Background: an optimization exercise with open tools, aiming at small area and a short achievable clock period. Do not read the settings as production practice.
At most, simulation tests tie the RTL to the original design; equivalence was not proved.
Not every run is shown, and edits may drop behaviour that the tests do not exercise.
No functional check of the RTL was part of runs 2 to 5.

Run 1, clock routing:
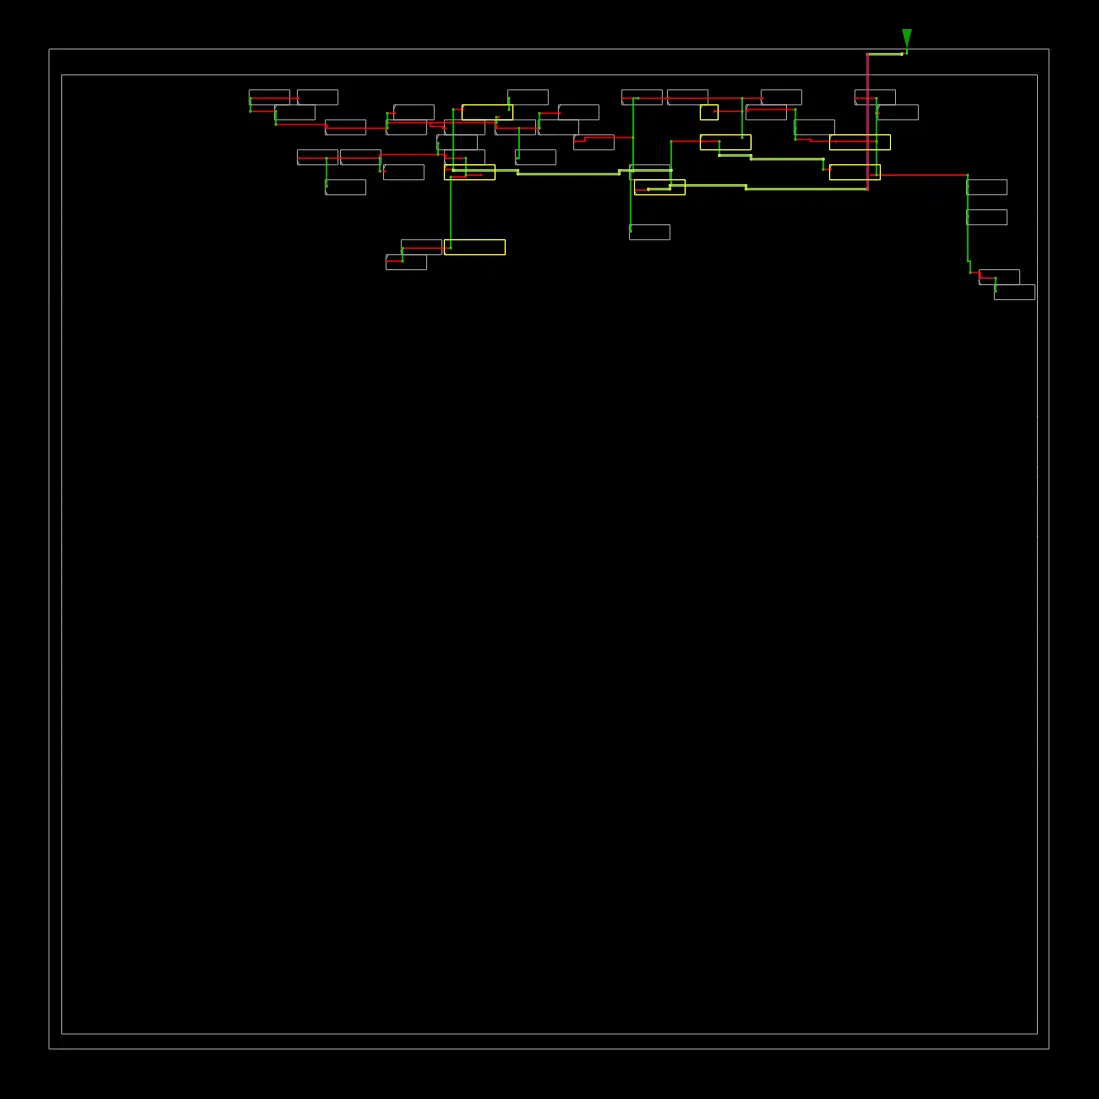
Run 1, supply network:
Pins as bars on the die edge.
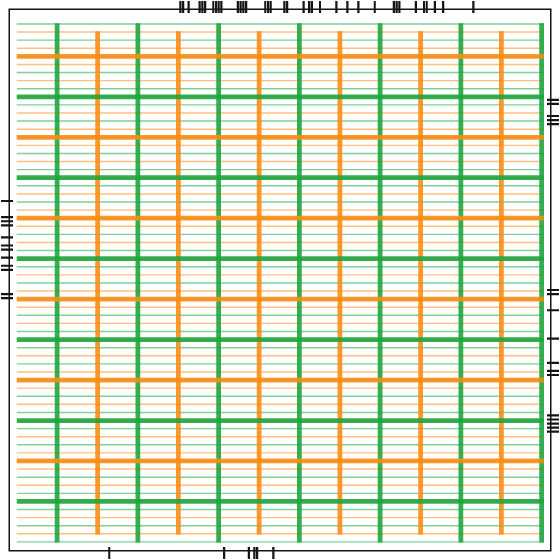
Run 1, cells coloured by class:
The bar under the picture is 50 µm long. Fill, decap, tap and diode cells in grey.
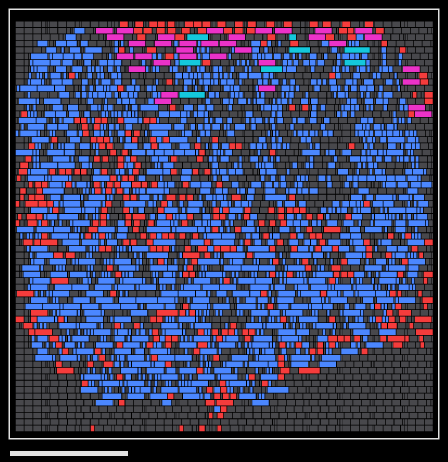
==> flow/design.v <==
module alu16bit (
  input clk,                 
  input reset,               
  input [2:0] operation,     
  input [15:0] operand_A,
  input [15:0] operand_B,
  output reg [31:0] result, 
  output reg carry_flag,
  output reg zero_flag
);
parameter [2:0] ADD  = 3'b000,
                SUB  = 3'b001,
                MUL  = 3'b010,
                AND  = 3'b011,
                OR   = 3'b100,
                NAND = 3'b101,
                NOR  = 3'b110,
                XOR  = 3'b111;
reg [31:0] alu_result;  
reg alu_carry;
reg alu_zero;
always @(*) begin
  alu_result = 32'b0;
  alu_carry  = 1'b0;
  alu_zero   = 1'b0;
  case (operation)
    ADD: begin
      {alu_carry, alu_result} = {1'b0, operand_A} + {1'b0, operand_B};
      alu_zero = (alu_result[15:0] == 16'b0);
    end
    SUB: begin
      {alu_carry, alu_result} = {1'b0, operand_A} - {1'b0, operand_B};
      alu_zero = (alu_result[15:0] == 16'b0);
    end
    MUL: begin
      alu_result = operand_A * operand_B;   
      alu_zero = (alu_result == 32'b0);
    end
    AND: begin
      alu_result = {16'b0, (operand_A & operand_B)};
      alu_zero = (alu_result[15:0] == 16'b0);
    end
    OR: begin
      alu_result = {16'b0, (operand_A | operand_B)};
      alu_zero = (alu_result[15:0] == 16'b0);
    end
    NAND: begin
      alu_result = {16'b0, ~(operand_A & operand_B)};
      alu_zero = (alu_result[15:0] == 16'b0);
    end
    NOR: begin
      alu_result = {16'b0, ~(operand_A | operand_B)};
      alu_zero = (alu_result[15:0] == 16'b0);
    end
    XOR: begin
      alu_result = {16'b0, (operand_A ^ operand_B)};
      alu_zero = (alu_result[15:0] == 16'b0);
    end
    default: begin
      alu_result = 32'b0;
      alu_carry  = 1'b0;
      alu_zero   = 1'b1;
    end
  endcase
end
always @(posedge clk) begin
  if (reset) begin
    result     <= 32'b0;
    carry_flag <= 1'b0;
    zero_flag  <= 1'b0;
  end else begin
    result     <= alu_result;
    carry_flag <= alu_carry;
    zero_flag  <= alu_zero;
  end
end
endmodule
==> flow/run.sh <==
#!/bin/bash
# synth_recipe.tcl (not shown) runs the flow's synth.tcl, then flattens the netlist and writes it again
# the make line also repeats each setting of config.mk as NAME=value (left out here)
make -C /OpenROAD-flow-scripts/flow DESIGN_CONFIG=/design/flow/config.mk WORK_HOME=/design/flow/orfs CLKGATE_MAP_FILE= SYNTH_SCRIPT=/design/flow/synth_recipe.tcl finish
==> flow/config.mk <==
export PLATFORM = sky130hd
export DESIGN_NAME = alu16bit
export DESIGN_NICKNAME = alu16bit
export VERILOG_FILES = /design/flow/design.v
export SDC_FILE = /design/flow/constraint.sdc
export NUM_CORES = 4
export LEC_CHECK = 0
export CAP_MARGIN = 20
export CORE_MARGIN = 2
export CORE_UTILIZATION = 40
export SLEW_MARGIN = 20
==> flow/constraint.sdc <==
create_clock -name core_clock -period 7.2 [get_ports {clk}]
set_input_delay 1.4400 -clock core_clock [delete_from_list [all_inputs] [get_ports {clk}]]
set_output_delay 1.4400 -clock core_clock [all_outputs]
set_load 0.01 [all_outputs]
==> run_results.csv, run 1 <==
group,metric,value,unit
clocking,cts_tree,"done",
clocking,cts.htree.levels,2,
synth,synth-compound-area-share,0.138,
sta,final_hold_viol_count,0,
synth,seq_area_frac_synth,0.0540,
placement,dp_slack,-0.864,ns
setup_path,crit_start,"operand_A[5]",
drt,firstDrtPassIters,6,
floorplan,die_h,181,µm
min_path,worstHoldEndpoint,"result[15]",
sta,period_minus_slack,7.05,ns
sta,period_share,0.979,
synth,synth_commonest_cells,"inv_1, fa_1, nand2_1",
placement,dpl.cell_count,2255,
clocking,postCtsHoldBufs,0,
layout,instances_no_fill,2311,
clocking,cts_resized,160,
synth,syn_avg_cell_area,7.87,µm²
synth,synth_area_leader_cell,"fa_1",
synth,syn_area,0.0126,mm²
placement,place.gp.congestion,0.997,
setup_path,required,7.41,ns
outcome,status,"complete, no violations",
setup_path,critPathCaptureType,"flip-flop",
min_path,hold_start,"operation[0]",
drt,postRouteAntennaNets,0,
global_routing,grt_pass1_vias,13300,
synth,syn_nets,1987,
sta,tns,0,ns
layout,syn2layout_area_growth,33.4,%
clocking,clock_path_buffers,2,
global_routing,grt_usage,0.292,
sta,slew_headroom,0.425,
min_path,whs_path_depth,4,
flow_run,cap_violations,0,
synth,synth.mux.area_fraction,0.00903,
synth,yosys-top-cells-area,"fa_1, ha_1, inv_1",
layout,nFillCells,2911,
setup_path,startpoint_type,"input pin",
drt,wirelength,48.1,mm
synth,synth_top_family_by_area,"adder cells",
synth,yosysUniqueCellTypes,79,
placement,placed_area,0.0155,mm²
sta,fin_ws,0.154,ns
setup_path,path_class,"in2reg",
floorplan,initial_core_util,0.409,
setup_path,crit_path_max_fanout,4,
synth,synth_top_area_frac,0.311,
synth,synth_edf_count,0,
global_routing,antenna_found_initial,0,
synth,synthCells,1602,
placement,io_buffers,70,
global_routing,grt_pass1_wl,74.2,mm
floorplan,die_w,181,µm
sta,rsz0062_at_grt,"yes",
drt,num_vias,12700,
drt,avgRoutedWirePerCell,20.8,µm
sta,hold_ws,1.89,ns
synth,ys.flop_type,"dfxtp_1",
floorplan,dieArea,0.0329,mm²
synth,synth-simple-area-share,0.185,
clocking,path_clk_slew,0.05,ns
placement,dp_hpwl,39.6,mm
sta,finalSetupViolations,0,
synth,ys_ff_latch,34,
sta,tightest_slew,0.861,ns
global_routing,grt_max_degree,40,
floorplan,io_pins,71,
clocking,post_cts_buffers,23,
drt,drc_errors,0,
Back to the opening pictures, 'clock routing':
total CTS buffers: 5
# clk buffers: 5
Clock Sinks: 34

Back to the opening pictures, 'supply network':
VDD -> orange
VSS -> green
rows = 64
met4 straps = 13
signal pins = 71
met5 straps = 12
met1 rails = 65

Back to the opening pictures, 'cells coloured by class':
clock drivers and dummy loads -> cyan  # cells 8, share of their area 1.2%
other buffers and delay cells -> red  # cells 380, share of their area 20%
all other logic -> blue  # cells 1493, share of their area 75%
flops -> magenta  # cells 34, share of their area 4.2%
final core occ: 0.545
Seq/total area: 0.0405
total core area: 0.0308 mm²
design area: 0.0168 mm²
Site Rows: 64

run 1: registers in the layout (all words and copies together), names as in the netlist:
signal,cells
result,32
zero_flag,1
carry_flag,1
run 1: per-layer routing:
layer | global-route usage | wire, µm | vias to the layer above
li1 | - | - | 5794
met1 | 0.387 | 20500 | 6312
met2 | 0.498 | 22900 | 544
met3 | 0.0419 | 3240 | 99
met4 | 0.0852 | 1510 | 0
met5 | 0 | 0 | -
run 1: layout make-up:
cell class | instances | area (µm²) | share of cell area
clock buffers | 5 | 125 | 0.00744
well taps | 396 | 495 | 0.0295
repair buffers | 380 | 3220 | 0.191
repair inverters | 1 | 7.51 | 0.000446
inverters | 293 | 1140 | 0.0676
clock inverters | 3 | 68.8 | 0.00409
flip-flops and latches | 34 | 681 | 0.0405
multi-input cells | 1199 | 11100 | 0.659
run 1: worst max-delay path by stage:
stage	to	slack [ns]	cells after the start
floorplan	result[30]	-0.02	24
global placement	zero_flag	-0.78	26
detailed placement	zero_flag	-0.86	23
CTS	zero_flag	0.006	22
global route	zero_flag	-0.04	24
finish	zero_flag	0.15	24
run 1: worst max-delay path, cell delays in order:
cell      delay, ns
buf_2          0.18
buf_4          0.15
buf_4          0.12
nand2_1        0.08
fa_2           0.55
inv_1          0.06
fa_1           0.55
fa_2           0.47
fa_1           0.51
fa_1           0.51
inv_1          0.05
fa_1           0.52
inv_2          0.05
ha_4           0.25
nand3_4        0.08
nor2_4         0.06
a221oi_4       0.28
o221a_4        0.26
o21ai_2        0.07
xor2_1         0.17
or3_4          0.34
nor4_4         0.25
nand4_1        0.12
o21ai_1        0.13
run 1: placed cells by master (no fill, tap or decap), types with 6 or more instances in the layout:
master and instances:
xnor2_1 29, clkdlybuf4s50_1 38, a21o_1 12, a21oi_2 8, buf_4 271, clkbuf_16 7, fa_1 183, nor2b_1 7
nor3_1 33, clkbuf_2 15, xor2_1 22, inv_1 252, nand3_1 16, buf_12 12, buf_6 25, nand2b_1 7
mux2i_1 8, nor2_1 171, nor2_2 12, nand4_1 21, dfxtp_1 34, inv_2 26, nand2_1 188, o211ai_1 8
a221oi_1 6, ha_4 13, a31oi_1 10, o21ai_0 45, ha_1 134, or3_1 10, o21bai_1 9, a211oi_1 14
fa_2 13, o21a_1 12, o21ai_1 8, nor4_1 13, a21oi_1 58
Run 1, routing congestion map:
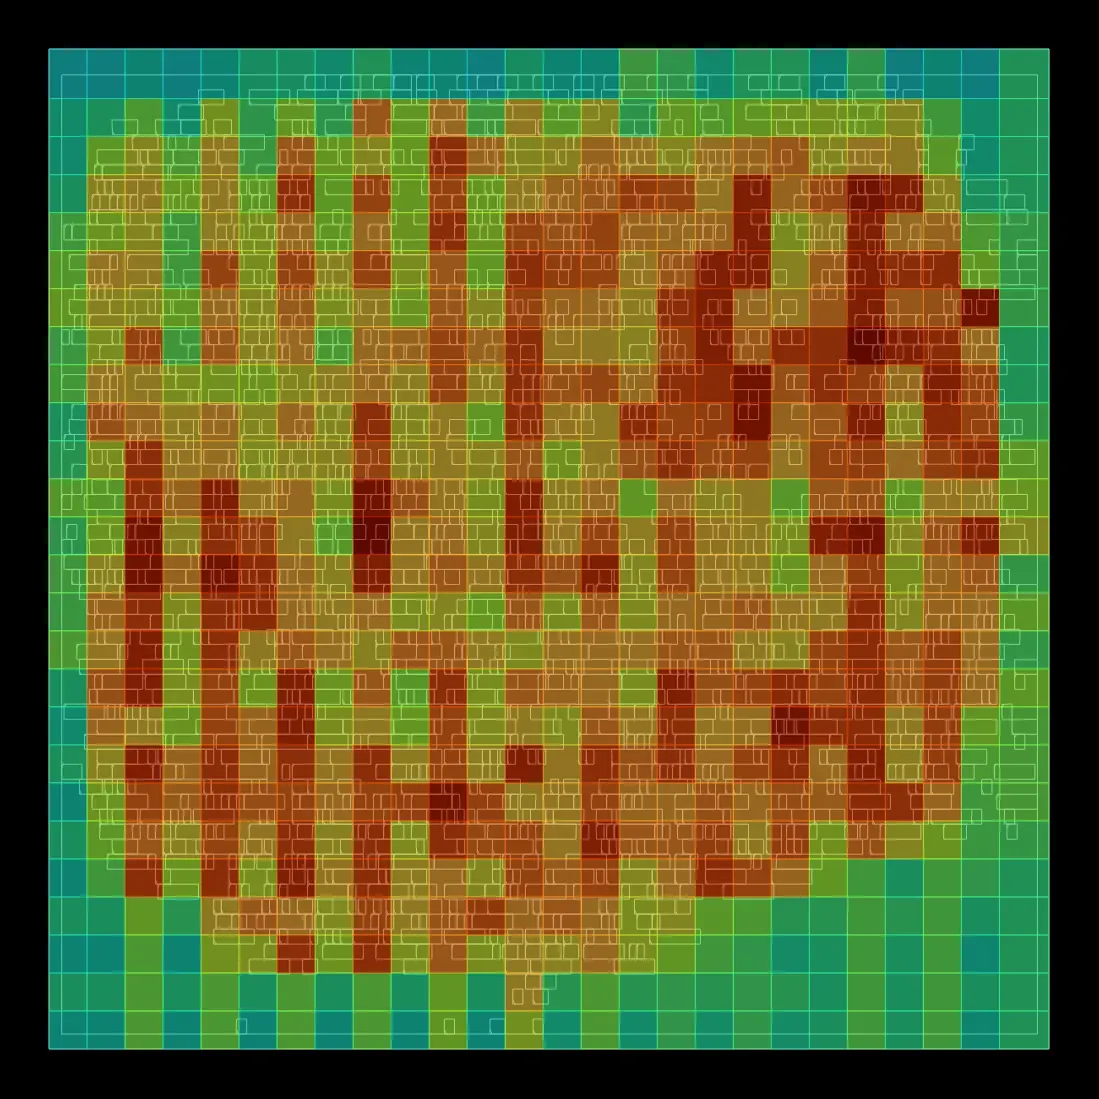

==> run 2: a larger rewrite; changed files in full <==
==> flow/design.v <==
module alu16bit (
  input clk,
  input reset,
  input [2:0] operation,
  input [15:0] operand_A,
  input [15:0] operand_B,
  output reg [31:0] result,
  output reg carry_flag,
  output reg zero_flag
);
  wire [15:0] a = operand_A;
  wire [15:0] b = operand_B;
  wire is_add = (operation == 3'd0);
  wire is_sub = (operation == 3'd1);
  wire is_mul = (operation == 3'd2);
  wire [15:0] m = is_mul ? b : {15'd0, is_add | is_sub};
  reg [15:0] cv;
  always @(*) begin
    case (operation)
      3'd0: cv = b;
      3'd1: cv = ~b;
      3'd3: cv = a & b;
      3'd4: cv = a | b;
      3'd5: cv = ~(a & b);
      3'd6: cv = ~(a | b);
      3'd7: cv = a ^ b;
      default: cv = 16'd0;
    endcase
  end
  wire cin = is_sub;
  wire [15:0] pp [0:15];
  genvar gi;
  generate for (gi = 0; gi < 16; gi = gi + 1) begin : g_pp
    assign pp[gi] = a & {16{m[gi]}};
  end endgenerate
  wire s1 = cin ^ pp[0][0];
  wire c2 = cin & pp[0][0];
  wire s3 = pp[0][1] ^ pp[1][0] ^ c2;
  wire c4 = (pp[0][1] & pp[1][0]) | (pp[0][1] & c2) | (pp[1][0] & c2);
  wire s5 = pp[0][2] ^ pp[1][1] ^ pp[2][0];
  wire c6 = (pp[0][2] & pp[1][1]) | (pp[0][2] & pp[2][0]) | (pp[1][1] & pp[2][0]);
  wire s7 = cv[2] ^ s5;
  wire c8 = cv[2] & s5;
  wire s9 = pp[0][3] ^ pp[1][2] ^ pp[2][1];
  wire c10 = (pp[0][3] & pp[1][2]) | (pp[0][3] & pp[2][1]) | (pp[1][2] & pp[2][1]);
  wire s11 = pp[3][0] ^ cv[3] ^ c6;
  wire c12 = (pp[3][0] & cv[3]) | (pp[3][0] & c6) | (cv[3] & c6);
  wire s13 = s9 ^ c8;
  wire c14 = s9 & c8;
  wire s15 = pp[0][4] ^ pp[1][3] ^ pp[2][2];
  wire c16 = (pp[0][4] & pp[1][3]) | (pp[0][4] & pp[2][2]) | (pp[1][3] & pp[2][2]);
  wire s17 = pp[3][1] ^ pp[4][0] ^ cv[4];
  wire c18 = (pp[3][1] & pp[4][0]) | (pp[3][1] & cv[4]) | (pp[4][0] & cv[4]);
  wire s19 = c10 ^ s15 ^ s17;
  wire c20 = (c10 & s15) | (c10 & s17) | (s15 & s17);
  wire s21 = c12 ^ c14;
  wire c22 = c12 & c14;
  wire s23 = pp[0][5] ^ pp[1][4] ^ pp[2][3];
  wire c24 = (pp[0][5] & pp[1][4]) | (pp[0][5] & pp[2][3]) | (pp[1][4] & pp[2][3]);
  wire s25 = pp[3][2] ^ pp[4][1] ^ pp[5][0];
  wire c26 = (pp[3][2] & pp[4][1]) | (pp[3][2] & pp[5][0]) | (pp[4][1] & pp[5][0]);
  wire s27 = cv[5] ^ c16 ^ s23;
  wire c28 = (cv[5] & c16) | (cv[5] & s23) | (c16 & s23);
  wire s29 = s25 ^ c18 ^ s27;
  wire c30 = (s25 & c18) | (s25 & s27) | (c18 & s27);
  wire s31 = c22 ^ c20;
  wire c32 = c22 & c20;
  wire s33 = pp[0][6] ^ pp[1][5] ^ pp[2][4];
  wire c34 = (pp[0][6] & pp[1][5]) | (pp[0][6] & pp[2][4]) | (pp[1][5] & pp[2][4]);
  wire s35 = pp[3][3] ^ pp[4][2] ^ pp[5][1];
  wire c36 = (pp[3][3] & pp[4][2]) | (pp[3][3] & pp[5][1]) | (pp[4][2] & pp[5][1]);
  wire s37 = pp[6][0] ^ cv[6] ^ c24;
  wire c38 = (pp[6][0] & cv[6]) | (pp[6][0] & c24) | (cv[6] & c24);
  wire s39 = c26 ^ s33 ^ s35;
  wire c40 = (c26 & s33) | (c26 & s35) | (s33 & s35);
  wire s41 = c28 ^ s37 ^ s39;
  wire c42 = (c28 & s37) | (c28 & s39) | (s37 & s39);
  wire s43 = c32 ^ c30;
  wire c44 = c32 & c30;
  wire s45 = pp[0][7] ^ pp[1][6] ^ pp[2][5];
  wire c46 = (pp[0][7] & pp[1][6]) | (pp[0][7] & pp[2][5]) | (pp[1][6] & pp[2][5]);
  wire s47 = pp[3][4] ^ pp[4][3] ^ pp[5][2];
  wire c48 = (pp[3][4] & pp[4][3]) | (pp[3][4] & pp[5][2]) | (pp[4][3] & pp[5][2]);
  wire s49 = pp[6][1] ^ pp[7][0] ^ cv[7];
  wire c50 = (pp[6][1] & pp[7][0]) | (pp[6][1] & cv[7]) | (pp[7][0] & cv[7]);
  wire s51 = c34 ^ c36 ^ s45;
  wire c52 = (c34 & c36) | (c34 & s45) | (c36 & s45);
  wire s53 = s47 ^ s49 ^ c38;
  wire c54 = (s47 & s49) | (s47 & c38) | (s49 & c38);
  wire s55 = c40 ^ s51 ^ s53;
  wire c56 = (c40 & s51) | (c40 & s53) | (s51 & s53);
  wire s57 = c42 ^ c44;
  wire c58 = c42 & c44;
  wire s59 = pp[0][8] ^ pp[1][7] ^ pp[2][6];
  wire c60 = (pp[0][8] & pp[1][7]) | (pp[0][8] & pp[2][6]) | (pp[1][7] & pp[2][6]);
  wire s61 = pp[3][5] ^ pp[4][4] ^ pp[5][3];
  wire c62 = (pp[3][5] & pp[4][4]) | (pp[3][5] & pp[5][3]) | (pp[4][4] & pp[5][3]);
  wire s63 = pp[6][2] ^ pp[7][1] ^ pp[8][0];
  wire c64 = (pp[6][2] & pp[7][1]) | (pp[6][2] & pp[8][0]) | (pp[7][1] & pp[8][0]);
  wire s65 = cv[8] ^ c46 ^ c48;
  wire c66 = (cv[8] & c46) | (cv[8] & c48) | (c46 & c48);
  wire s67 = s59 ^ s61 ^ s63;
  wire c68 = (s59 & s61) | (s59 & s63) | (s61 & s63);
  wire s69 = c50 ^ c52 ^ s65;
  wire c70 = (c50 & c52) | (c50 & s65) | (c52 & s65);
  wire s71 = s67 ^ c54 ^ s69;
  wire c72 = (s67 & c54) | (s67 & s69) | (c54 & s69);
  wire s73 = c56 ^ c58;
  wire c74 = c56 & c58;
  wire s75 = pp[0][9] ^ pp[1][8] ^ pp[2][7];
  wire c76 = (pp[0][9] & pp[1][8]) | (pp[0][9] & pp[2][7]) | (pp[1][8] & pp[2][7]);
  wire s77 = pp[3][6] ^ pp[4][5] ^ pp[5][4];
  wire c78 = (pp[3][6] & pp[4][5]) | (pp[3][6] & pp[5][4]) | (pp[4][5] & pp[5][4]);
  wire s79 = pp[6][3] ^ pp[7][2] ^ pp[8][1];
  wire c80 = (pp[6][3] & pp[7][2]) | (pp[6][3] & pp[8][1]) | (pp[7][2] & pp[8][1]);
  wire s81 = pp[9][0] ^ cv[9] ^ c60;
  wire c82 = (pp[9][0] & cv[9]) | (pp[9][0] & c60) | (cv[9] & c60);
  wire s83 = c62 ^ c64 ^ s75;
  wire c84 = (c62 & c64) | (c62 & s75) | (c64 & s75);
  wire s85 = s77 ^ s79 ^ c66;
  wire c86 = (s77 & s79) | (s77 & c66) | (s79 & c66);
  wire s87 = c68 ^ s81 ^ s83;
  wire c88 = (c68 & s81) | (c68 & s83) | (s81 & s83);
  wire s89 = c70 ^ s85 ^ s87;
  wire c90 = (c70 & s85) | (c70 & s87) | (s85 & s87);
  wire s91 = c72 ^ s89;
  wire c92 = c72 & s89;
  wire s93 = pp[0][10] ^ pp[1][9] ^ pp[2][8];
  wire c94 = (pp[0][10] & pp[1][9]) | (pp[0][10] & pp[2][8]) | (pp[1][9] & pp[2][8]);
  wire s95 = pp[3][7] ^ pp[4][6] ^ pp[5][5];
  wire c96 = (pp[3][7] & pp[4][6]) | (pp[3][7] & pp[5][5]) | (pp[4][6] & pp[5][5]);
  wire s97 = pp[6][4] ^ pp[7][3] ^ pp[8][2];
  wire c98 = (pp[6][4] & pp[7][3]) | (pp[6][4] & pp[8][2]) | (pp[7][3] & pp[8][2]);
  wire s99 = pp[9][1] ^ pp[10][0] ^ cv[10];
  wire c100 = (pp[9][1] & pp[10][0]) | (pp[9][1] & cv[10]) | (pp[10][0] & cv[10]);
  wire s101 = c76 ^ c78 ^ c80;
  wire c102 = (c76 & c78) | (c76 & c80) | (c78 & c80);
  wire s103 = s93 ^ s95 ^ s97;
  wire c104 = (s93 & s95) | (s93 & s97) | (s95 & s97);
  wire s105 = s99 ^ c82 ^ c84;
  wire c106 = (s99 & c82) | (s99 & c84) | (c82 & c84);
  wire s107 = s101 ^ s103 ^ c86;
  wire c108 = (s101 & s103) | (s101 & c86) | (s103 & c86);
  wire s109 = c88 ^ s105 ^ s107;
  wire c110 = (c88 & s105) | (c88 & s107) | (s105 & s107);
  wire s111 = c90 ^ c92;
  wire c112 = c90 & c92;
  wire s113 = pp[0][11] ^ pp[1][10] ^ pp[2][9];
  wire c114 = (pp[0][11] & pp[1][10]) | (pp[0][11] & pp[2][9]) | (pp[1][10] & pp[2][9]);
  wire s115 = pp[3][8] ^ pp[4][7] ^ pp[5][6];
  wire c116 = (pp[3][8] & pp[4][7]) | (pp[3][8] & pp[5][6]) | (pp[4][7] & pp[5][6]);
  wire s117 = pp[6][5] ^ pp[7][4] ^ pp[8][3];
  wire c118 = (pp[6][5] & pp[7][4]) | (pp[6][5] & pp[8][3]) | (pp[7][4] & pp[8][3]);
  wire s119 = pp[9][2] ^ pp[10][1] ^ pp[11][0];
  wire c120 = (pp[9][2] & pp[10][1]) | (pp[9][2] & pp[11][0]) | (pp[10][1] & pp[11][0]);
  wire s121 = cv[11] ^ c94 ^ c96;
  wire c122 = (cv[11] & c94) | (cv[11] & c96) | (c94 & c96);
  wire s123 = c98 ^ s113 ^ s115;
  wire c124 = (c98 & s113) | (c98 & s115) | (s113 & s115);
  wire s125 = s117 ^ s119 ^ c100;
  wire c126 = (s117 & s119) | (s117 & c100) | (s119 & c100);
  wire s127 = c102 ^ c104 ^ s121;
  wire c128 = (c102 & c104) | (c102 & s121) | (c104 & s121);
  wire s129 = s123 ^ s125 ^ c106;
  wire c130 = (s123 & s125) | (s123 & c106) | (s125 & c106);
  wire s131 = s127 ^ c108 ^ s129;
  wire c132 = (s127 & c108) | (s127 & s129) | (c108 & s129);
  wire s133 = c110 ^ s131;
  wire c134 = c110 & s131;
  wire s135 = pp[0][12] ^ pp[1][11] ^ pp[2][10];
  wire c136 = (pp[0][12] & pp[1][11]) | (pp[0][12] & pp[2][10]) | (pp[1][11] & pp[2][10]);
  wire s137 = pp[3][9] ^ pp[4][8] ^ pp[5][7];
  wire c138 = (pp[3][9] & pp[4][8]) | (pp[3][9] & pp[5][7]) | (pp[4][8] & pp[5][7]);
  wire s139 = pp[6][6] ^ pp[7][5] ^ pp[8][4];
  wire c140 = (pp[6][6] & pp[7][5]) | (pp[6][6] & pp[8][4]) | (pp[7][5] & pp[8][4]);
  wire s141 = pp[9][3] ^ pp[10][2] ^ pp[11][1];
  wire c142 = (pp[9][3] & pp[10][2]) | (pp[9][3] & pp[11][1]) | (pp[10][2] & pp[11][1]);
  wire s143 = pp[12][0] ^ cv[12] ^ c114;
  wire c144 = (pp[12][0] & cv[12]) | (pp[12][0] & c114) | (cv[12] & c114);
  wire s145 = c116 ^ c118 ^ c120;
  wire c146 = (c116 & c118) | (c116 & c120) | (c118 & c120);
  wire s147 = s135 ^ s137 ^ s139;
  wire c148 = (s135 & s137) | (s135 & s139) | (s137 & s139);
  wire s149 = s141 ^ c122 ^ c124;
  wire c150 = (s141 & c122) | (s141 & c124) | (c122 & c124);
  wire s151 = s143 ^ s145 ^ s147;
  wire c152 = (s143 & s145) | (s143 & s147) | (s145 & s147);
  wire s153 = c126 ^ c128 ^ s149;
  wire c154 = (c126 & c128) | (c126 & s149) | (c128 & s149);
  wire s155 = s151 ^ c130 ^ s153;
  wire c156 = (s151 & c130) | (s151 & s153) | (c130 & s153);
  wire s157 = c132 ^ s155;
  wire c158 = c132 & s155;
  wire s159 = pp[0][13] ^ pp[1][12] ^ pp[2][11];
  wire c160 = (pp[0][13] & pp[1][12]) | (pp[0][13] & pp[2][11]) | (pp[1][12] & pp[2][11]);
  wire s161 = pp[3][10] ^ pp[4][9] ^ pp[5][8];
  wire c162 = (pp[3][10] & pp[4][9]) | (pp[3][10] & pp[5][8]) | (pp[4][9] & pp[5][8]);
  wire s163 = pp[6][7] ^ pp[7][6] ^ pp[8][5];
  wire c164 = (pp[6][7] & pp[7][6]) | (pp[6][7] & pp[8][5]) | (pp[7][6] & pp[8][5]);
  wire s165 = pp[9][4] ^ pp[10][3] ^ pp[11][2];
  wire c166 = (pp[9][4] & pp[10][3]) | (pp[9][4] & pp[11][2]) | (pp[10][3] & pp[11][2]);
  wire s167 = pp[12][1] ^ pp[13][0] ^ cv[13];
  wire c168 = (pp[12][1] & pp[13][0]) | (pp[12][1] & cv[13]) | (pp[13][0] & cv[13]);
  wire s169 = c136 ^ c138 ^ c140;
  wire c170 = (c136 & c138) | (c136 & c140) | (c138 & c140);
  wire s171 = c142 ^ s159 ^ s161;
  wire c172 = (c142 & s159) | (c142 & s161) | (s159 & s161);
  wire s173 = s163 ^ s165 ^ s167;
  wire c174 = (s163 & s165) | (s163 & s167) | (s165 & s167);
  wire s175 = c144 ^ c146 ^ c148;
  wire c176 = (c144 & c146) | (c144 & c148) | (c146 & c148);
  wire s177 = s169 ^ s171 ^ s173;
  wire c178 = (s169 & s171) | (s169 & s173) | (s171 & s173);
  wire s179 = c150 ^ c152 ^ s175;
  wire c180 = (c150 & c152) | (c150 & s175) | (c152 & s175);
  wire s181 = s177 ^ c154 ^ s179;
  wire c182 = (s177 & c154) | (s177 & s179) | (c154 & s179);
  wire s183 = c156 ^ s181;
  wire c184 = c156 & s181;
  wire s185 = pp[0][14] ^ pp[1][13] ^ pp[2][12];
  wire c186 = (pp[0][14] & pp[1][13]) | (pp[0][14] & pp[2][12]) | (pp[1][13] & pp[2][12]);
  wire s187 = pp[3][11] ^ pp[4][10] ^ pp[5][9];
  wire c188 = (pp[3][11] & pp[4][10]) | (pp[3][11] & pp[5][9]) | (pp[4][10] & pp[5][9]);
  wire s189 = pp[6][8] ^ pp[7][7] ^ pp[8][6];
  wire c190 = (pp[6][8] & pp[7][7]) | (pp[6][8] & pp[8][6]) | (pp[7][7] & pp[8][6]);
  wire s191 = pp[9][5] ^ pp[10][4] ^ pp[11][3];
  wire c192 = (pp[9][5] & pp[10][4]) | (pp[9][5] & pp[11][3]) | (pp[10][4] & pp[11][3]);
  wire s193 = pp[12][2] ^ pp[13][1] ^ pp[14][0];
  wire c194 = (pp[12][2] & pp[13][1]) | (pp[12][2] & pp[14][0]) | (pp[13][1] & pp[14][0]);
  wire s195 = cv[14] ^ c160 ^ c162;
  wire c196 = (cv[14] & c160) | (cv[14] & c162) | (c160 & c162);
  wire s197 = c164 ^ c166 ^ s185;
  wire c198 = (c164 & c166) | (c164 & s185) | (c166 & s185);
  wire s199 = s187 ^ s189 ^ s191;
  wire c200 = (s187 & s189) | (s187 & s191) | (s189 & s191);
  wire s201 = s193 ^ c168 ^ c170;
  wire c202 = (s193 & c168) | (s193 & c170) | (c168 & c170);
  wire s203 = c172 ^ s195 ^ s197;
  wire c204 = (c172 & s195) | (c172 & s197) | (s195 & s197);
  wire s205 = s199 ^ c174 ^ c176;
  wire c206 = (s199 & c174) | (s199 & c176) | (c174 & c176);
  wire s207 = s201 ^ s203 ^ c178;
  wire c208 = (s201 & s203) | (s201 & c178) | (s203 & c178);
  wire s209 = c180 ^ s205 ^ s207;
  wire c210 = (c180 & s205) | (c180 & s207) | (s205 & s207);
  wire s211 = c182 ^ c184;
  wire c212 = c182 & c184;
  wire s213 = pp[0][15] ^ pp[1][14] ^ pp[2][13];
  wire c214 = (pp[0][15] & pp[1][14]) | (pp[0][15] & pp[2][13]) | (pp[1][14] & pp[2][13]);
  wire s215 = pp[3][12] ^ pp[4][11] ^ pp[5][10];
  wire c216 = (pp[3][12] & pp[4][11]) | (pp[3][12] & pp[5][10]) | (pp[4][11] & pp[5][10]);
  wire s217 = pp[6][9] ^ pp[7][8] ^ pp[8][7];
  wire c218 = (pp[6][9] & pp[7][8]) | (pp[6][9] & pp[8][7]) | (pp[7][8] & pp[8][7]);
  wire s219 = pp[9][6] ^ pp[10][5] ^ pp[11][4];
  wire c220 = (pp[9][6] & pp[10][5]) | (pp[9][6] & pp[11][4]) | (pp[10][5] & pp[11][4]);
  wire s221 = pp[12][3] ^ pp[13][2] ^ pp[14][1];
  wire c222 = (pp[12][3] & pp[13][2]) | (pp[12][3] & pp[14][1]) | (pp[13][2] & pp[14][1]);
  wire s223 = pp[15][0] ^ cv[15] ^ c186;
  wire c224 = (pp[15][0] & cv[15]) | (pp[15][0] & c186) | (cv[15] & c186);
  wire s225 = c188 ^ c190 ^ c192;
  wire c226 = (c188 & c190) | (c188 & c192) | (c190 & c192);
  wire s227 = c194 ^ s213 ^ s215;
  wire c228 = (c194 & s213) | (c194 & s215) | (s213 & s215);
  wire s229 = s217 ^ s219 ^ s221;
  wire c230 = (s217 & s219) | (s217 & s221) | (s219 & s221);
  wire s231 = c196 ^ c198 ^ c200;
  wire c232 = (c196 & c198) | (c196 & c200) | (c198 & c200);
  wire s233 = s223 ^ s225 ^ s227;
  wire c234 = (s223 & s225) | (s223 & s227) | (s225 & s227);
  wire s235 = s229 ^ c202 ^ c204;
  wire c236 = (s229 & c202) | (s229 & c204) | (c202 & c204);
  wire s237 = s231 ^ s233 ^ c206;
  wire c238 = (s231 & s233) | (s231 & c206) | (s233 & c206);
  wire s239 = s235 ^ c208 ^ s237;
  wire c240 = (s235 & c208) | (s235 & s237) | (c208 & s237);
  wire s241 = c210 ^ s239;
  wire c242 = c210 & s239;
  wire s243 = pp[1][15] ^ pp[2][14] ^ pp[3][13];
  wire c244 = (pp[1][15] & pp[2][14]) | (pp[1][15] & pp[3][13]) | (pp[2][14] & pp[3][13]);
  wire s245 = pp[4][12] ^ pp[5][11] ^ pp[6][10];
  wire c246 = (pp[4][12] & pp[5][11]) | (pp[4][12] & pp[6][10]) | (pp[5][11] & pp[6][10]);
  wire s247 = pp[7][9] ^ pp[8][8] ^ pp[9][7];
  wire c248 = (pp[7][9] & pp[8][8]) | (pp[7][9] & pp[9][7]) | (pp[8][8] & pp[9][7]);
  wire s249 = pp[10][6] ^ pp[11][5] ^ pp[12][4];
  wire c250 = (pp[10][6] & pp[11][5]) | (pp[10][6] & pp[12][4]) | (pp[11][5] & pp[12][4]);
  wire s251 = pp[13][3] ^ pp[14][2] ^ pp[15][1];
  wire c252 = (pp[13][3] & pp[14][2]) | (pp[13][3] & pp[15][1]) | (pp[14][2] & pp[15][1]);
  wire s253 = c214 ^ c216 ^ c218;
  wire c254 = (c214 & c216) | (c214 & c218) | (c216 & c218);
  wire s255 = c220 ^ c222 ^ s243;
  wire c256 = (c220 & c222) | (c220 & s243) | (c222 & s243);
  wire s257 = s245 ^ s247 ^ s249;
  wire c258 = (s245 & s247) | (s245 & s249) | (s247 & s249);
  wire s259 = s251 ^ c224 ^ c226;
  wire c260 = (s251 & c224) | (s251 & c226) | (c224 & c226);
  wire s261 = c228 ^ c230 ^ s253;
  wire c262 = (c228 & c230) | (c228 & s253) | (c230 & s253);
  wire s263 = s255 ^ s257 ^ c232;
  wire c264 = (s255 & s257) | (s255 & c232) | (s257 & c232);
  wire s265 = s259 ^ c234 ^ s261;
  wire c266 = (s259 & c234) | (s259 & s261) | (c234 & s261);
  wire s267 = c236 ^ s263 ^ s265;
  wire c268 = (c236 & s263) | (c236 & s265) | (s263 & s265);
  wire s269 = c238 ^ s267 ^ c240;
  wire c270 = (c238 & s267) | (c238 & c240) | (s267 & c240);
  wire s271 = pp[2][15] ^ pp[3][14] ^ pp[4][13];
  wire c272 = (pp[2][15] & pp[3][14]) | (pp[2][15] & pp[4][13]) | (pp[3][14] & pp[4][13]);
  wire s273 = pp[5][12] ^ pp[6][11] ^ pp[7][10];
  wire c274 = (pp[5][12] & pp[6][11]) | (pp[5][12] & pp[7][10]) | (pp[6][11] & pp[7][10]);
  wire s275 = pp[8][9] ^ pp[9][8] ^ pp[10][7];
  wire c276 = (pp[8][9] & pp[9][8]) | (pp[8][9] & pp[10][7]) | (pp[9][8] & pp[10][7]);
  wire s277 = pp[11][6] ^ pp[12][5] ^ pp[13][4];
  wire c278 = (pp[11][6] & pp[12][5]) | (pp[11][6] & pp[13][4]) | (pp[12][5] & pp[13][4]);
  wire s279 = pp[14][3] ^ pp[15][2] ^ c244;
  wire c280 = (pp[14][3] & pp[15][2]) | (pp[14][3] & c244) | (pp[15][2] & c244);
  wire s281 = c246 ^ c248 ^ c250;
  wire c282 = (c246 & c248) | (c246 & c250) | (c248 & c250);
  wire s283 = c252 ^ s271 ^ s273;
  wire c284 = (c252 & s271) | (c252 & s273) | (s271 & s273);
  wire s285 = s275 ^ s277 ^ c254;
  wire c286 = (s275 & s277) | (s275 & c254) | (s277 & c254);
  wire s287 = c256 ^ c258 ^ s279;
  wire c288 = (c256 & c258) | (c256 & s279) | (c258 & s279);
  wire s289 = s281 ^ s283 ^ c260;
  wire c290 = (s281 & s283) | (s281 & c260) | (s283 & c260);
  wire s291 = c262 ^ s285 ^ s287;
  wire c292 = (c262 & s285) | (c262 & s287) | (s285 & s287);
  wire s293 = c264 ^ s289 ^ c266;
  wire c294 = (c264 & s289) | (c264 & c266) | (s289 & c266);
  wire s295 = s291 ^ c268 ^ s293;
  wire c296 = (s291 & c268) | (s291 & s293) | (c268 & s293);
  wire s297 = pp[3][15] ^ pp[4][14] ^ pp[5][13];
  wire c298 = (pp[3][15] & pp[4][14]) | (pp[3][15] & pp[5][13]) | (pp[4][14] & pp[5][13]);
  wire s299 = pp[6][12] ^ pp[7][11] ^ pp[8][10];
  wire c300 = (pp[6][12] & pp[7][11]) | (pp[6][12] & pp[8][10]) | (pp[7][11] & pp[8][10]);
  wire s301 = pp[9][9] ^ pp[10][8] ^ pp[11][7];
  wire c302 = (pp[9][9] & pp[10][8]) | (pp[9][9] & pp[11][7]) | (pp[10][8] & pp[11][7]);
  wire s303 = pp[12][6] ^ pp[13][5] ^ pp[14][4];
  wire c304 = (pp[12][6] & pp[13][5]) | (pp[12][6] & pp[14][4]) | (pp[13][5] & pp[14][4]);
  wire s305 = pp[15][3] ^ c272 ^ c274;
  wire c306 = (pp[15][3] & c272) | (pp[15][3] & c274) | (c272 & c274);
  wire s307 = c276 ^ c278 ^ s297;
  wire c308 = (c276 & c278) | (c276 & s297) | (c278 & s297);
  wire s309 = s299 ^ s301 ^ s303;
  wire c310 = (s299 & s301) | (s299 & s303) | (s301 & s303);
  wire s311 = c280 ^ c282 ^ c284;
  wire c312 = (c280 & c282) | (c280 & c284) | (c282 & c284);
  wire s313 = s305 ^ s307 ^ s309;
  wire c314 = (s305 & s307) | (s305 & s309) | (s307 & s309);
  wire s315 = c286 ^ c288 ^ s311;
  wire c316 = (c286 & c288) | (c286 & s311) | (c288 & s311);
  wire s317 = s313 ^ c290 ^ c292;
  wire c318 = (s313 & c290) | (s313 & c292) | (c290 & c292);
  wire s319 = s315 ^ c294 ^ s317;
  wire c320 = (s315 & c294) | (s315 & s317) | (c294 & s317);
  wire s321 = pp[4][15] ^ pp[5][14] ^ pp[6][13];
  wire c322 = (pp[4][15] & pp[5][14]) | (pp[4][15] & pp[6][13]) | (pp[5][14] & pp[6][13]);
  wire s323 = pp[7][12] ^ pp[8][11] ^ pp[9][10];
  wire c324 = (pp[7][12] & pp[8][11]) | (pp[7][12] & pp[9][10]) | (pp[8][11] & pp[9][10]);
  wire s325 = pp[10][9] ^ pp[11][8] ^ pp[12][7];
  wire c326 = (pp[10][9] & pp[11][8]) | (pp[10][9] & pp[12][7]) | (pp[11][8] & pp[12][7]);
  wire s327 = pp[13][6] ^ pp[14][5] ^ pp[15][4];
  wire c328 = (pp[13][6] & pp[14][5]) | (pp[13][6] & pp[15][4]) | (pp[14][5] & pp[15][4]);
  wire s329 = c298 ^ c300 ^ c302;
  wire c330 = (c298 & c300) | (c298 & c302) | (c300 & c302);
  wire s331 = c304 ^ s321 ^ s323;
  wire c332 = (c304 & s321) | (c304 & s323) | (s321 & s323);
  wire s333 = s325 ^ s327 ^ c306;
  wire c334 = (s325 & s327) | (s325 & c306) | (s327 & c306);
  wire s335 = c308 ^ c310 ^ s329;
  wire c336 = (c308 & c310) | (c308 & s329) | (c310 & s329);
  wire s337 = s331 ^ c312 ^ s333;
  wire c338 = (s331 & c312) | (s331 & s333) | (c312 & s333);
  wire s339 = c314 ^ s335 ^ c316;
  wire c340 = (c314 & s335) | (c314 & c316) | (s335 & c316);
  wire s341 = s337 ^ c318 ^ s339;
  wire c342 = (s337 & c318) | (s337 & s339) | (c318 & s339);
  wire s343 = pp[5][15] ^ pp[6][14] ^ pp[7][13];
  wire c344 = (pp[5][15] & pp[6][14]) | (pp[5][15] & pp[7][13]) | (pp[6][14] & pp[7][13]);
  wire s345 = pp[8][12] ^ pp[9][11] ^ pp[10][10];
  wire c346 = (pp[8][12] & pp[9][11]) | (pp[8][12] & pp[10][10]) | (pp[9][11] & pp[10][10]);
  wire s347 = pp[11][9] ^ pp[12][8] ^ pp[13][7];
  wire c348 = (pp[11][9] & pp[12][8]) | (pp[11][9] & pp[13][7]) | (pp[12][8] & pp[13][7]);
  wire s349 = pp[14][6] ^ pp[15][5] ^ c322;
  wire c350 = (pp[14][6] & pp[15][5]) | (pp[14][6] & c322) | (pp[15][5] & c322);
  wire s351 = c324 ^ c326 ^ c328;
  wire c352 = (c324 & c326) | (c324 & c328) | (c326 & c328);
  wire s353 = s343 ^ s345 ^ s347;
  wire c354 = (s343 & s345) | (s343 & s347) | (s345 & s347);
  wire s355 = c330 ^ c332 ^ s349;
  wire c356 = (c330 & c332) | (c330 & s349) | (c332 & s349);
  wire s357 = s351 ^ s353 ^ c334;
  wire c358 = (s351 & s353) | (s351 & c334) | (s353 & c334);
  wire s359 = c336 ^ s355 ^ c338;
  wire c360 = (c336 & s355) | (c336 & c338) | (s355 & c338);
  wire s361 = s357 ^ c340 ^ s359;
  wire c362 = (s357 & c340) | (s357 & s359) | (c340 & s359);
  wire s363 = pp[6][15] ^ pp[7][14] ^ pp[8][13];
  wire c364 = (pp[6][15] & pp[7][14]) | (pp[6][15] & pp[8][13]) | (pp[7][14] & pp[8][13]);
  wire s365 = pp[9][12] ^ pp[10][11] ^ pp[11][10];
  wire c366 = (pp[9][12] & pp[10][11]) | (pp[9][12] & pp[11][10]) | (pp[10][11] & pp[11][10]);
  wire s367 = pp[12][9] ^ pp[13][8] ^ pp[14][7];
  wire c368 = (pp[12][9] & pp[13][8]) | (pp[12][9] & pp[14][7]) | (pp[13][8] & pp[14][7]);
  wire s369 = pp[15][6] ^ c344 ^ c346;
  wire c370 = (pp[15][6] & c344) | (pp[15][6] & c346) | (c344 & c346);
  wire s371 = c348 ^ s363 ^ s365;
  wire c372 = (c348 & s363) | (c348 & s365) | (s363 & s365);
  wire s373 = s367 ^ c350 ^ c352;
  wire c374 = (s367 & c350) | (s367 & c352) | (c350 & c352);
  wire s375 = c354 ^ s369 ^ s371;
  wire c376 = (c354 & s369) | (c354 & s371) | (s369 & s371);
  wire s377 = c356 ^ s373 ^ s375;
  wire c378 = (c356 & s373) | (c356 & s375) | (s373 & s375);
  wire s379 = c358 ^ s377 ^ c360;
  wire c380 = (c358 & s377) | (c358 & c360) | (s377 & c360);
  wire s381 = pp[7][15] ^ pp[8][14] ^ pp[9][13];
  wire c382 = (pp[7][15] & pp[8][14]) | (pp[7][15] & pp[9][13]) | (pp[8][14] & pp[9][13]);
  wire s383 = pp[10][12] ^ pp[11][11] ^ pp[12][10];
  wire c384 = (pp[10][12] & pp[11][11]) | (pp[10][12] & pp[12][10]) | (pp[11][11] & pp[12][10]);
  wire s385 = pp[13][9] ^ pp[14][8] ^ pp[15][7];
  wire c386 = (pp[13][9] & pp[14][8]) | (pp[13][9] & pp[15][7]) | (pp[14][8] & pp[15][7]);
  wire s387 = c364 ^ c366 ^ c368;
  wire c388 = (c364 & c366) | (c364 & c368) | (c366 & c368);
  wire s389 = s381 ^ s383 ^ s385;
  wire c390 = (s381 & s383) | (s381 & s385) | (s383 & s385);
  wire s391 = c370 ^ c372 ^ s387;
  wire c392 = (c370 & c372) | (c370 & s387) | (c372 & s387);
  wire s393 = s389 ^ c374 ^ c376;
  wire c394 = (s389 & c374) | (s389 & c376) | (c374 & c376);
  wire s395 = s391 ^ c378 ^ s393;
  wire c396 = (s391 & c378) | (s391 & s393) | (c378 & s393);
  wire s397 = pp[8][15] ^ pp[9][14] ^ pp[10][13];
  wire c398 = (pp[8][15] & pp[9][14]) | (pp[8][15] & pp[10][13]) | (pp[9][14] & pp[10][13]);
  wire s399 = pp[11][12] ^ pp[12][11] ^ pp[13][10];
  wire c400 = (pp[11][12] & pp[12][11]) | (pp[11][12] & pp[13][10]) | (pp[12][11] & pp[13][10]);
  wire s401 = pp[14][9] ^ pp[15][8] ^ c382;
  wire c402 = (pp[14][9] & pp[15][8]) | (pp[14][9] & c382) | (pp[15][8] & c382);
  wire s403 = c384 ^ c386 ^ s397;
  wire c404 = (c384 & c386) | (c384 & s397) | (c386 & s397);
  wire s405 = s399 ^ c388 ^ c390;
  wire c406 = (s399 & c388) | (s399 & c390) | (c388 & c390);
  wire s407 = s401 ^ s403 ^ c392;
  wire c408 = (s401 & s403) | (s401 & c392) | (s403 & c392);
  wire s409 = s405 ^ c394 ^ s407;
  wire c410 = (s405 & c394) | (s405 & s407) | (c394 & s407);
  wire s411 = pp[9][15] ^ pp[10][14] ^ pp[11][13];
  wire c412 = (pp[9][15] & pp[10][14]) | (pp[9][15] & pp[11][13]) | (pp[10][14] & pp[11][13]);
  wire s413 = pp[12][12] ^ pp[13][11] ^ pp[14][10];
  wire c414 = (pp[12][12] & pp[13][11]) | (pp[12][12] & pp[14][10]) | (pp[13][11] & pp[14][10]);
  wire s415 = pp[15][9] ^ c398 ^ c400;
  wire c416 = (pp[15][9] & c398) | (pp[15][9] & c400) | (c398 & c400);
  wire s417 = s411 ^ s413 ^ c402;
  wire c418 = (s411 & s413) | (s411 & c402) | (s413 & c402);
  wire s419 = c404 ^ s415 ^ c406;
  wire c420 = (c404 & s415) | (c404 & c406) | (s415 & c406);
  wire s421 = s417 ^ c408 ^ s419;
  wire c422 = (s417 & c408) | (s417 & s419) | (c408 & s419);
  wire s423 = pp[10][15] ^ pp[11][14] ^ pp[12][13];
  wire c424 = (pp[10][15] & pp[11][14]) | (pp[10][15] & pp[12][13]) | (pp[11][14] & pp[12][13]);
  wire s425 = pp[13][12] ^ pp[14][11] ^ pp[15][10];
  wire c426 = (pp[13][12] & pp[14][11]) | (pp[13][12] & pp[15][10]) | (pp[14][11] & pp[15][10]);
  wire s427 = c412 ^ c414 ^ s423;
  wire c428 = (c412 & c414) | (c412 & s423) | (c414 & s423);
  wire s429 = s425 ^ c416 ^ s427;
  wire c430 = (s425 & c416) | (s425 & s427) | (c416 & s427);
  wire s431 = c418 ^ s429 ^ c420;
  wire c432 = (c418 & s429) | (c418 & c420) | (s429 & c420);
  wire s433 = pp[11][15] ^ pp[12][14] ^ pp[13][13];
  wire c434 = (pp[11][15] & pp[12][14]) | (pp[11][15] & pp[13][13]) | (pp[12][14] & pp[13][13]);
  wire s435 = pp[14][12] ^ pp[15][11] ^ c424;
  wire c436 = (pp[14][12] & pp[15][11]) | (pp[14][12] & c424) | (pp[15][11] & c424);
  wire s437 = c426 ^ s433 ^ c428;
  wire c438 = (c426 & s433) | (c426 & c428) | (s433 & c428);
  wire s439 = s435 ^ c430 ^ s437;
  wire c440 = (s435 & c430) | (s435 & s437) | (c430 & s437);
  wire s441 = pp[12][15] ^ pp[13][14] ^ pp[14][13];
  wire c442 = (pp[12][15] & pp[13][14]) | (pp[12][15] & pp[14][13]) | (pp[13][14] & pp[14][13]);
  wire s443 = pp[15][12] ^ c434 ^ s441;
  wire c444 = (pp[15][12] & c434) | (pp[15][12] & s441) | (c434 & s441);
  wire s445 = c436 ^ s443 ^ c438;
  wire c446 = (c436 & s443) | (c436 & c438) | (s443 & c438);
  wire s447 = pp[13][15] ^ pp[14][14] ^ pp[15][13];
  wire c448 = (pp[13][15] & pp[14][14]) | (pp[13][15] & pp[15][13]) | (pp[14][14] & pp[15][13]);
  wire s449 = c442 ^ s447 ^ c444;
  wire c450 = (c442 & s447) | (c442 & c444) | (s447 & c444);
  wire s451 = pp[14][15] ^ pp[15][14] ^ c448;
  wire c452 = (pp[14][15] & pp[15][14]) | (pp[14][15] & c448) | (pp[15][14] & c448);
  wire [31:0] x = {1'b0, pp[15][15], c450, c446, c440, c432, c422, c410, c396, c380, c362, c342, c320, c296, c270, c242, c212, s209, c158, c134, c112, s109, c74, s71, s55, s41, s29, s19, s11, c4, cv[1], cv[0]};
  wire [31:0] y = {1'b0, c452, s451, s449, s445, s439, s431, s421, s409, s395, s379, s361, s341, s319, s295, s269, s241, s211, s183, s157, s133, s111, s91, s73, s57, s43, s31, s21, s13, s7, s3, s1};
  wire [31:0] S = x + y;
  wire borrow = is_sub & ~S[16];
  wire zero_lo = (S[15:0] == 16'd0);
  wire zero_mul = (a == 16'd0) | (b == 16'd0);
  wire [31:0] r = {S[31:17] | {15{borrow}}, S[16] ^ is_sub, S[15:0]};
  wire z = is_mul ? zero_mul : zero_lo;
  always @(posedge clk) begin
    if (reset) begin
      result     <= 32'b0;
      carry_flag <= 1'b0;
      zero_flag  <= 1'b0;
    end else begin
      result     <= r;
      carry_flag <= borrow;
      zero_flag  <= z;
    end
  end
endmodule
Run 2, routing congestion map:
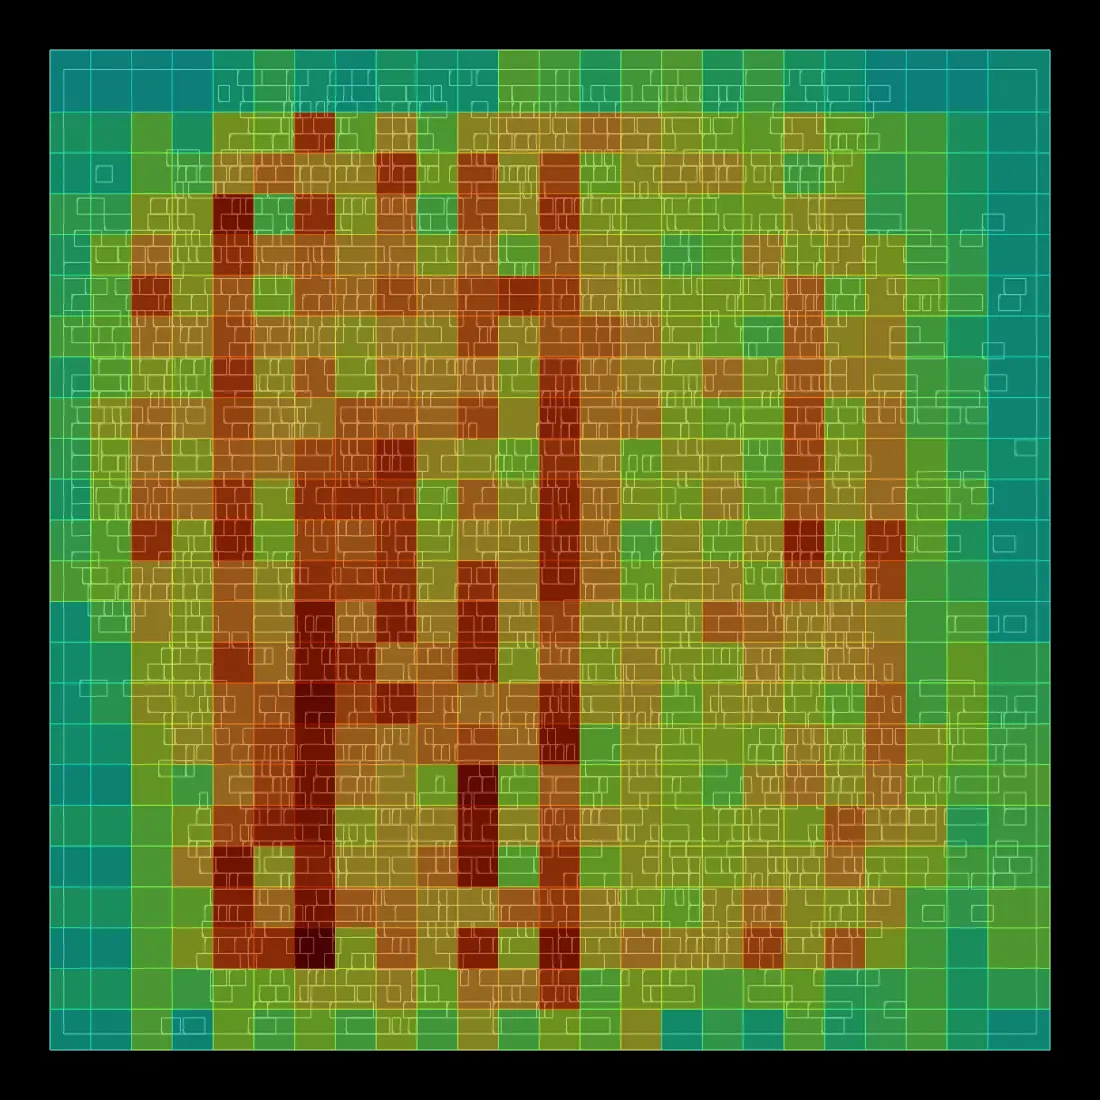
wire length per cell: 18.4 µm
M3 GR Usage: 0.0401
All-Layer GR Usage: 0.246
met2 usage: 0.389
gr busiest metal: met2

==> run 2 against run 1 <==
Effect of this change:
- area after synthesis is 13% lower
- worst hold slack better by 0.027 ns
- first-iteration DRC count is 21% lower
- highest routed layer unchanged
- critical path depth is 1 lower
- clock-buffer cell count is 3 higher
- non-clock buffer count is 29 lower
- final area is 12% lower
- synthesized cell count is 19% lower
==> run_results.csv, run 2 <==
group,metric,value,unit
sta,period_minus_slack,7.03,ns
synth,ys_ff_latch,34,
floorplan,initial_core_util,0.406,
layout,multi_input_comb_area,0.00951,mm²
placement,dp_slack,-0.687,ns
layout,final_cell_area,0.0147,mm²
sta,fin_ws,0.167,ns
sta,slew_headroom,0.646,
placement,placed_area,0.0138,mm²
global_routing,grt_pass1_vias,10200,
sta,final_hold_viol_count,0,
drt,firstDrtPassIters,5,
synth,synth_commonest_cells,"inv_1, fa_1, nand2_1",
setup_path,critPathCaptureType,"flip-flop",
setup_path,required,7.37,ns
floorplan,dieArea,0.0286,mm²
layout,top_register,"result",
synth,syn_area,0.0109,mm²
floorplan,rows,60,
clocking,clock_path_buffers,2,
layout,reg.largest.list,"result: 32 flops, carry_flag: 1 flops, zero_flag: 1 flops",
synth,synthCells,1300,
floorplan,coreArea,0.0269,mm²
sta,finalSetupViolations,0,
synth,synth_area_leader_cell,"fa_1",
clocking,clock-sinks,34,
clocking,path_clk_slew,0.05,ns
sta,tightest_slew,0.525,ns
synth,synth_top_area_frac,0.389,
clocking,cts_buffers,5,
placement,io_buffers,70,
layout,register_area,681,µm²
layout,nFillCells,2497,
synth,yosysUniqueCellTypes,64,
layout,syn2layout_area_growth,35.0,%
synth,synth_edf_count,0,
synth,syn_avg_cell_area,8.40,µm²
synth,seq_area_frac_synth,0.0623,
drt,postRouteAntennaNets,0,
layout,final_cell_mix,"buf_4, inv_1, fa_1, nand2_1, and3_1",
sta,period_share,0.977,
placement,place.gp.congestion,0.946,
global_routing,antenna_found_initial,0,
outcome,status,"complete, no violations",
floorplan,die_w,169,µm
setup_path,crit_path_max_fanout,4,
layout,final_common_cell,"buf_4",
Run 2, wiring by layer:
The bar under the picture is 50 µm long.
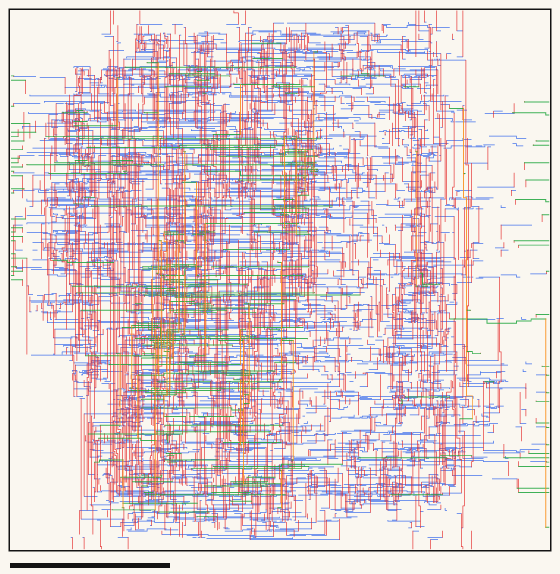
met4 -> orange  # wire length 1060 µm
met1 -> blue  # wire length 15400 µm
met3 -> green  # wire length 2860 µm
met2 -> red  # wire length 16000 µm

[run 2: cell types whose count changed after synthesis, moves of 14 or more]
| cell | change |
|---|---|
| a21oi_1 | -19 |
| ha_1 | -73 |
| nand2_1 | -27 |
| nor3_1 | -26 |
| inv_1 | -39 |
| and3_1 | +138 |
| nor2_1 | -154 |
| o21ai_0 | -19 |
| fa_1 | +16 |
| clkbuf_1 | +14 |
| and2_1 | +15 |
[run 2: critical path, cell delays in order]
cell,delay [ns]
clkdlybuf4s50_1,0.51
inv_2,0.06
nor4_2,0.12
buf_4,0.19
buf_12,0.11
nand2_1,0.06
fa_2,0.35
inv_1,0.08
fa_1,0.45
fa_1,0.57
inv_1,0.06
fa_1,0.49
fa_2,0.39
fa_1,0.57
inv_2,0.05
ha_4,0.28
nand2_2,0.05
or2_1,0.22
or3_4,0.34
o31ai_4,0.25
nor2_2,0.08
or3_1,0.35
o2111a_1,0.15
[run 2: worst min-delay path by stage]
stage                     startpoint         end  slack [ns]  cells past startpoint
after global routing           reset  result[16]        1.94                      3
after detailed placement  result[18]  result[18]        2.17                      1
final                          reset  result[16]        1.91                      3
after CTS                      reset  result[16]        1.92                      3
after global placement    carry_flag  carry_flag        2.18                      1
after floorplan                reset   result[0]        1.51                      1
[run 2: cell type report]
class,instances,share of cell area
multi-input combinational,939,0.645
tap,341,0.0289
inverter,244,0.0623
timing repair buffer,351,0.206
sequential,34,0.0462
clock buffer,8,0.0113
[run 2: kinds of logic (layout without fill, tap and decap cells)]
logic type      after synthesis  count (layout)  synth area share
compound gates              173             173             0.107
xor+xnor                     32              32            0.0257
fa+ha+maj                   291             291             0.479
buf+inv                     327             603             0.113
flops                        34              34            0.0623
mux                          16              16            0.0151
simple gates                427             427             0.198
[run 2: layer usage]
layer  global-route usage  wire length (µm)
met5                    0                 0
met4               0.0795              1060
met3               0.0401              2860
met2                0.389             16000
met1                0.346             15400
[run 2: what timing repair did]
action,CTS,global route
pin swaps,16,69
resized for setup,27,104
setup buffers,5,36
endpoints found under the setup margin,13,15
gates cloned,0,2
Run 2, supply network:
Pins as bars on the die edge.
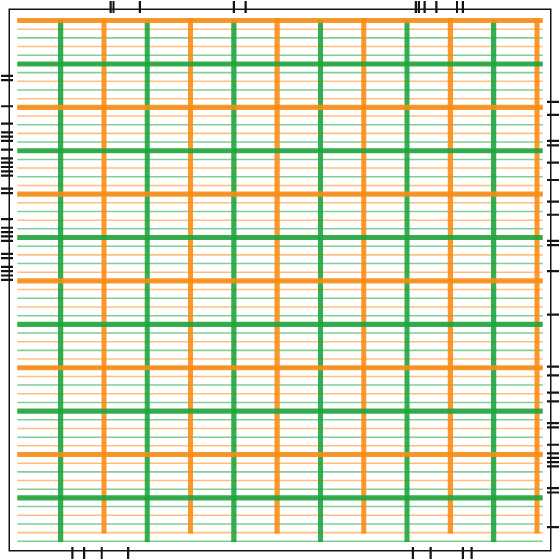

==> run 3, diff against run 2 <==
--- a/flow/design.v
+++ b/flow/design.v
@@ -487,7 +487,123 @@
   wire c452 = (pp[14][15] & pp[15][14]) | (pp[14][15] & c448) | (pp[15][14] & c448);
   wire [31:0] x = {1'b0, pp[15][15], c450, c446, c440, c432, c422, c410, c396, c380, c362, c342, c320, c296, c270, c242, c212, s209, c158, c134, c112, s109, c74, s71, s55, s41, s29, s19, s11, c4, cv[1], cv[0]};
   wire [31:0] y = {1'b0, c452, s451, s449, s445, s439, s431, s421, s409, s395, s379, s361, s341, s319, s295, s269, s241, s211, s183, s157, s133, s111, s91, s73, s57, s43, s31, s21, s13, s7, s3, s1};
-  wire [31:0] S = x + y;
+  wire [31:0] g = x & y;
+  wire [31:0] p = x ^ y;
+  wire G453 = g[1] | (p[1] & g[0]);
+  wire P454 = p[1] & p[0];
+  wire G455 = g[3] | (p[3] & g[2]);
+  wire P456 = p[3] & p[2];
+  wire G457 = g[5] | (p[5] & g[4]);
+  wire P458 = p[5] & p[4];
+  wire G459 = g[7] | (p[7] & g[6]);
+  wire P460 = p[7] & p[6];
+  wire G461 = g[9] | (p[9] & g[8]);
+  wire P462 = p[9] & p[8];
+  wire G463 = g[11] | (p[11] & g[10]);
+  wire P464 = p[11] & p[10];
+  wire G465 = g[13] | (p[13] & g[12]);
+  wire P466 = p[13] & p[12];
+  wire G467 = g[15] | (p[15] & g[14]);
+  wire P468 = p[15] & p[14];
+  wire G469 = g[17] | (p[17] & g[16]);
+  wire P470 = p[17] & p[16];
+  wire G471 = g[19] | (p[19] & g[18]);
+  wire P472 = p[19] & p[18];
+  wire G473 = g[21] | (p[21] & g[20]);
+  wire P474 = p[21] & p[20];
+  wire G475 = g[23] | (p[23] & g[22]);
+  wire P476 = p[23] & p[22];
+  wire G477 = g[25] | (p[25] & g[24]);
+  wire P478 = p[25] & p[24];
+  wire G479 = g[27] | (p[27] & g[26]);
+  wire P480 = p[27] & p[26];
+  wire G481 = g[29] | (p[29] & g[28]);
+  wire P482 = p[29] & p[28];
+  wire G483 = g[31] | (p[31] & g[30]);
+  wire P484 = p[31] & p[30];
+  wire G485 = G455 | (P456 & G453);
+  wire P486 = P456 & P454;
+  wire G487 = G459 | (P460 & G457);
+  wire P488 = P460 & P458;
+  wire G489 = G463 | (P464 & G461);
+  wire P490 = P464 & P462;
+  wire G491 = G467 | (P468 & G465);
+  wire P492 = P468 & P466;
+  wire G493 = G471 | (P472 & G469);
+  wire P494 = P472 & P470;
+  wire G495 = G475 | (P476 & G473);
+  wire P496 = P476 & P474;
+  wire G497 = G479 | (P480 & G477);
+  wire P498 = P480 & P478;
+  wire G499 = G483 | (P484 & G481);
+  wire P500 = P484 & P482;
+  wire G501 = G487 | (P488 & G485);
+  wire P502 = P488 & P486;
+  wire G503 = G491 | (P492 & G489);
+  wire P504 = P492 & P490;
+  wire G505 = G495 | (P496 & G493);
+  wire P506 = P496 & P494;
+  wire G507 = G499 | (P500 & G497);
+  wire P508 = P500 & P498;
+  wire G509 = G503 | (P504 & G501);
+  wire P510 = P504 & P502;
+  wire G511 = G507 | (P508 & G505);
+  wire P512 = P508 & P506;
+  wire G513 = G511 | (P512 & G509);
+  wire P514 = P512 & P510;
+  wire G515 = G505 | (P506 & G509);
+  wire P516 = P506 & P510;
+  wire G517 = G489 | (P490 & G501);
+  wire P518 = P490 & P502;
+  wire G519 = G493 | (P494 & G509);
+  wire P520 = P494 & P510;
+  wire G521 = G497 | (P498 & G515);
+  wire P522 = P498 & P516;
+  wire G523 = G457 | (P458 & G485);
+  wire P524 = P458 & P486;
+  wire G525 = G461 | (P462 & G501);
+  wire P526 = P462 & P502;
+  wire G527 = G465 | (P466 & G517);
+  wire P528 = P466 & P518;
+  wire G529 = G469 | (P470 & G509);
+  wire P530 = P470 & P510;
+  wire G531 = G473 | (P474 & G519);
+  wire P532 = P474 & P520;
+  wire G533 = G477 | (P478 & G515);
+  wire P534 = P478 & P516;
+  wire G535 = G481 | (P482 & G521);
+  wire P536 = P482 & P522;
+  wire G537 = g[2] | (p[2] & G453);
+  wire P538 = p[2] & P454;
+  wire G539 = g[4] | (p[4] & G485);
+  wire P540 = p[4] & P486;
+  wire G541 = g[6] | (p[6] & G523);
+  wire P542 = p[6] & P524;
+  wire G543 = g[8] | (p[8] & G501);
+  wire P544 = p[8] & P502;
+  wire G545 = g[10] | (p[10] & G525);
+  wire P546 = p[10] & P526;
+  wire G547 = g[12] | (p[12] & G517);
+  wire P548 = p[12] & P518;
+  wire G549 = g[14] | (p[14] & G527);
+  wire P550 = p[14] & P528;
+  wire G551 = g[16] | (p[16] & G509);
+  wire P552 = p[16] & P510;
+  wire G553 = g[18] | (p[18] & G529);
+  wire P554 = p[18] & P530;
+  wire G555 = g[20] | (p[20] & G519);
+  wire P556 = p[20] & P520;
+  wire G557 = g[22] | (p[22] & G531);
+  wire P558 = p[22] & P532;
+  wire G559 = g[24] | (p[24] & G515);
+  wire P560 = p[24] & P516;
+  wire G561 = g[26] | (p[26] & G533);
+  wire P562 = p[26] & P534;
+  wire G563 = g[28] | (p[28] & G521);
+  wire P564 = p[28] & P522;
+  wire G565 = g[30] | (p[30] & G535);
+  wire P566 = p[30] & P536;
+  wire [31:0] S = {p[31] ^ G565, p[30] ^ G535, p[29] ^ G563, p[28] ^ G521, p[27] ^ G561, p[26] ^ G533, p[25] ^ G559, p[24] ^ G515, p[23] ^ G557, p[22] ^ G531, p[21] ^ G555, p[20] ^ G519, p[19] ^ G553, p[18] ^ G529, p[17] ^ G551, p[16] ^ G509, p[15] ^ G549, p[14] ^ G527, p[13] ^ G547, p[12] ^ G517, p[11] ^ G545, p[10] ^ G525, p[9] ^ G543, p[8] ^ G501, p[7] ^ G541, p[6] ^ G523, p[5] ^ G539, p[4] ^ G485, p[3] ^ G537, p[2] ^ G453, p[1] ^ g[0], p[0]};
   wire borrow = is_sub & ~S[16];
   wire zero_lo = (S[15:0] == 16'd0);
   wire zero_mul = (a == 16'd0) | (b == 16'd0);
Run 3, supply network:
Pins as bars on the die edge.
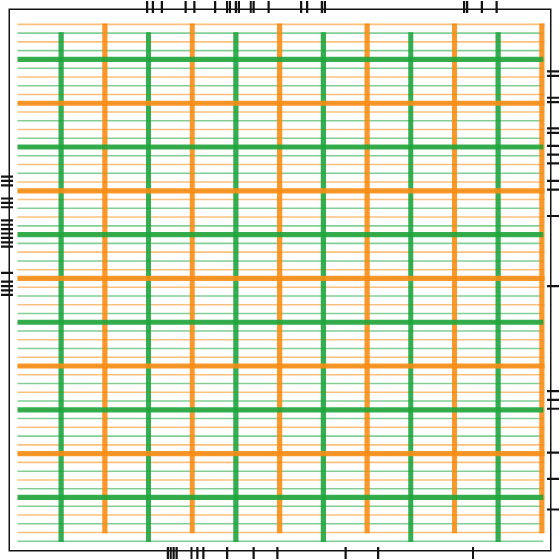
VDD -> orange
VSS -> green
signal pins = 71
met5 straps = 11
total core area: 0.0262 mm²
Die Ht: 168 µm
Die Span X: 168 µm

Run 3, routed clock nets over the placement:
The bar under the picture is 50 µm long.
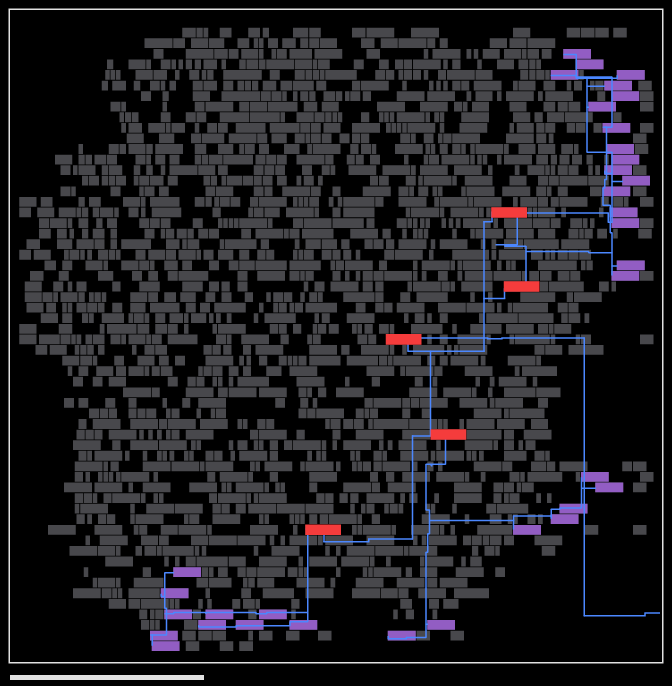
clock wires -> blue  # length 780 µm
cells driving clock nets -> red  # count 5
flip-flops -> purple  # count 34
flops lie = spread over the die

==> run 3 against run 2 <==
Effect of this change:
- still clean
- worst hold slack got worse by 0.14 ns
- flip-flop and latch count did not move
- first-iteration DRC count fell by 18%
- clock-buffer cell count fell by 1
- area after synthesis fell by 1.9%
- wire length fell by 5.4%
- highest routed layer unchanged
==> run_results.csv, run 3 <==
group,metric,value,unit
sta,period_share,0.987,
layout,instances_no_fill,1803,
synth,seq_area_frac_synth,0.0635,
min_path,hold_start,"operation[2]",
layout,nNetsFinal,1808,
synth,synth_area_leader_cell,"fa_1",
synth,synth_commonest_cells,"inv_1, fa_1, nand2_1",
clocking,cts_tree,"done",
setup_path,crit_start,"operation[1]",
synth,synthArstFlopShare,0,
sta,fmax,141,MHz
synth,yosys-top-cells-area,"fa_1, ha_1, inv_1",
setup_path,slowest_delay,0.62,ns
synth,yosysMostFrequentCell,"inv_1",
clocking,clock_path_buffers,2,
drt,wirelength,33.4,mm
layout,largest_register_ffs,32,
synth,yosysUniqueCellTypes,55,
synth,syn_area,0.0107,mm²
clocking,cts.htree.levels,2,
sta,final_hold_viol_count,0,
global_routing,grt_pass1_vias,9745,
layout,final_cell_area,0.0142,mm²
sta,slew_headroom,0.530,
synth,synth_edf_count,0,
flow_run,cap_violations,0,
sta,rsz0062_at_grt,"yes",
placement,placed_area,0.0131,mm²
placement,place.gp.congestion,0.965,
layout,drive_above_1_share,0.256,
layout,final_common_cell,"inv_1",
global_routing,grt_pass1_wl,52.2,mm
synth,ys.flop_type,"dfxtp_1",
clocking,cts_buffers,5,
setup_path,crit_path_max_fanout,5,
synth,ys_ff_latch,34,
layout,final_cell_mix,"inv_1, buf_4, fa_1, nand2_1, and3_1",
synth,synth_top_area_frac,0.424,
layout,final_util,0.543,
setup_path,critPathArrivalTime,7.28,ns
placement,dp_hpwl,26.7,mm
setup_path,path_buf_inv,10,
global_routing,antenna_found_initial,0,
sta,slew_viol_final,0,
synth,syn_nets,1568,
layout,syn2layout_area_growth,32.8,%
floorplan,rows,59,
setup_path,slowest_stage,"fa_1",
setup_path,critPathCaptureType,"flip-flop",
drt,postRouteAntennaNets,0,
setup_path,crit_top_cell,"fa_1",
drt,drc_errors,0,
clocking,clock-sinks,34,
placement,io_buffers,70,
synth,synthCells,1227,
layout,reg.largest.list,"result: 32 flops, carry_flag: 1 flops, zero_flag: 1 flops",
global_routing,grt_max_degree,40,
floorplan,io_pins,71,
placement,dp_slack,-0.717,ns
placement,dpl.cell_count,1746,
global_routing,grt_usage,0.240,
sta,period_minus_slack,7.11,ns
clocking,path_clk_slew,0.06,ns
synth,syn_avg_cell_area,8.73,µm²
drt,avgRoutedWirePerCell,18.5,µm
min_path,hold_path.class,"in2reg",
global_routing,grt_overflow,0,
layout,n_antenna_cell,0,
sta,finalSetupViolations,0,
floorplan,initial_core_util,0.409,
sta,tightest_slew,0.704,ns
sta,tns,0,ns
setup_path,path_class,"in2reg",
drt,num_vias,9390,
outcome,status,"complete, no violations",
sta,fin_ws,0.0912,ns
drt,drt-initial-drc-count,674,
clocking,cts-root-buf,"clkbuf_16",
floorplan,dieArea,0.0281,mm²
layout,top_register,"result",
setup_path,cpLargestDelayFamily,"adder cells",
synth,synth_warnings,1,
sta,hold_ws,1.78,ns
setup_path,required,7.37,ns
setup_path,startpoint_type,"input pin",
drt,firstDrtPassIters,7,
==> run 3: cell types whose count changed after synthesis, moves of 7 or more <==
cell | before | now
o21ai_0 | 33 | 22
o21ai_1 | 2 | 12
a21o_1 | 17 | 9
nor4_4 | 0 | 7
nor2_1 | 33 | 57
fa_1 | 212 | 227
xnor2_1 | 20 | 6
buf_2 | 2 | 12
nor4_1 | 25 | 8
clkbuf_1 | 73 | 60
and3_1 | 139 | 130
nor4_2 | 0 | 8
a21oi_1 | 48 | 28
==> run 3: path summary, 6_finish.rpt <==
kind | slack, ns | depth (start not counted) | endpoint
worst max-delay path | 0.09 | 27 | result[26]
worst min-delay path | 1.78 | 6 | zero_flag
==> run 3: final cells by class <==
| cell class | count | area, µm² |
|---|---|---|
| clock inverter | 1 | 5.00 |
| tap | 335 | 419 |
| sequential | 34 | 681 |
| inverter | 245 | 927 |
| timing repair buffer | 311 | 2810 |
| clock buffer | 7 | 143 |
| multi-input combinational | 870 | 9240 |
| fill | 2388 | 12000 |
==> run 3: worst min-delay path: stages <==
cell and delay [ns]:
buf_12 0.12, nor3_4 0.05, buf_6 0.13, buf_4 0.15, nand2_1 0.05, a21oi_1 0.06
==> run 3: timing repair <==
action                                  4_1_cts  5_1_grt
gates resized for setup                      76      106
endpoints found under the setup margin       19       18
setup buffers                                32       14
gates cloned                                  2        1
hold buffers                                  0        0
pin swaps                                    44       49
==> run 3: cells by family after synthesis <==
| family | after synthesis | synth area share |
|---|---|---|
| adders and majority gates | 304 | 0.514 |
| muxes | 11 | 0.0114 |
| and+or+nand+nor | 420 | 0.208 |
| AOI/OAI and AO/OA | 112 | 0.0682 |
| xor gates and xnor gates | 23 | 0.0188 |
| buffers and inverters | 323 | 0.116 |
| DFF | 34 | 0.0635 |
==> run 3: layer usage <==
layer / global-route usage / share of wire / wire, µm / vias to the layer above
li1: - / - / - / 4306
met1: 0.329 / 0.43 / 14300 / 4694
met4: 0.0560 / 0.020 / 665 / 0
met5: 0 / 0 / 0 / -
met2: 0.394 / 0.47 / 15700 / 347
met3: 0.0494 / 0.082 / 2740 / 43
Run 3, routing congestion map:
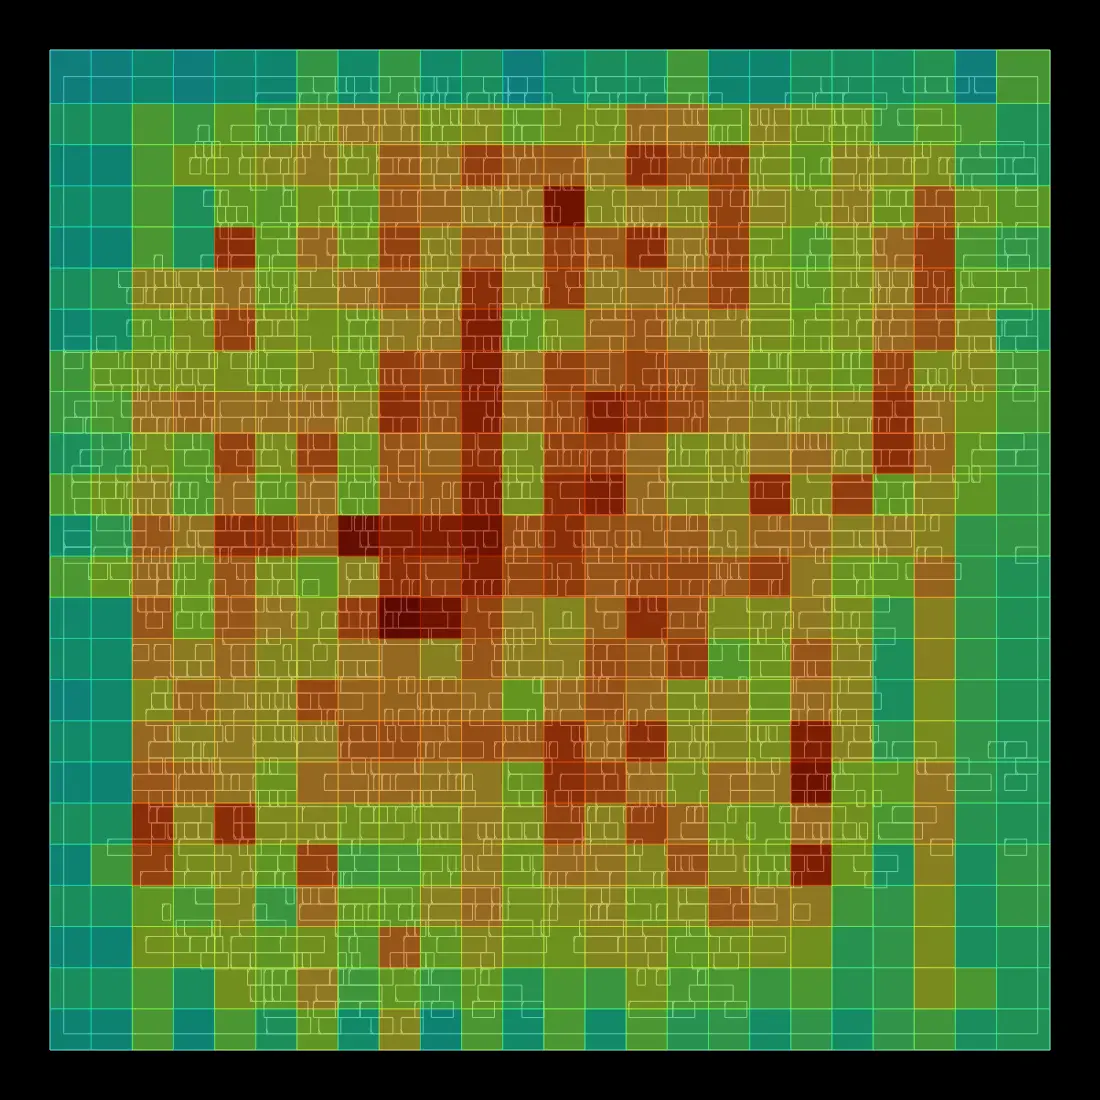

==> run 4: too many edits to list; what changed since run 3 <==
flow/design.v: 623 -> 708 lines; modules unchanged: 0
  alu16bit: edited, 623 -> 676 lines
  fa: new, 4 lines
  ha: new, 4 lines
  xor2: new, 3 lines
  xnor2: new, 3 lines
  and2: new, 3 lines
  nand2: new, 3 lines
  nor2: new, 3 lines
  inv1: new, 3 lines
  aoi21: new, 3 lines
  oai21: new, 3 lines
==> module xnor2 as of run 4 <==
module xnor2 (input a, input b, output y);
  assign y = ~(a ^ b);
endmodule
==> module nor2 as of run 4 <==
module nor2 (input a, input b, output y);
  assign y = ~(a | b);
endmodule
==> module oai21 as of run 4 <==
module oai21 (input a, input b, input c, output y);
  assign y = ~((a | b) & c);
endmodule
==> module xor2 as of run 4 <==
module xor2 (input a, input b, output y);
  assign y = a ^ b;
endmodule
==> module aoi21 as of run 4 <==
module aoi21 (input a, input b, input c, output y);
  assign y = ~((a & b) | c);
endmodule
==> module and2 as of run 4 <==
module and2 (input a, input b, output y);
  assign y = a & b;
endmodule
==> module ha as of run 4 <==
module ha (input a, input b, output s, output co);
  assign s = a ^ b;
  assign co = a & b;
endmodule
==> module inv1 as of run 4 <==
module inv1 (input a, output y);
  assign y = ~a;
endmodule
==> module fa as of run 4 <==
module fa (input a, input b, input c, output s, output co);
  assign s = a ^ b ^ c;
  assign co = (a & b) | (a & c) | (b & c);
endmodule
==> module nand2 as of run 4 <==
module nand2 (input a, input b, output y);
  assign y = ~(a & b);
endmodule
--- a/flow/config.mk
+++ b/flow/config.mk
@@ -6,6 +6,9 @@
 export NUM_CORES = 4
 export LEC_CHECK = 0
+export ABC_AREA = 1
 export CAP_MARGIN = 20
 export CORE_MARGIN = 2
 export CORE_UTILIZATION = 40
+export GPL_TIMING_DRIVEN = 0
 export SLEW_MARGIN = 20
+export SYNTH_HIERARCHICAL = 1
Run 4, routing congestion map:
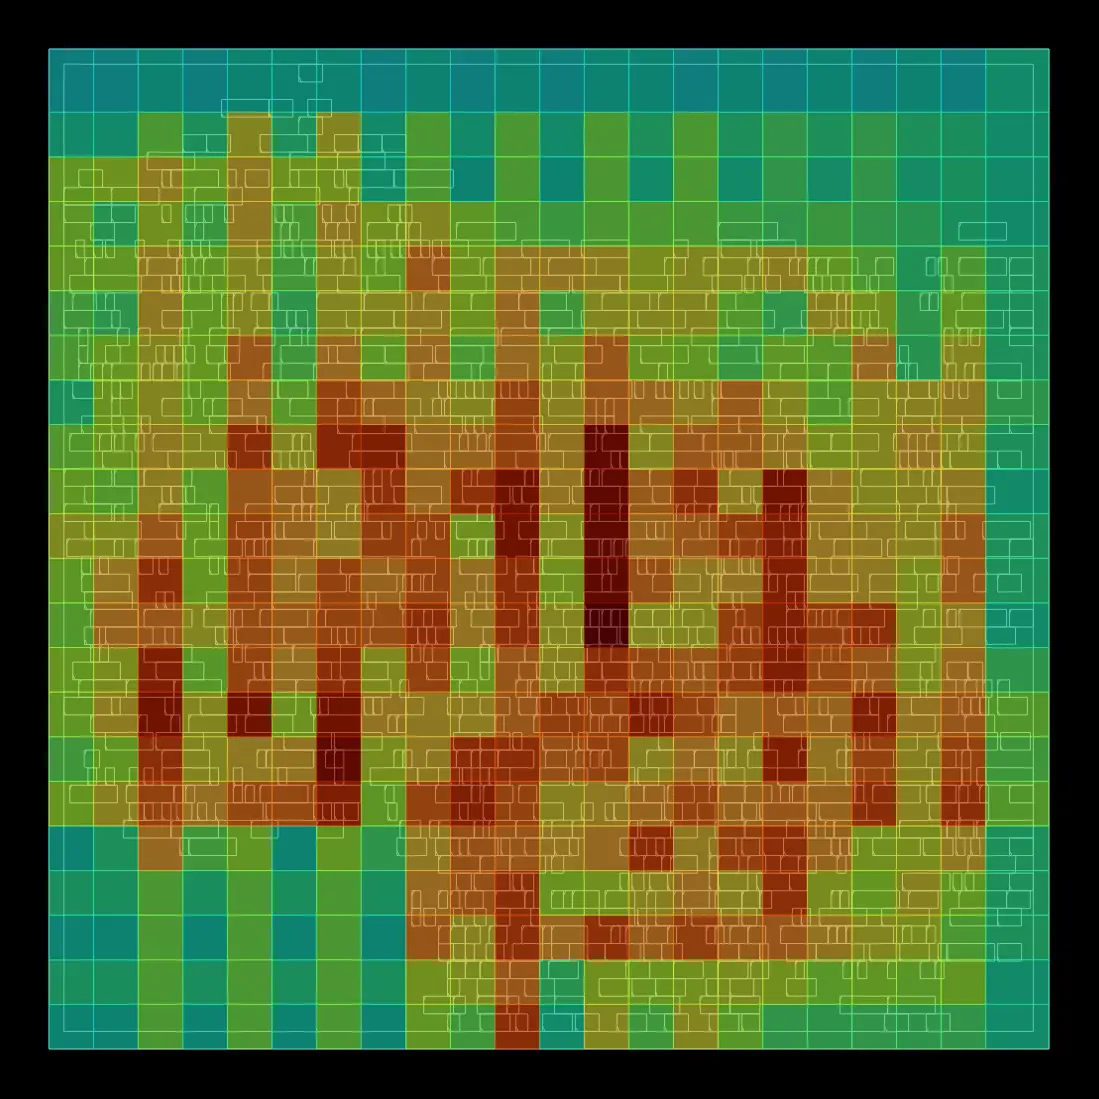
All-Layer GR Usage: 0.235
met1 global-route usage: 0.312
final core occ: 0.484

==> run 4 against run 3 <==
Effect of this change:
- critical path depth increased by 1
- non-clock buffer count decreased by 176
- flip-flop and latch count unchanged
==> run_results.csv, run 4 <==
group,metric,value,unit
outcome,status,"complete, no violations",
synth,synth_top_area_frac,0.476,
floorplan,initial_core_util,0.405,
drt,drt-initial-drc-count,536,
floorplan,io_pins,71,
layout,top_register,"result",
drt,postRouteAntennaNets,0,
clocking,path_clk_slew,0.06,ns
setup_path,path_class,"in2reg",
setup_path,startpoint_type,"input pin",
synth,synth_area_leader_cell,"fa_1",
setup_path,required,7.43,ns
synth,seq_area_frac_synth,0.0749,
global_routing,grt_overflow,0,
clocking,cts_buffers,5,
flow_run,cap_violations,0,
sta,tightest_slew,0.736,ns
synth,syn_nets,1324,
placement,dp_slack,-1.34,ns
clocking,cts_tree,"done",
sta,fin_ws,0.304,ns
floorplan,rows,55,
sta,period_share,0.958,
global_routing,antenna_found_initial,0,
synth,synth_edf_count,0,
layout,drive_above_1_share,0.153,
drt,firstDrtPassIters,5,
clocking,cts.htree.levels,2,
layout,instances_no_fill,1367,
placement,dpl.cell_count,1338,
clocking,cts-root-buf,"clkbuf_16",
placement,place.gp.congestion,0.951,
global_routing,grt_pass1_vias,7717,
synth,ys.flop_type,"dfxtp_1",
layout,nNetsFinal,1423,
drt,avgRoutedWirePerCell,19.5,µm
synth,synth_commonest_cells,"nor2_1, fa_1, ha_1",
synth,yosysMostFrequentCell,"nor2_1",
layout,final_cell_mix,"nor2_1, fa_1, ha_1, inv_1, nand2_1",
floorplan,die_w,155,µm
setup_path,critPathCaptureType,"flip-flop",
layout,reg.largest.list,"result: 32 flops, carry_flag: 1 flops, zero_flag: 1 flops",
global_routing,grt_busiest_layer,"met2",
global_routing,met3_usage,0.0367,
layout,final_common_cell,"nor2_1",
synth,yosys-top-cells-area,"fa_1, nor2_1, ha_1",
layout,largest_register_ffs,32,
synth,ys_ff_latch,34,
drt,drc_errors,0,
floorplan,die_h,155,µm
layout,syn2layout_area_growth,19.5,%
placement,io_buffers,69,
global_routing,grt_pass1_wl,42.9,mm
global_routing,gr-usage-met2,0.397,
sta,tns,0,ns
synth,syn_avg_cell_area,9.23,µm²
drt,wirelength,26.6,mm
synth,synth_warnings,7,
floorplan,coreArea,0.0224,mm²
setup_path,crit_path_max_fanout,10,
synth,synthArstFlopShare,0,
global_routing,grt_max_degree,18,
sta,rsz0062_at_grt,"yes",
min_path,hold_path.class,"in2reg",
placement,dp_hpwl,21.4,mm
synth,synthCells,984,
sta,hold_ws,1.64,ns
synth,yosysUniqueCellTypes,36,
drt,vias_per_cell,5.42,
synth,syn_area,0.00908,mm²
placement,placed_area,0.0101,mm²
layout,n_antenna_cell,0,
setup_path,critPathArrivalTime,7.13,ns
sta,finalSetupViolations,0,
clocking,postCtsHoldBufs,0,
sta,period_minus_slack,6.90,ns
sta,slew_viol_final,0,
clocking,clock-sinks,34,
drt,num_vias,7403,
clocking,clock_path_buffers,2,
floorplan,dieArea,0.0239,mm²
sta,final_hold_viol_count,0,
layout,final_cell_area,0.0109,mm²
sta,fmax,145,MHz
sta,slew_headroom,0.509,
Run 4, wiring by layer:
The bar under the picture is 50 µm long.
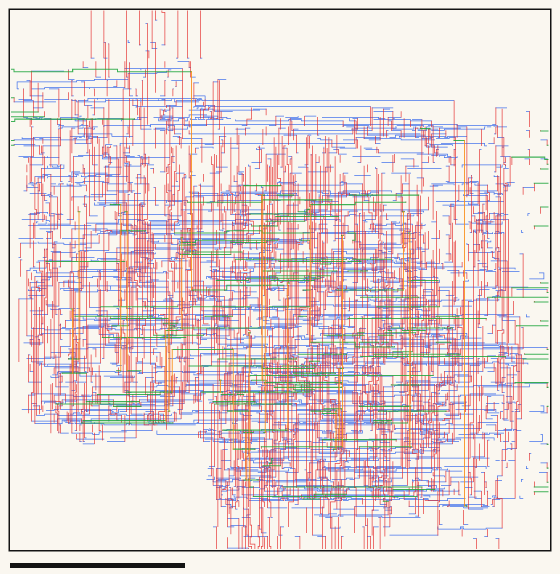
met3 -> green  # wire length 1890 µm
met4 -> orange  # wire length 872 µm
met1 -> blue  # wire length 10600 µm
met2 -> red  # wire length 13300 µm

-- run 4: timing repair --
action                     CTS  global route
gates resized for setup     89           100
pin swaps                    6            12
setup endpoints to repair   18            18
cloned                       0             1
setup buffers                5            21
hold endpoints to repair     0             0
-- run 4: layout make-up --
type                    count  area (µm²)
inverters                  80         372
plain buffers              40         358
flip-flops and latches     34         681
clock buffers               6         139
repair buffers             95         883
repair inverters            1        5.00
multi-input cells         826        8060
well taps                 285         357
fillers                  2166       11600
-- run 4: per-layer routing --
layer	vias up	share of wire
met5	-	0
met4	0	0.033
met3	51	0.071
met2	307	0.50
met1	3728	0.40
li1	3317	-
-- run 4: logic make-up (layout without fill, tap and decap cells) --
| family | count (synthesis) | in the layout | share of synthesized area |
|---|---|---|---|
| adders and majority gates | 303 | 303 | 0.596 |
| buffers and inverters | 124 | 222 | 0.0623 |
| AOI/OAI and AO/OA | 82 | 82 | 0.0628 |
| DFF | 34 | 34 | 0.0749 |
| xor gates and xnor gates | 5 | 5 | 0.00482 |
| and+or+nand+nor | 436 | 436 | 0.199 |
-- run 4: per-module statistics from Yosys (local to each module, per instance) --
module / flops+latches / area [µm²] / cells / times used
ha: 0 / 12.5 / 1 / 41
fa: 0 / 20.0 / 1 / 216
alu16bit: 34 / 4250 / 727 / 1
-- run 4: critical path, stage by stage --
cell and delay (ns):
clkbuf_2 0.14, inv_4 0.10, nand3_4 0.12, inv_8 0.14, nand2_4 0.11, buf_4 0.20, nor2_1 0.14, fa_1 0.47
fa_1 0.45, fa_1 0.43, fa_1 0.53, fa_1 0.41, ha_1 0.29, ha_1 0.32, nand2_1 0.11, inv_1 0.06
a21oi_2 0.17, nand2_2 0.09, a31o_2 0.21, ha_1 0.19, nor2_2 0.15, xor2_2 0.21, ha_4 0.21, buf_4 0.16
inv_1 0.05, nand2_1 0.06, inv_1 0.04, a21oi_2 0.11
-- run 4: path summary, 6_finish.rpt --
kind,startpoint,to,depth (start not counted)
max,operation[2],result[31],28
min,reset,result[12],2
Run 4, clock routing:
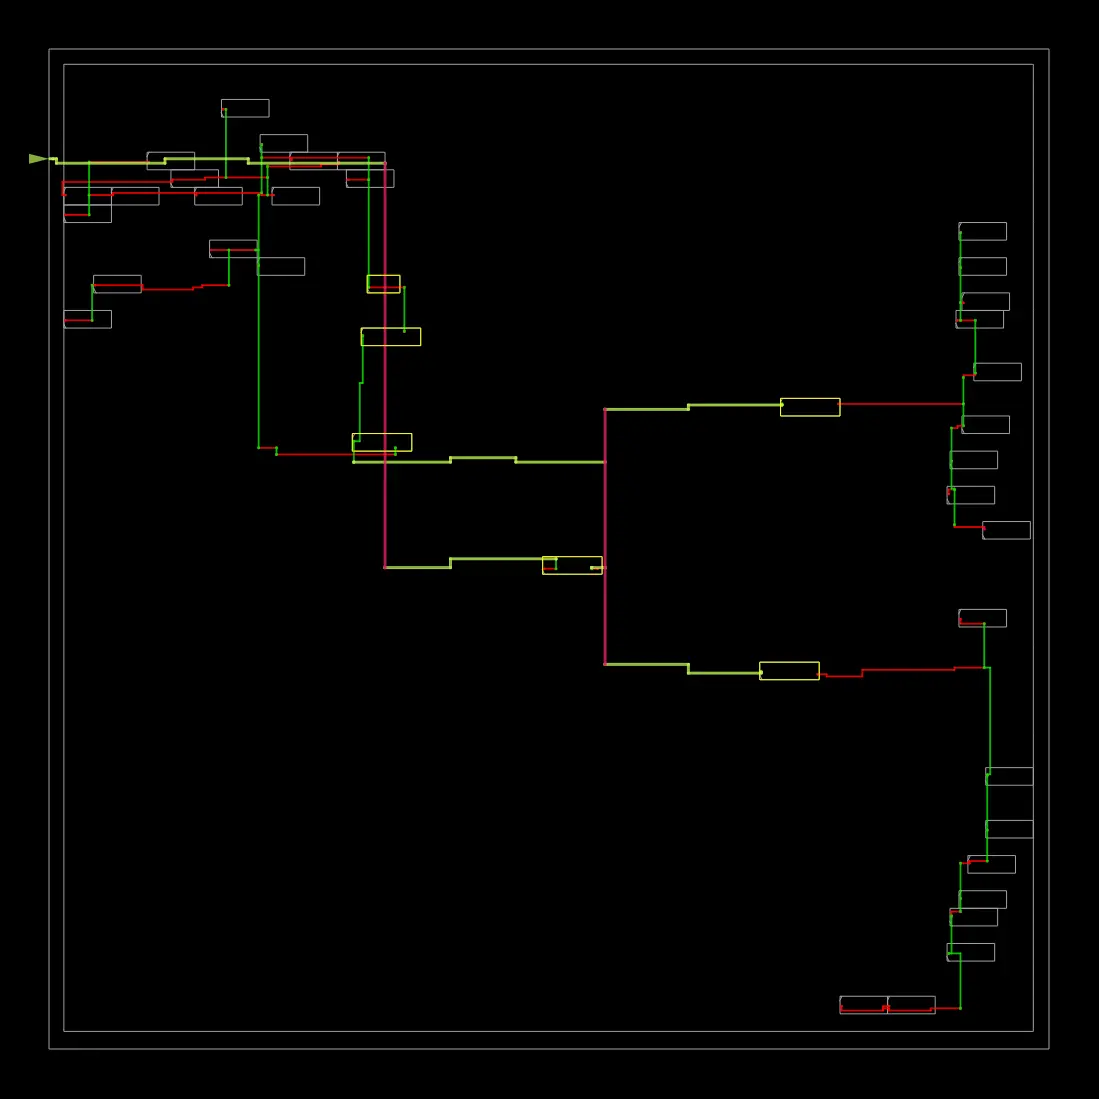

==> run 5, diff against run 4 <==
--- a/flow/config.mk
+++ b/flow/config.mk
@@ -9,6 +9,5 @@
 export CAP_MARGIN = 20
 export CORE_MARGIN = 2
 export CORE_UTILIZATION = 40
-export GPL_TIMING_DRIVEN = 0
 export SLEW_MARGIN = 20
 export SYNTH_HIERARCHICAL = 1
Run 5, clock routing:
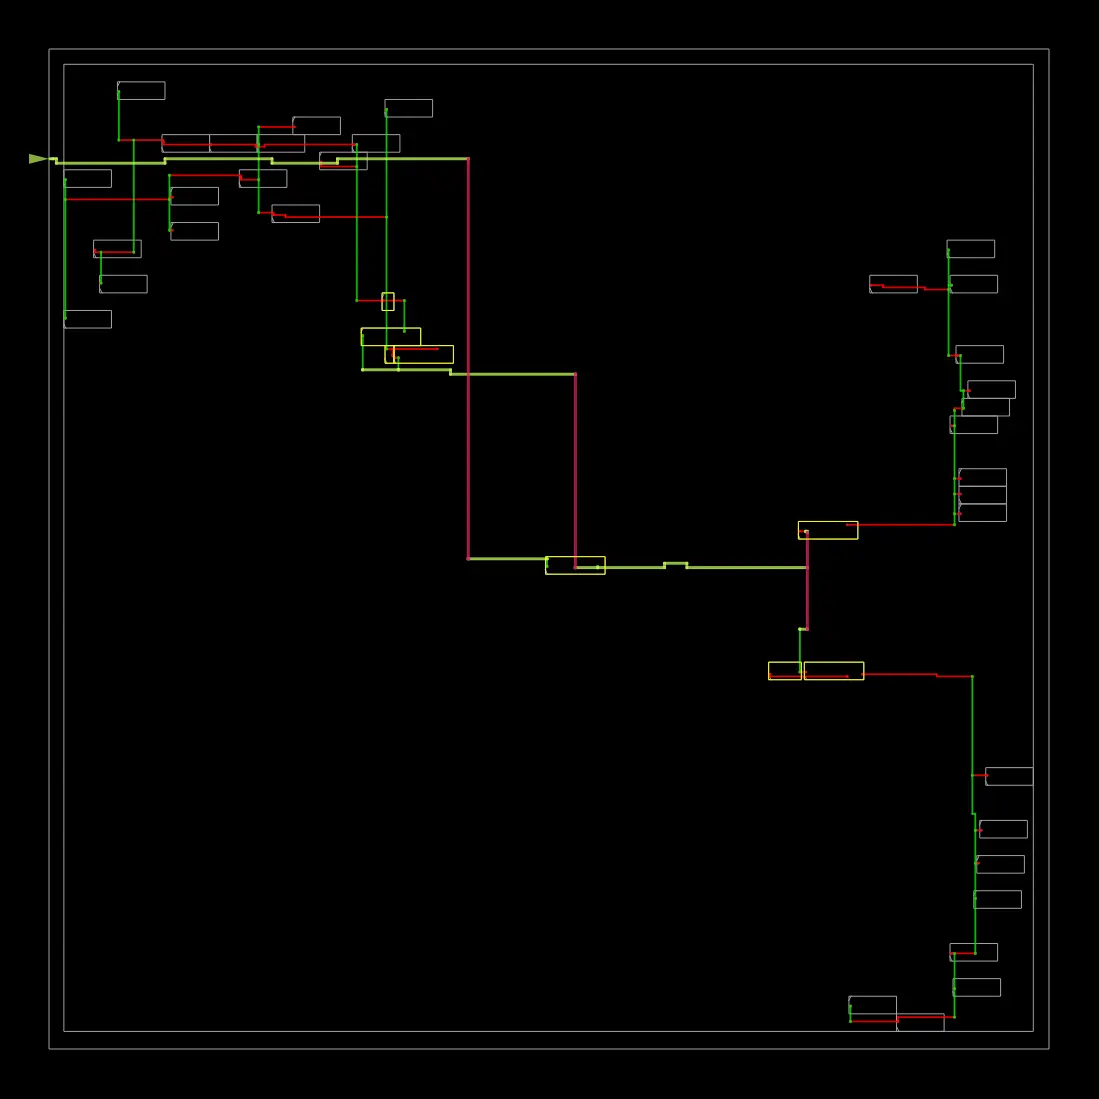
# clk buffers: 7
seq_cells: 34

==> run 5 against run 4 <==
Effect of this change:
- clock-buffer cell count rose by 1
- via count rose by 5.2%
- synthesized cell count did not move
- critical endpoint is now result[24]
==> run_results.csv, run 5 <==
group,metric,value,unit
layout,largest_register_ffs,32,
synth,synthArstFlopShare,0,
placement,dp_hpwl,22.3,mm
layout,final_cell_mix,"nor2_1, fa_1, buf_4, ha_1, clkdlybuf4s50_1",
drt,wl_met1,10.8,mm
setup_path,cpLargestDelayFamily,"adder cells",
layout,instances_no_fill,1467,
floorplan,rows,55,
setup_path,path_buf_inv,6,
sta,slew_headroom,0.676,
synth,synth_top_area_frac,0.476,
sta,tightest_slew,0.485,ns
global_routing,gr-usage-met2,0.419,
setup_path,crit_top_cell,"nand2_1",
layout,top_register,"result",
clocking,cts_buffers,5,
synth,synth_area_leader_cell,"fa_1",
clocking,cts-root-buf,"clkbuf_16",
outcome,status,"complete, no violations",
clocking,clock-sinks,34,
synth,seq_area_frac_synth,0.0749,
layout,nFillCells,2083,
drt,drt-initial-drc-count,356,
floorplan,coreArea,0.0224,mm²
global_routing,grt_busiest_layer,"met2",
global_routing,met3_usage,0.0434,
synth,yosysMostFrequentCell,"nor2_1",
placement,place.gp.congestion,0.901,
clocking,cts_tree,"done",
layout,syn2layout_area_growth,28.1,%
drt,routed-wl-met3,1.72,mm
sta,period_minus_slack,7.02,ns
synth,ys_ff_latch,34,
synth,ys.flop_type,"dfxtp_1",
global_routing,met1_usage,0.300,
global_routing,grt_pass1_vias,8490,
global_routing,grt_pass1_wl,44.6,mm
sta,finalSetupViolations,0,
setup_path,critPathCaptureType,"flip-flop",
setup_path,crit_path_max_fanout,4,
setup_path,path_class,"in2reg",
global_routing,grt_max_degree,29,
clocking,clock_path_buffers,2,
synth,synthCells,984,
synth,synth_edf_count,0,
placement,dpl.cell_count,1448,
sta,fmax,142,MHz
sta,period_share,0.975,
setup_path,startpoint_type,"input pin",
synth,synth_commonest_cells,"nor2_1, fa_1, ha_1",
drt,top_layer,"met4",
floorplan,dieArea,0.0239,mm²
synth,yosysUniqueCellTypes,36,
layout,reg.largest.list,"result: 32 flops, carry_flag: 1 flops, zero_flag: 1 flops",
sta,slew_viol_final,0,
clocking,path_clk_slew,0.06,ns
drt,postRouteAntennaNets,0,
min_path,hold_path.class,"in2reg",
global_routing,antenna_found_initial,0,
layout,drive_above_1_share,0.226,
clocking,cts.htree.levels,2,
setup_path,slowest_delay,0.55,ns
drt,vias_per_cell,5.31,
placement,placed_area,0.0111,mm²
Run 5, wiring by layer:
The bar under the picture is 50 µm long.
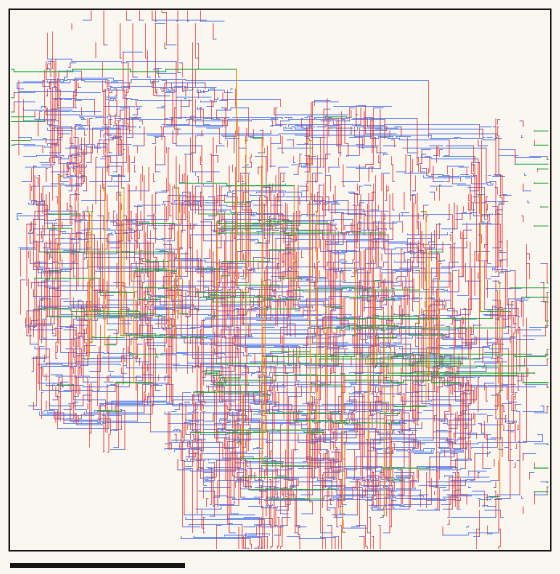
met4 -> orange  # wire length 1280 µm
met1 -> blue  # wire length 10800 µm
met3 -> green  # wire length 1720 µm
met2 -> red  # wire length 13300 µm
All-Layer GR Usage: 0.240
Vias: 7789
Total Wirelength: 27.2 mm
wire length per cell: 18.5 µm

## run 5: what timing repair did
item	in CTS	in global routing
resized for setup	3	82
gates cloned	0	1
buffers inserted	0	10
endpoints found under the setup margin	9	18
pin swaps	0	25
## run 5: per-stage QoR
| step | worst slack (ns) | hold WS, ns | TNS [ns] |
|---|---|---|---|
| 4_1_cts | 0.00181 | 1.96 | 0 |
| 3_3_place_gp | -0.339 | 2.17 | -3.55 |
| 3_5_place_dp | -0.421 | 2.17 | -5.17 |
| 5_1_grt | -0.0719 | 1.99 | -0.215 |
| 2_1_floorplan | 0.343 | 1.71 | 0 |
| 6_report | 0.182 | 1.95 | 0 |
## run 5: layout make-up
class | count | area [µm²] | share of cell area
repair inverters | 1 | 6.26 | 0.000538
multi-input cells | 826 | 8090 | 0.695
flip-flops and latches | 34 | 681 | 0.0585
well taps | 285 | 357 | 0.0306
repair buffers | 233 | 2050 | 0.176
inverters | 80 | 305 | 0.0262
clock buffers | 7 | 143 | 0.0123
clock inverters | 1 | 5.00 | 0.000430
## run 5: modules after synthesis (local to each module, per instance)
| module | flops+latches | cells | copies in the design |
|---|---|---|---|
| alu16bit | 34 | 727 | 1 |
| fa | 0 | 1 | 216 |
| ha | 0 | 1 | 41 |
## run 5: logic make-up (layout without fill, tap and decap cells)
| logic type | Yosys count | in the layout | share of synthesized area |
|---|---|---|---|
| and+or+nand+nor | 436 | 436 | 0.199 |
| buffers and inverters | 124 | 322 | 0.0623 |
| AOI/OAI and AO/OA | 82 | 82 | 0.0628 |
| adders and majority gates | 303 | 303 | 0.596 |
| DFF | 34 | 34 | 0.0749 |
| xor gates and xnor gates | 5 | 5 | 0.00482 |
## run 5: path summary, 6_finish.rpt
path / startpoint / to / slack, ns / cells past startpoint
worst min-delay path: operation[1] / zero_flag / 1.95 / 7
worst max-delay path: operand_B[13] / result[24] / 0.18 / 28
Run 5, cells coloured by class:
The bar under the picture is 50 µm long. Fill, decap, tap and diode cells in grey.
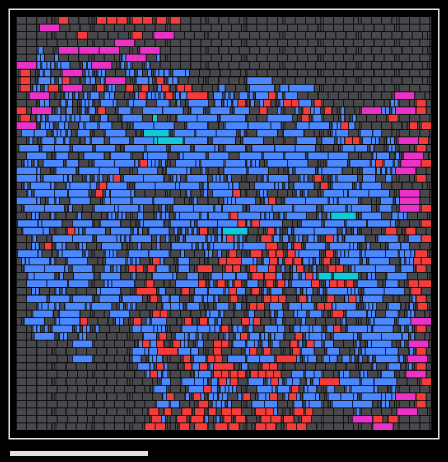

--- run 6: outline of the changes from run 5 ---
flow/design.v: 708 -> 631 lines; modules unchanged: 2
  alu16bit: edited, 676 -> 623 lines
  removed: xor2, xnor2, and2, nand2, nor2, inv1, aoi21, oai21
--- a/flow/config.mk
+++ b/flow/config.mk
@@ -6,8 +6,8 @@
 export NUM_CORES = 4
 export LEC_CHECK = 0
-export ABC_AREA = 1
 export CAP_MARGIN = 20
 export CORE_MARGIN = 2
 export CORE_UTILIZATION = 40
+export GPL_TIMING_DRIVEN = 0
 export SLEW_MARGIN = 20
 export SYNTH_HIERARCHICAL = 1
Run 6, cells coloured by class:
The bar under the picture is 50 µm long. Fill, decap, tap and diode cells in grey.
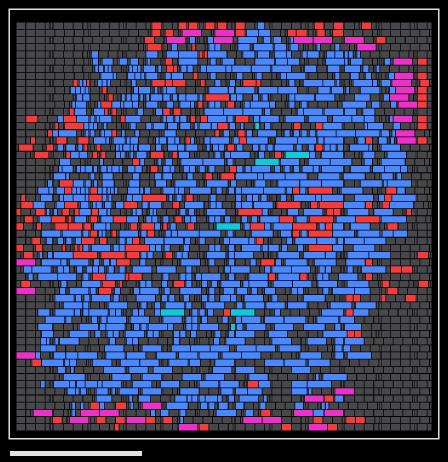
flops -> magenta  # cells 34, share of their area 5.4%
other buffers and delay cells -> red  # cells 212, share of their area 17%
all other logic -> blue  # cells 874, share of their area 77%
clock drivers and dummy loads -> cyan  # cells 7, share of their area 1.1%
design area: 0.0129 mm²
Site Rows: 57
total core area: 0.0245 mm²

==> run 6 against run 5 <==
Effect of this change:
- now fails the layout checks on setup timing
- via count grew 11%
- synthesized cell count grew 1.3%
- area after synthesis grew 10%
- critical endpoint is now result[27]
- final area grew 11%
- wire length grew 31%
- core utilization grew 0.95 points
- worst setup slack lost 0.26 ns
- highest routed layer unchanged
==> run_results.csv, run 6 <==
group,metric,value,unit
clocking,cts_tree,"done",
layout,drive_above_1_share,0.276,
synth,synth-compound-area-share,0.0800,
synth,synth-simple-area-share,0.219,
layout,final_cell_mix,"and3_1, fa_1, ha_1, fa_2, buf_4",
layout,final_common_cell,"and3_1",
floorplan,initial_core_util,0.410,
setup_path,critPathArrivalTime,7.43,ns
drt,vias_per_cell,5.93,
clocking,clock-sinks,34,
layout,reg.largest.list,"result: 32 flops, carry_flag: 1 flops, zero_flag: 1 flops",
synth,seq_area_frac_synth,0.0678,
layout,largest_register_ffs,32,
synth,ys.flop_type,"dfxtp_1",
synth,synthArstFlopShare,0,
global_routing,antenna_found_initial,0,
drt,avgRoutedWirePerCell,24.5,µm
outcome,violations,"setup timing",
drt,num_vias,8617,
flow_run,cap_violations,0,
drt,wl_met1,15.0,mm
setup_path,path_class,"in2reg",
clocking,clock_path_buffers,2,
layout,instances_no_fill,1452,
synth,syn_area,0.0100,mm²
synth,yosys-top-cells-area,"fa_1, and3_1, ha_1",
sta,fin_ws,-0.0828,ns
sta,rsz0062_at_grt,"yes",
drt,postRouteAntennaNets,0,
global_routing,met3_usage,0.0639,
placement,dpl.cell_count,1391,
global_routing,gr-usage-met2,0.417,
synth,yosysUniqueCellTypes,52,
setup_path,required,7.34,ns
setup_path,crit_top_cell,"fa_2",
layout,syn2layout_area_growth,28.8,%
floorplan,die_w,162,µm
synth,synthCells,997,
setup_path,crit_chain,"dlygate4sd2_1, clkbuf_2, and3_1, fa_2, fa_2, fa_1, fa_2, fa_2, fa_2, ha_4, nand3_4, nor3_4, a311oi_2, o21ai_4, a21o_4, a31oi_4, o21ai_2, fa_2, xnor2_2, a21oi_1",
sta,period_share,1.01,
setup_path,crit_path_end,"result[27]",
clocking,cts.htree.levels,2,
synth,syn_nets,1338,
clocking,postCtsHoldBufs,0,
clocking,cts_buffers,5,
placement,dp_hpwl,26.7,mm
min_path,whs_path_depth,2,
placement,place.gp.congestion,0.954,
global_routing,grt_max_degree,12,
synth,synth_top_area_frac,0.453,
global_routing,grt_pass1_vias,8899,
setup_path,slowest_stage,"fa_2",
sta,period_minus_slack,7.28,ns
drt,routed-wl-met3,3.34,mm
clocking,path_clk_slew,0.07,ns
synth,synth_top_family_by_area,"adder cells",
synth,synth-adder-area-share,0.549,
sta,slew_headroom,0.305,
setup_path,startpoint_type,"input pin",
synth,yosysMostFrequentCell,"and3_1",
sta,slew_viol_final,0,
floorplan,die_h,162,µm
outcome,status,"finished with violations",
synth,synth_commonest_cells,"and3_1, fa_1, clkbuf_1",
synth,ys_ff_latch,34,
synth,synth_area_leader_cell,"fa_1",
global_routing,grt_usage,0.273,
sta,final_hold_viol_count,0,
drt,wirelength,35.5,mm
drt,drc_errors,0,
global_routing,met1_usage,0.384,
layout,top_register,"result",
sta,finalSetupViolations,7,
layout,nNetsFinal,1468,
global_routing,grt_overflow,0,
Run 6, supply network:
Pins as bars on the die edge.
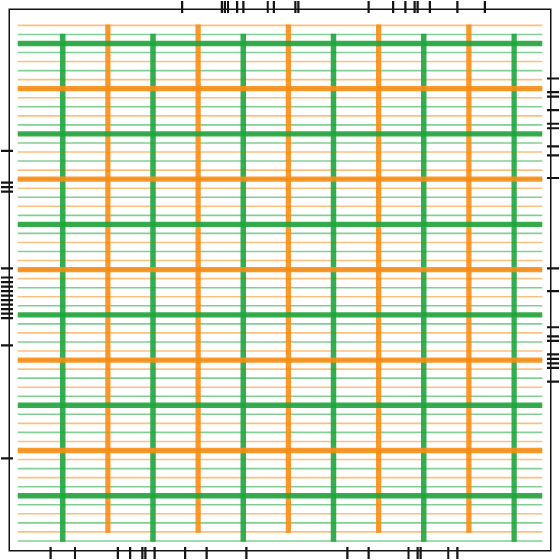
VSS -> green
VDD -> orange
rows = 57
met1 rails = 58
met5 straps = 11

-- run 6: what timing repair did --
| action | CTS | global route |
|---|---|---|
| pin swaps | 58 | 49 |
| cloned | 2 | 2 |
| hold endpoints to repair | 0 | 0 |
| buffers inserted | 35 | 14 |
| resized for setup | 326 | 96 |
| setup endpoints to repair | 23 | 18 |
-- run 6: worst max-delay path, delay by kind of cell --
family / cells / cell delay, ns
compound gates: 6 / 1.12
simple gates: 3 / 0.35
fa+ha+maj: 8 / 3.53
xor+xnor: 1 / 0.13
buf+inv: 2 / 0.85
-- run 6: kinds of logic after synthesis --
family | count (synthesis)
xor gates and xnor gates | 16
DFF | 34
adders and majority gates | 304
and+or+nand+nor | 379
muxes | 19
buffers and inverters | 130
AOI/OAI and AO/OA | 115
-- run 6: per-module statistics from Yosys, one instance, submodules excluded --
module	flip-flops and latches	copies in the design	cells
alu16bit	34	1	771
fa	0	211	1
ha	0	15	1
-- run 6: final cells by class --
class / instances / area, µm²
Antenna cell: 1 / 2.50
Buffer: 90 / 970
Clock buffer: 5 / 125
Clock inverter: 2 / 10.0
Fill cell: 2206 / 11500
Inverter: 40 / 163
Multi-Input combinational cell: 833 / 9430
Sequential cell: 34 / 681
Tap cell: 324 / 405
Timing Repair Buffer: 122 / 1120
Timing Repair inverter: 1 / 11.3
-- run 6: worst min-delay path by stage --
stage / end / startpoint
finish: result[2] / reset
global route: result[2] / reset
CTS: result[2] / reset
detailed placement: result[0] / reset
global placement: result[4] / reset
floorplan: result[0] / reset
-- run 6: metrics by stage --
| step | TNS (ns) | util | setup slack [ns] | area (µm²) | hold WS, ns |
|---|---|---|---|---|---|
| after global routing | -2.46 | 0.528 | -0.264 | 12900 | 1.86 |
| final | -0.325 | 0.528 | -0.0828 | 12900 | 1.84 |
| after floorplan | 0 | - | 0.00456 | 10100 | 1.51 |
| after detailed placement | -34.81 | 0.459 | -1.97 | 11200 | 2.14 |
| after global placement | -34.29 | 0.459 | -1.94 | 11200 | 2.13 |
| after CTS | -0.413 | 0.514 | -0.0796 | 12600 | 1.84 |

==> gallery <==
Routed clock nets over the placement.
The bar under the picture is 50 µm long.
picture 1
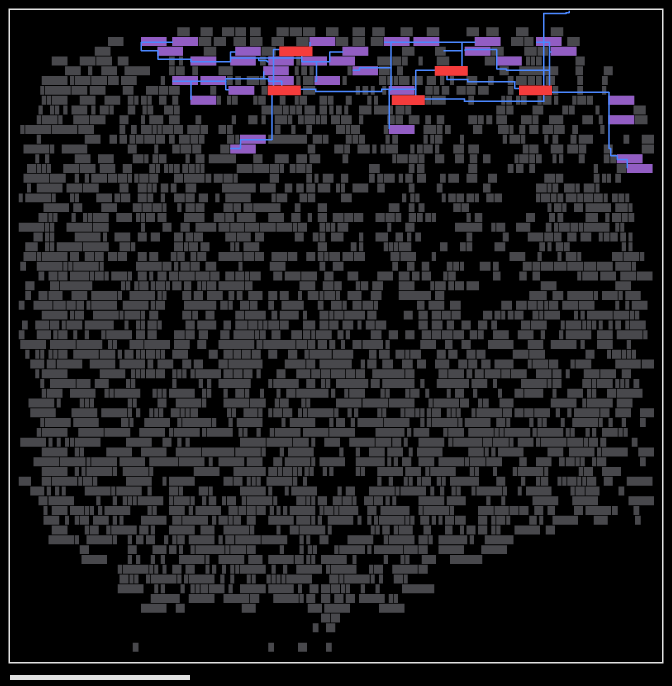
picture 2
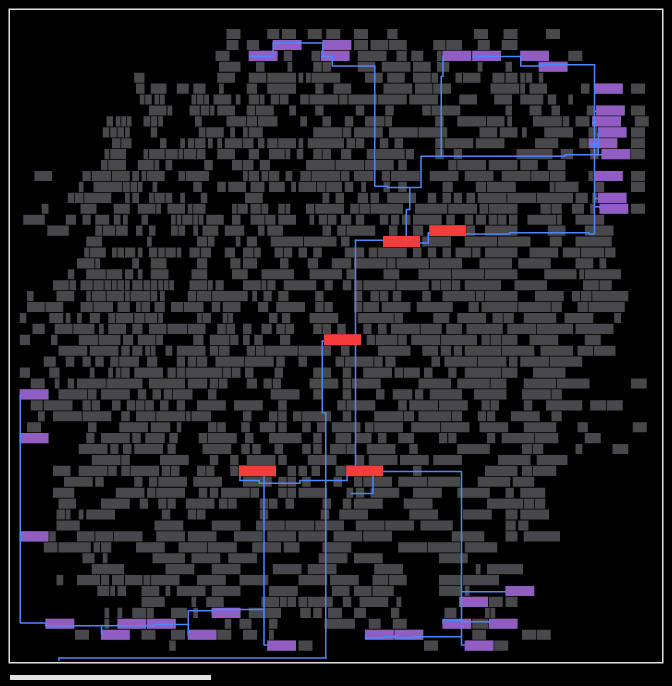
picture 3
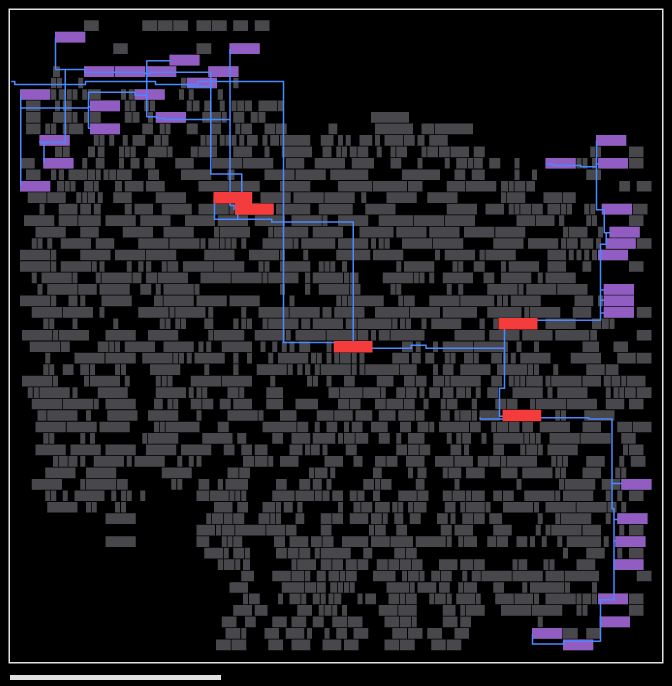
picture 4
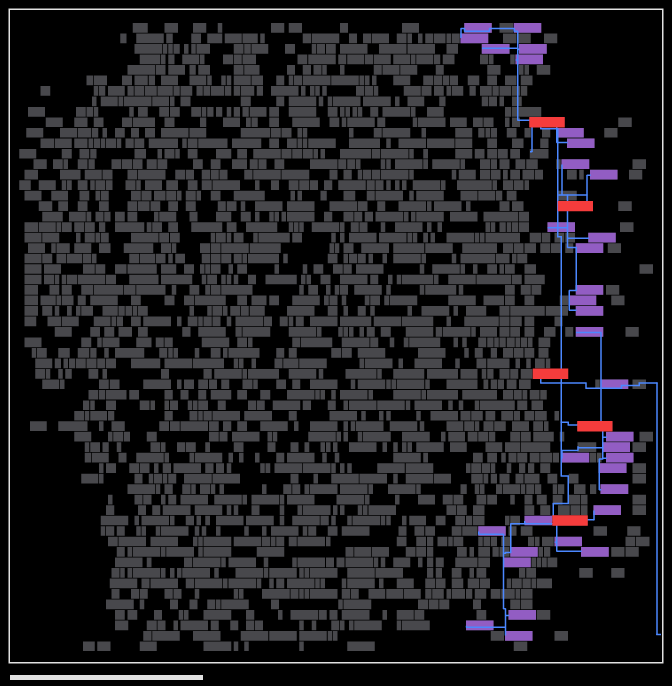
picture 3: run 5
picture 1: run 1
picture 4: run 2
picture 2: run 6

Key to picture 2:
flip-flops -> purple  # count 34
clock wires -> blue  # length 859 µm
cells driving clock nets -> red  # count 5
routed clock nets = 6
flops lie = spread over the die


==> layout pictures side by side <==
Wiring by layer.
The bar under the picture is 50 µm long.
(a)
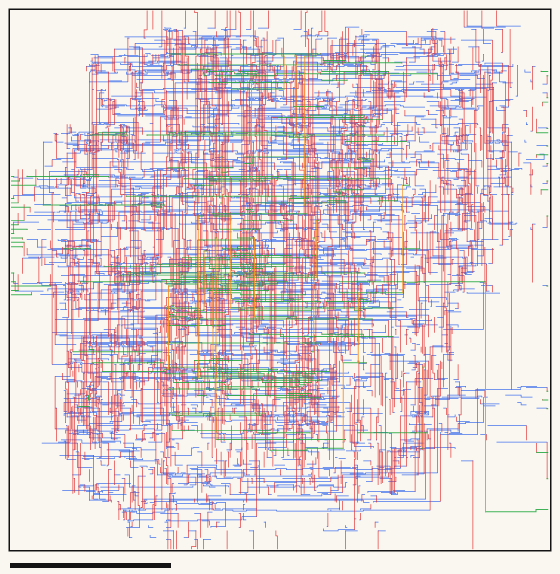
(b)
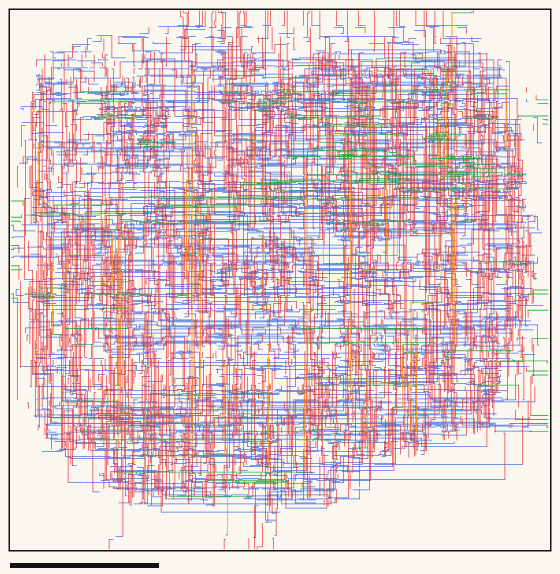
(c)
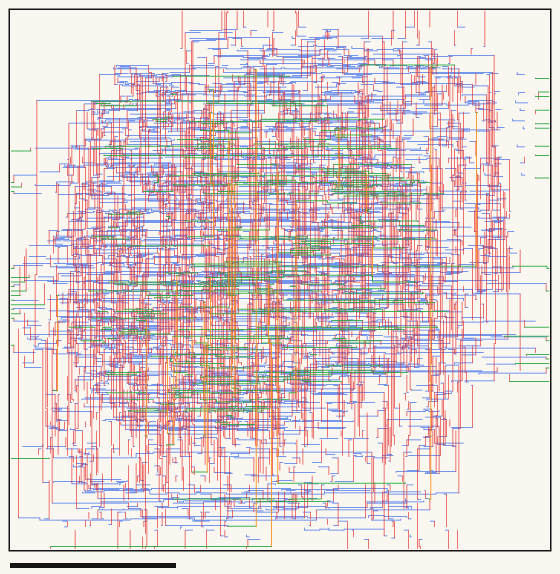
run 6: (c)
run 1: (b)
run 3: (a)
- largest die: (b)

==> what the ideal ports hide <==
In the flow no input, the clock included, has a driving cell. The finished layouts below were timed again as built, in two steps.
Step 1 sets driving cells, clkbuf_16 on the clock port and buf_2 on the other inputs (assumed; they add their load-dependent delay and slew).
Step 2 moves the port delays by t, midway between the first and last clock arrival at a register: inputs arrive t later, outputs are due t later. That takes back most of the time a late clock gives input paths.
a / b / c = ideal ports / drivers / drivers and shift; a / b = the first two.
run	t (ns)	setup slack, ns	clock arrival spread, ns	pins driven straight from the clock port
run 1	0.314	0.154 / 0.164 / -0.150	0.004 / 0.004	1
run 2	0.315	0.167 / 0.178 / -0.137	0.004 / 0.004	1
run 3	0.336	0.091 / 0.068 / -0.268	0.002 / 0.003	1
run 4	0.340	0.304 / 0.329 / -0.011	0.012 / 0.012	1
run 5	0.334	0.182 / 0.200 / -0.133	0.008 / 0.007	1
run 6	0.336	-0.083 / -0.073 / -0.409	0.009 / 0.009	1
With both steps, setup timing fails in 5 of these runs, where it was met with ideal ports. For run 3, which loses most, drivers alone change the setup slack by -0.023 ns; drivers and shift together by -0.359 ns.
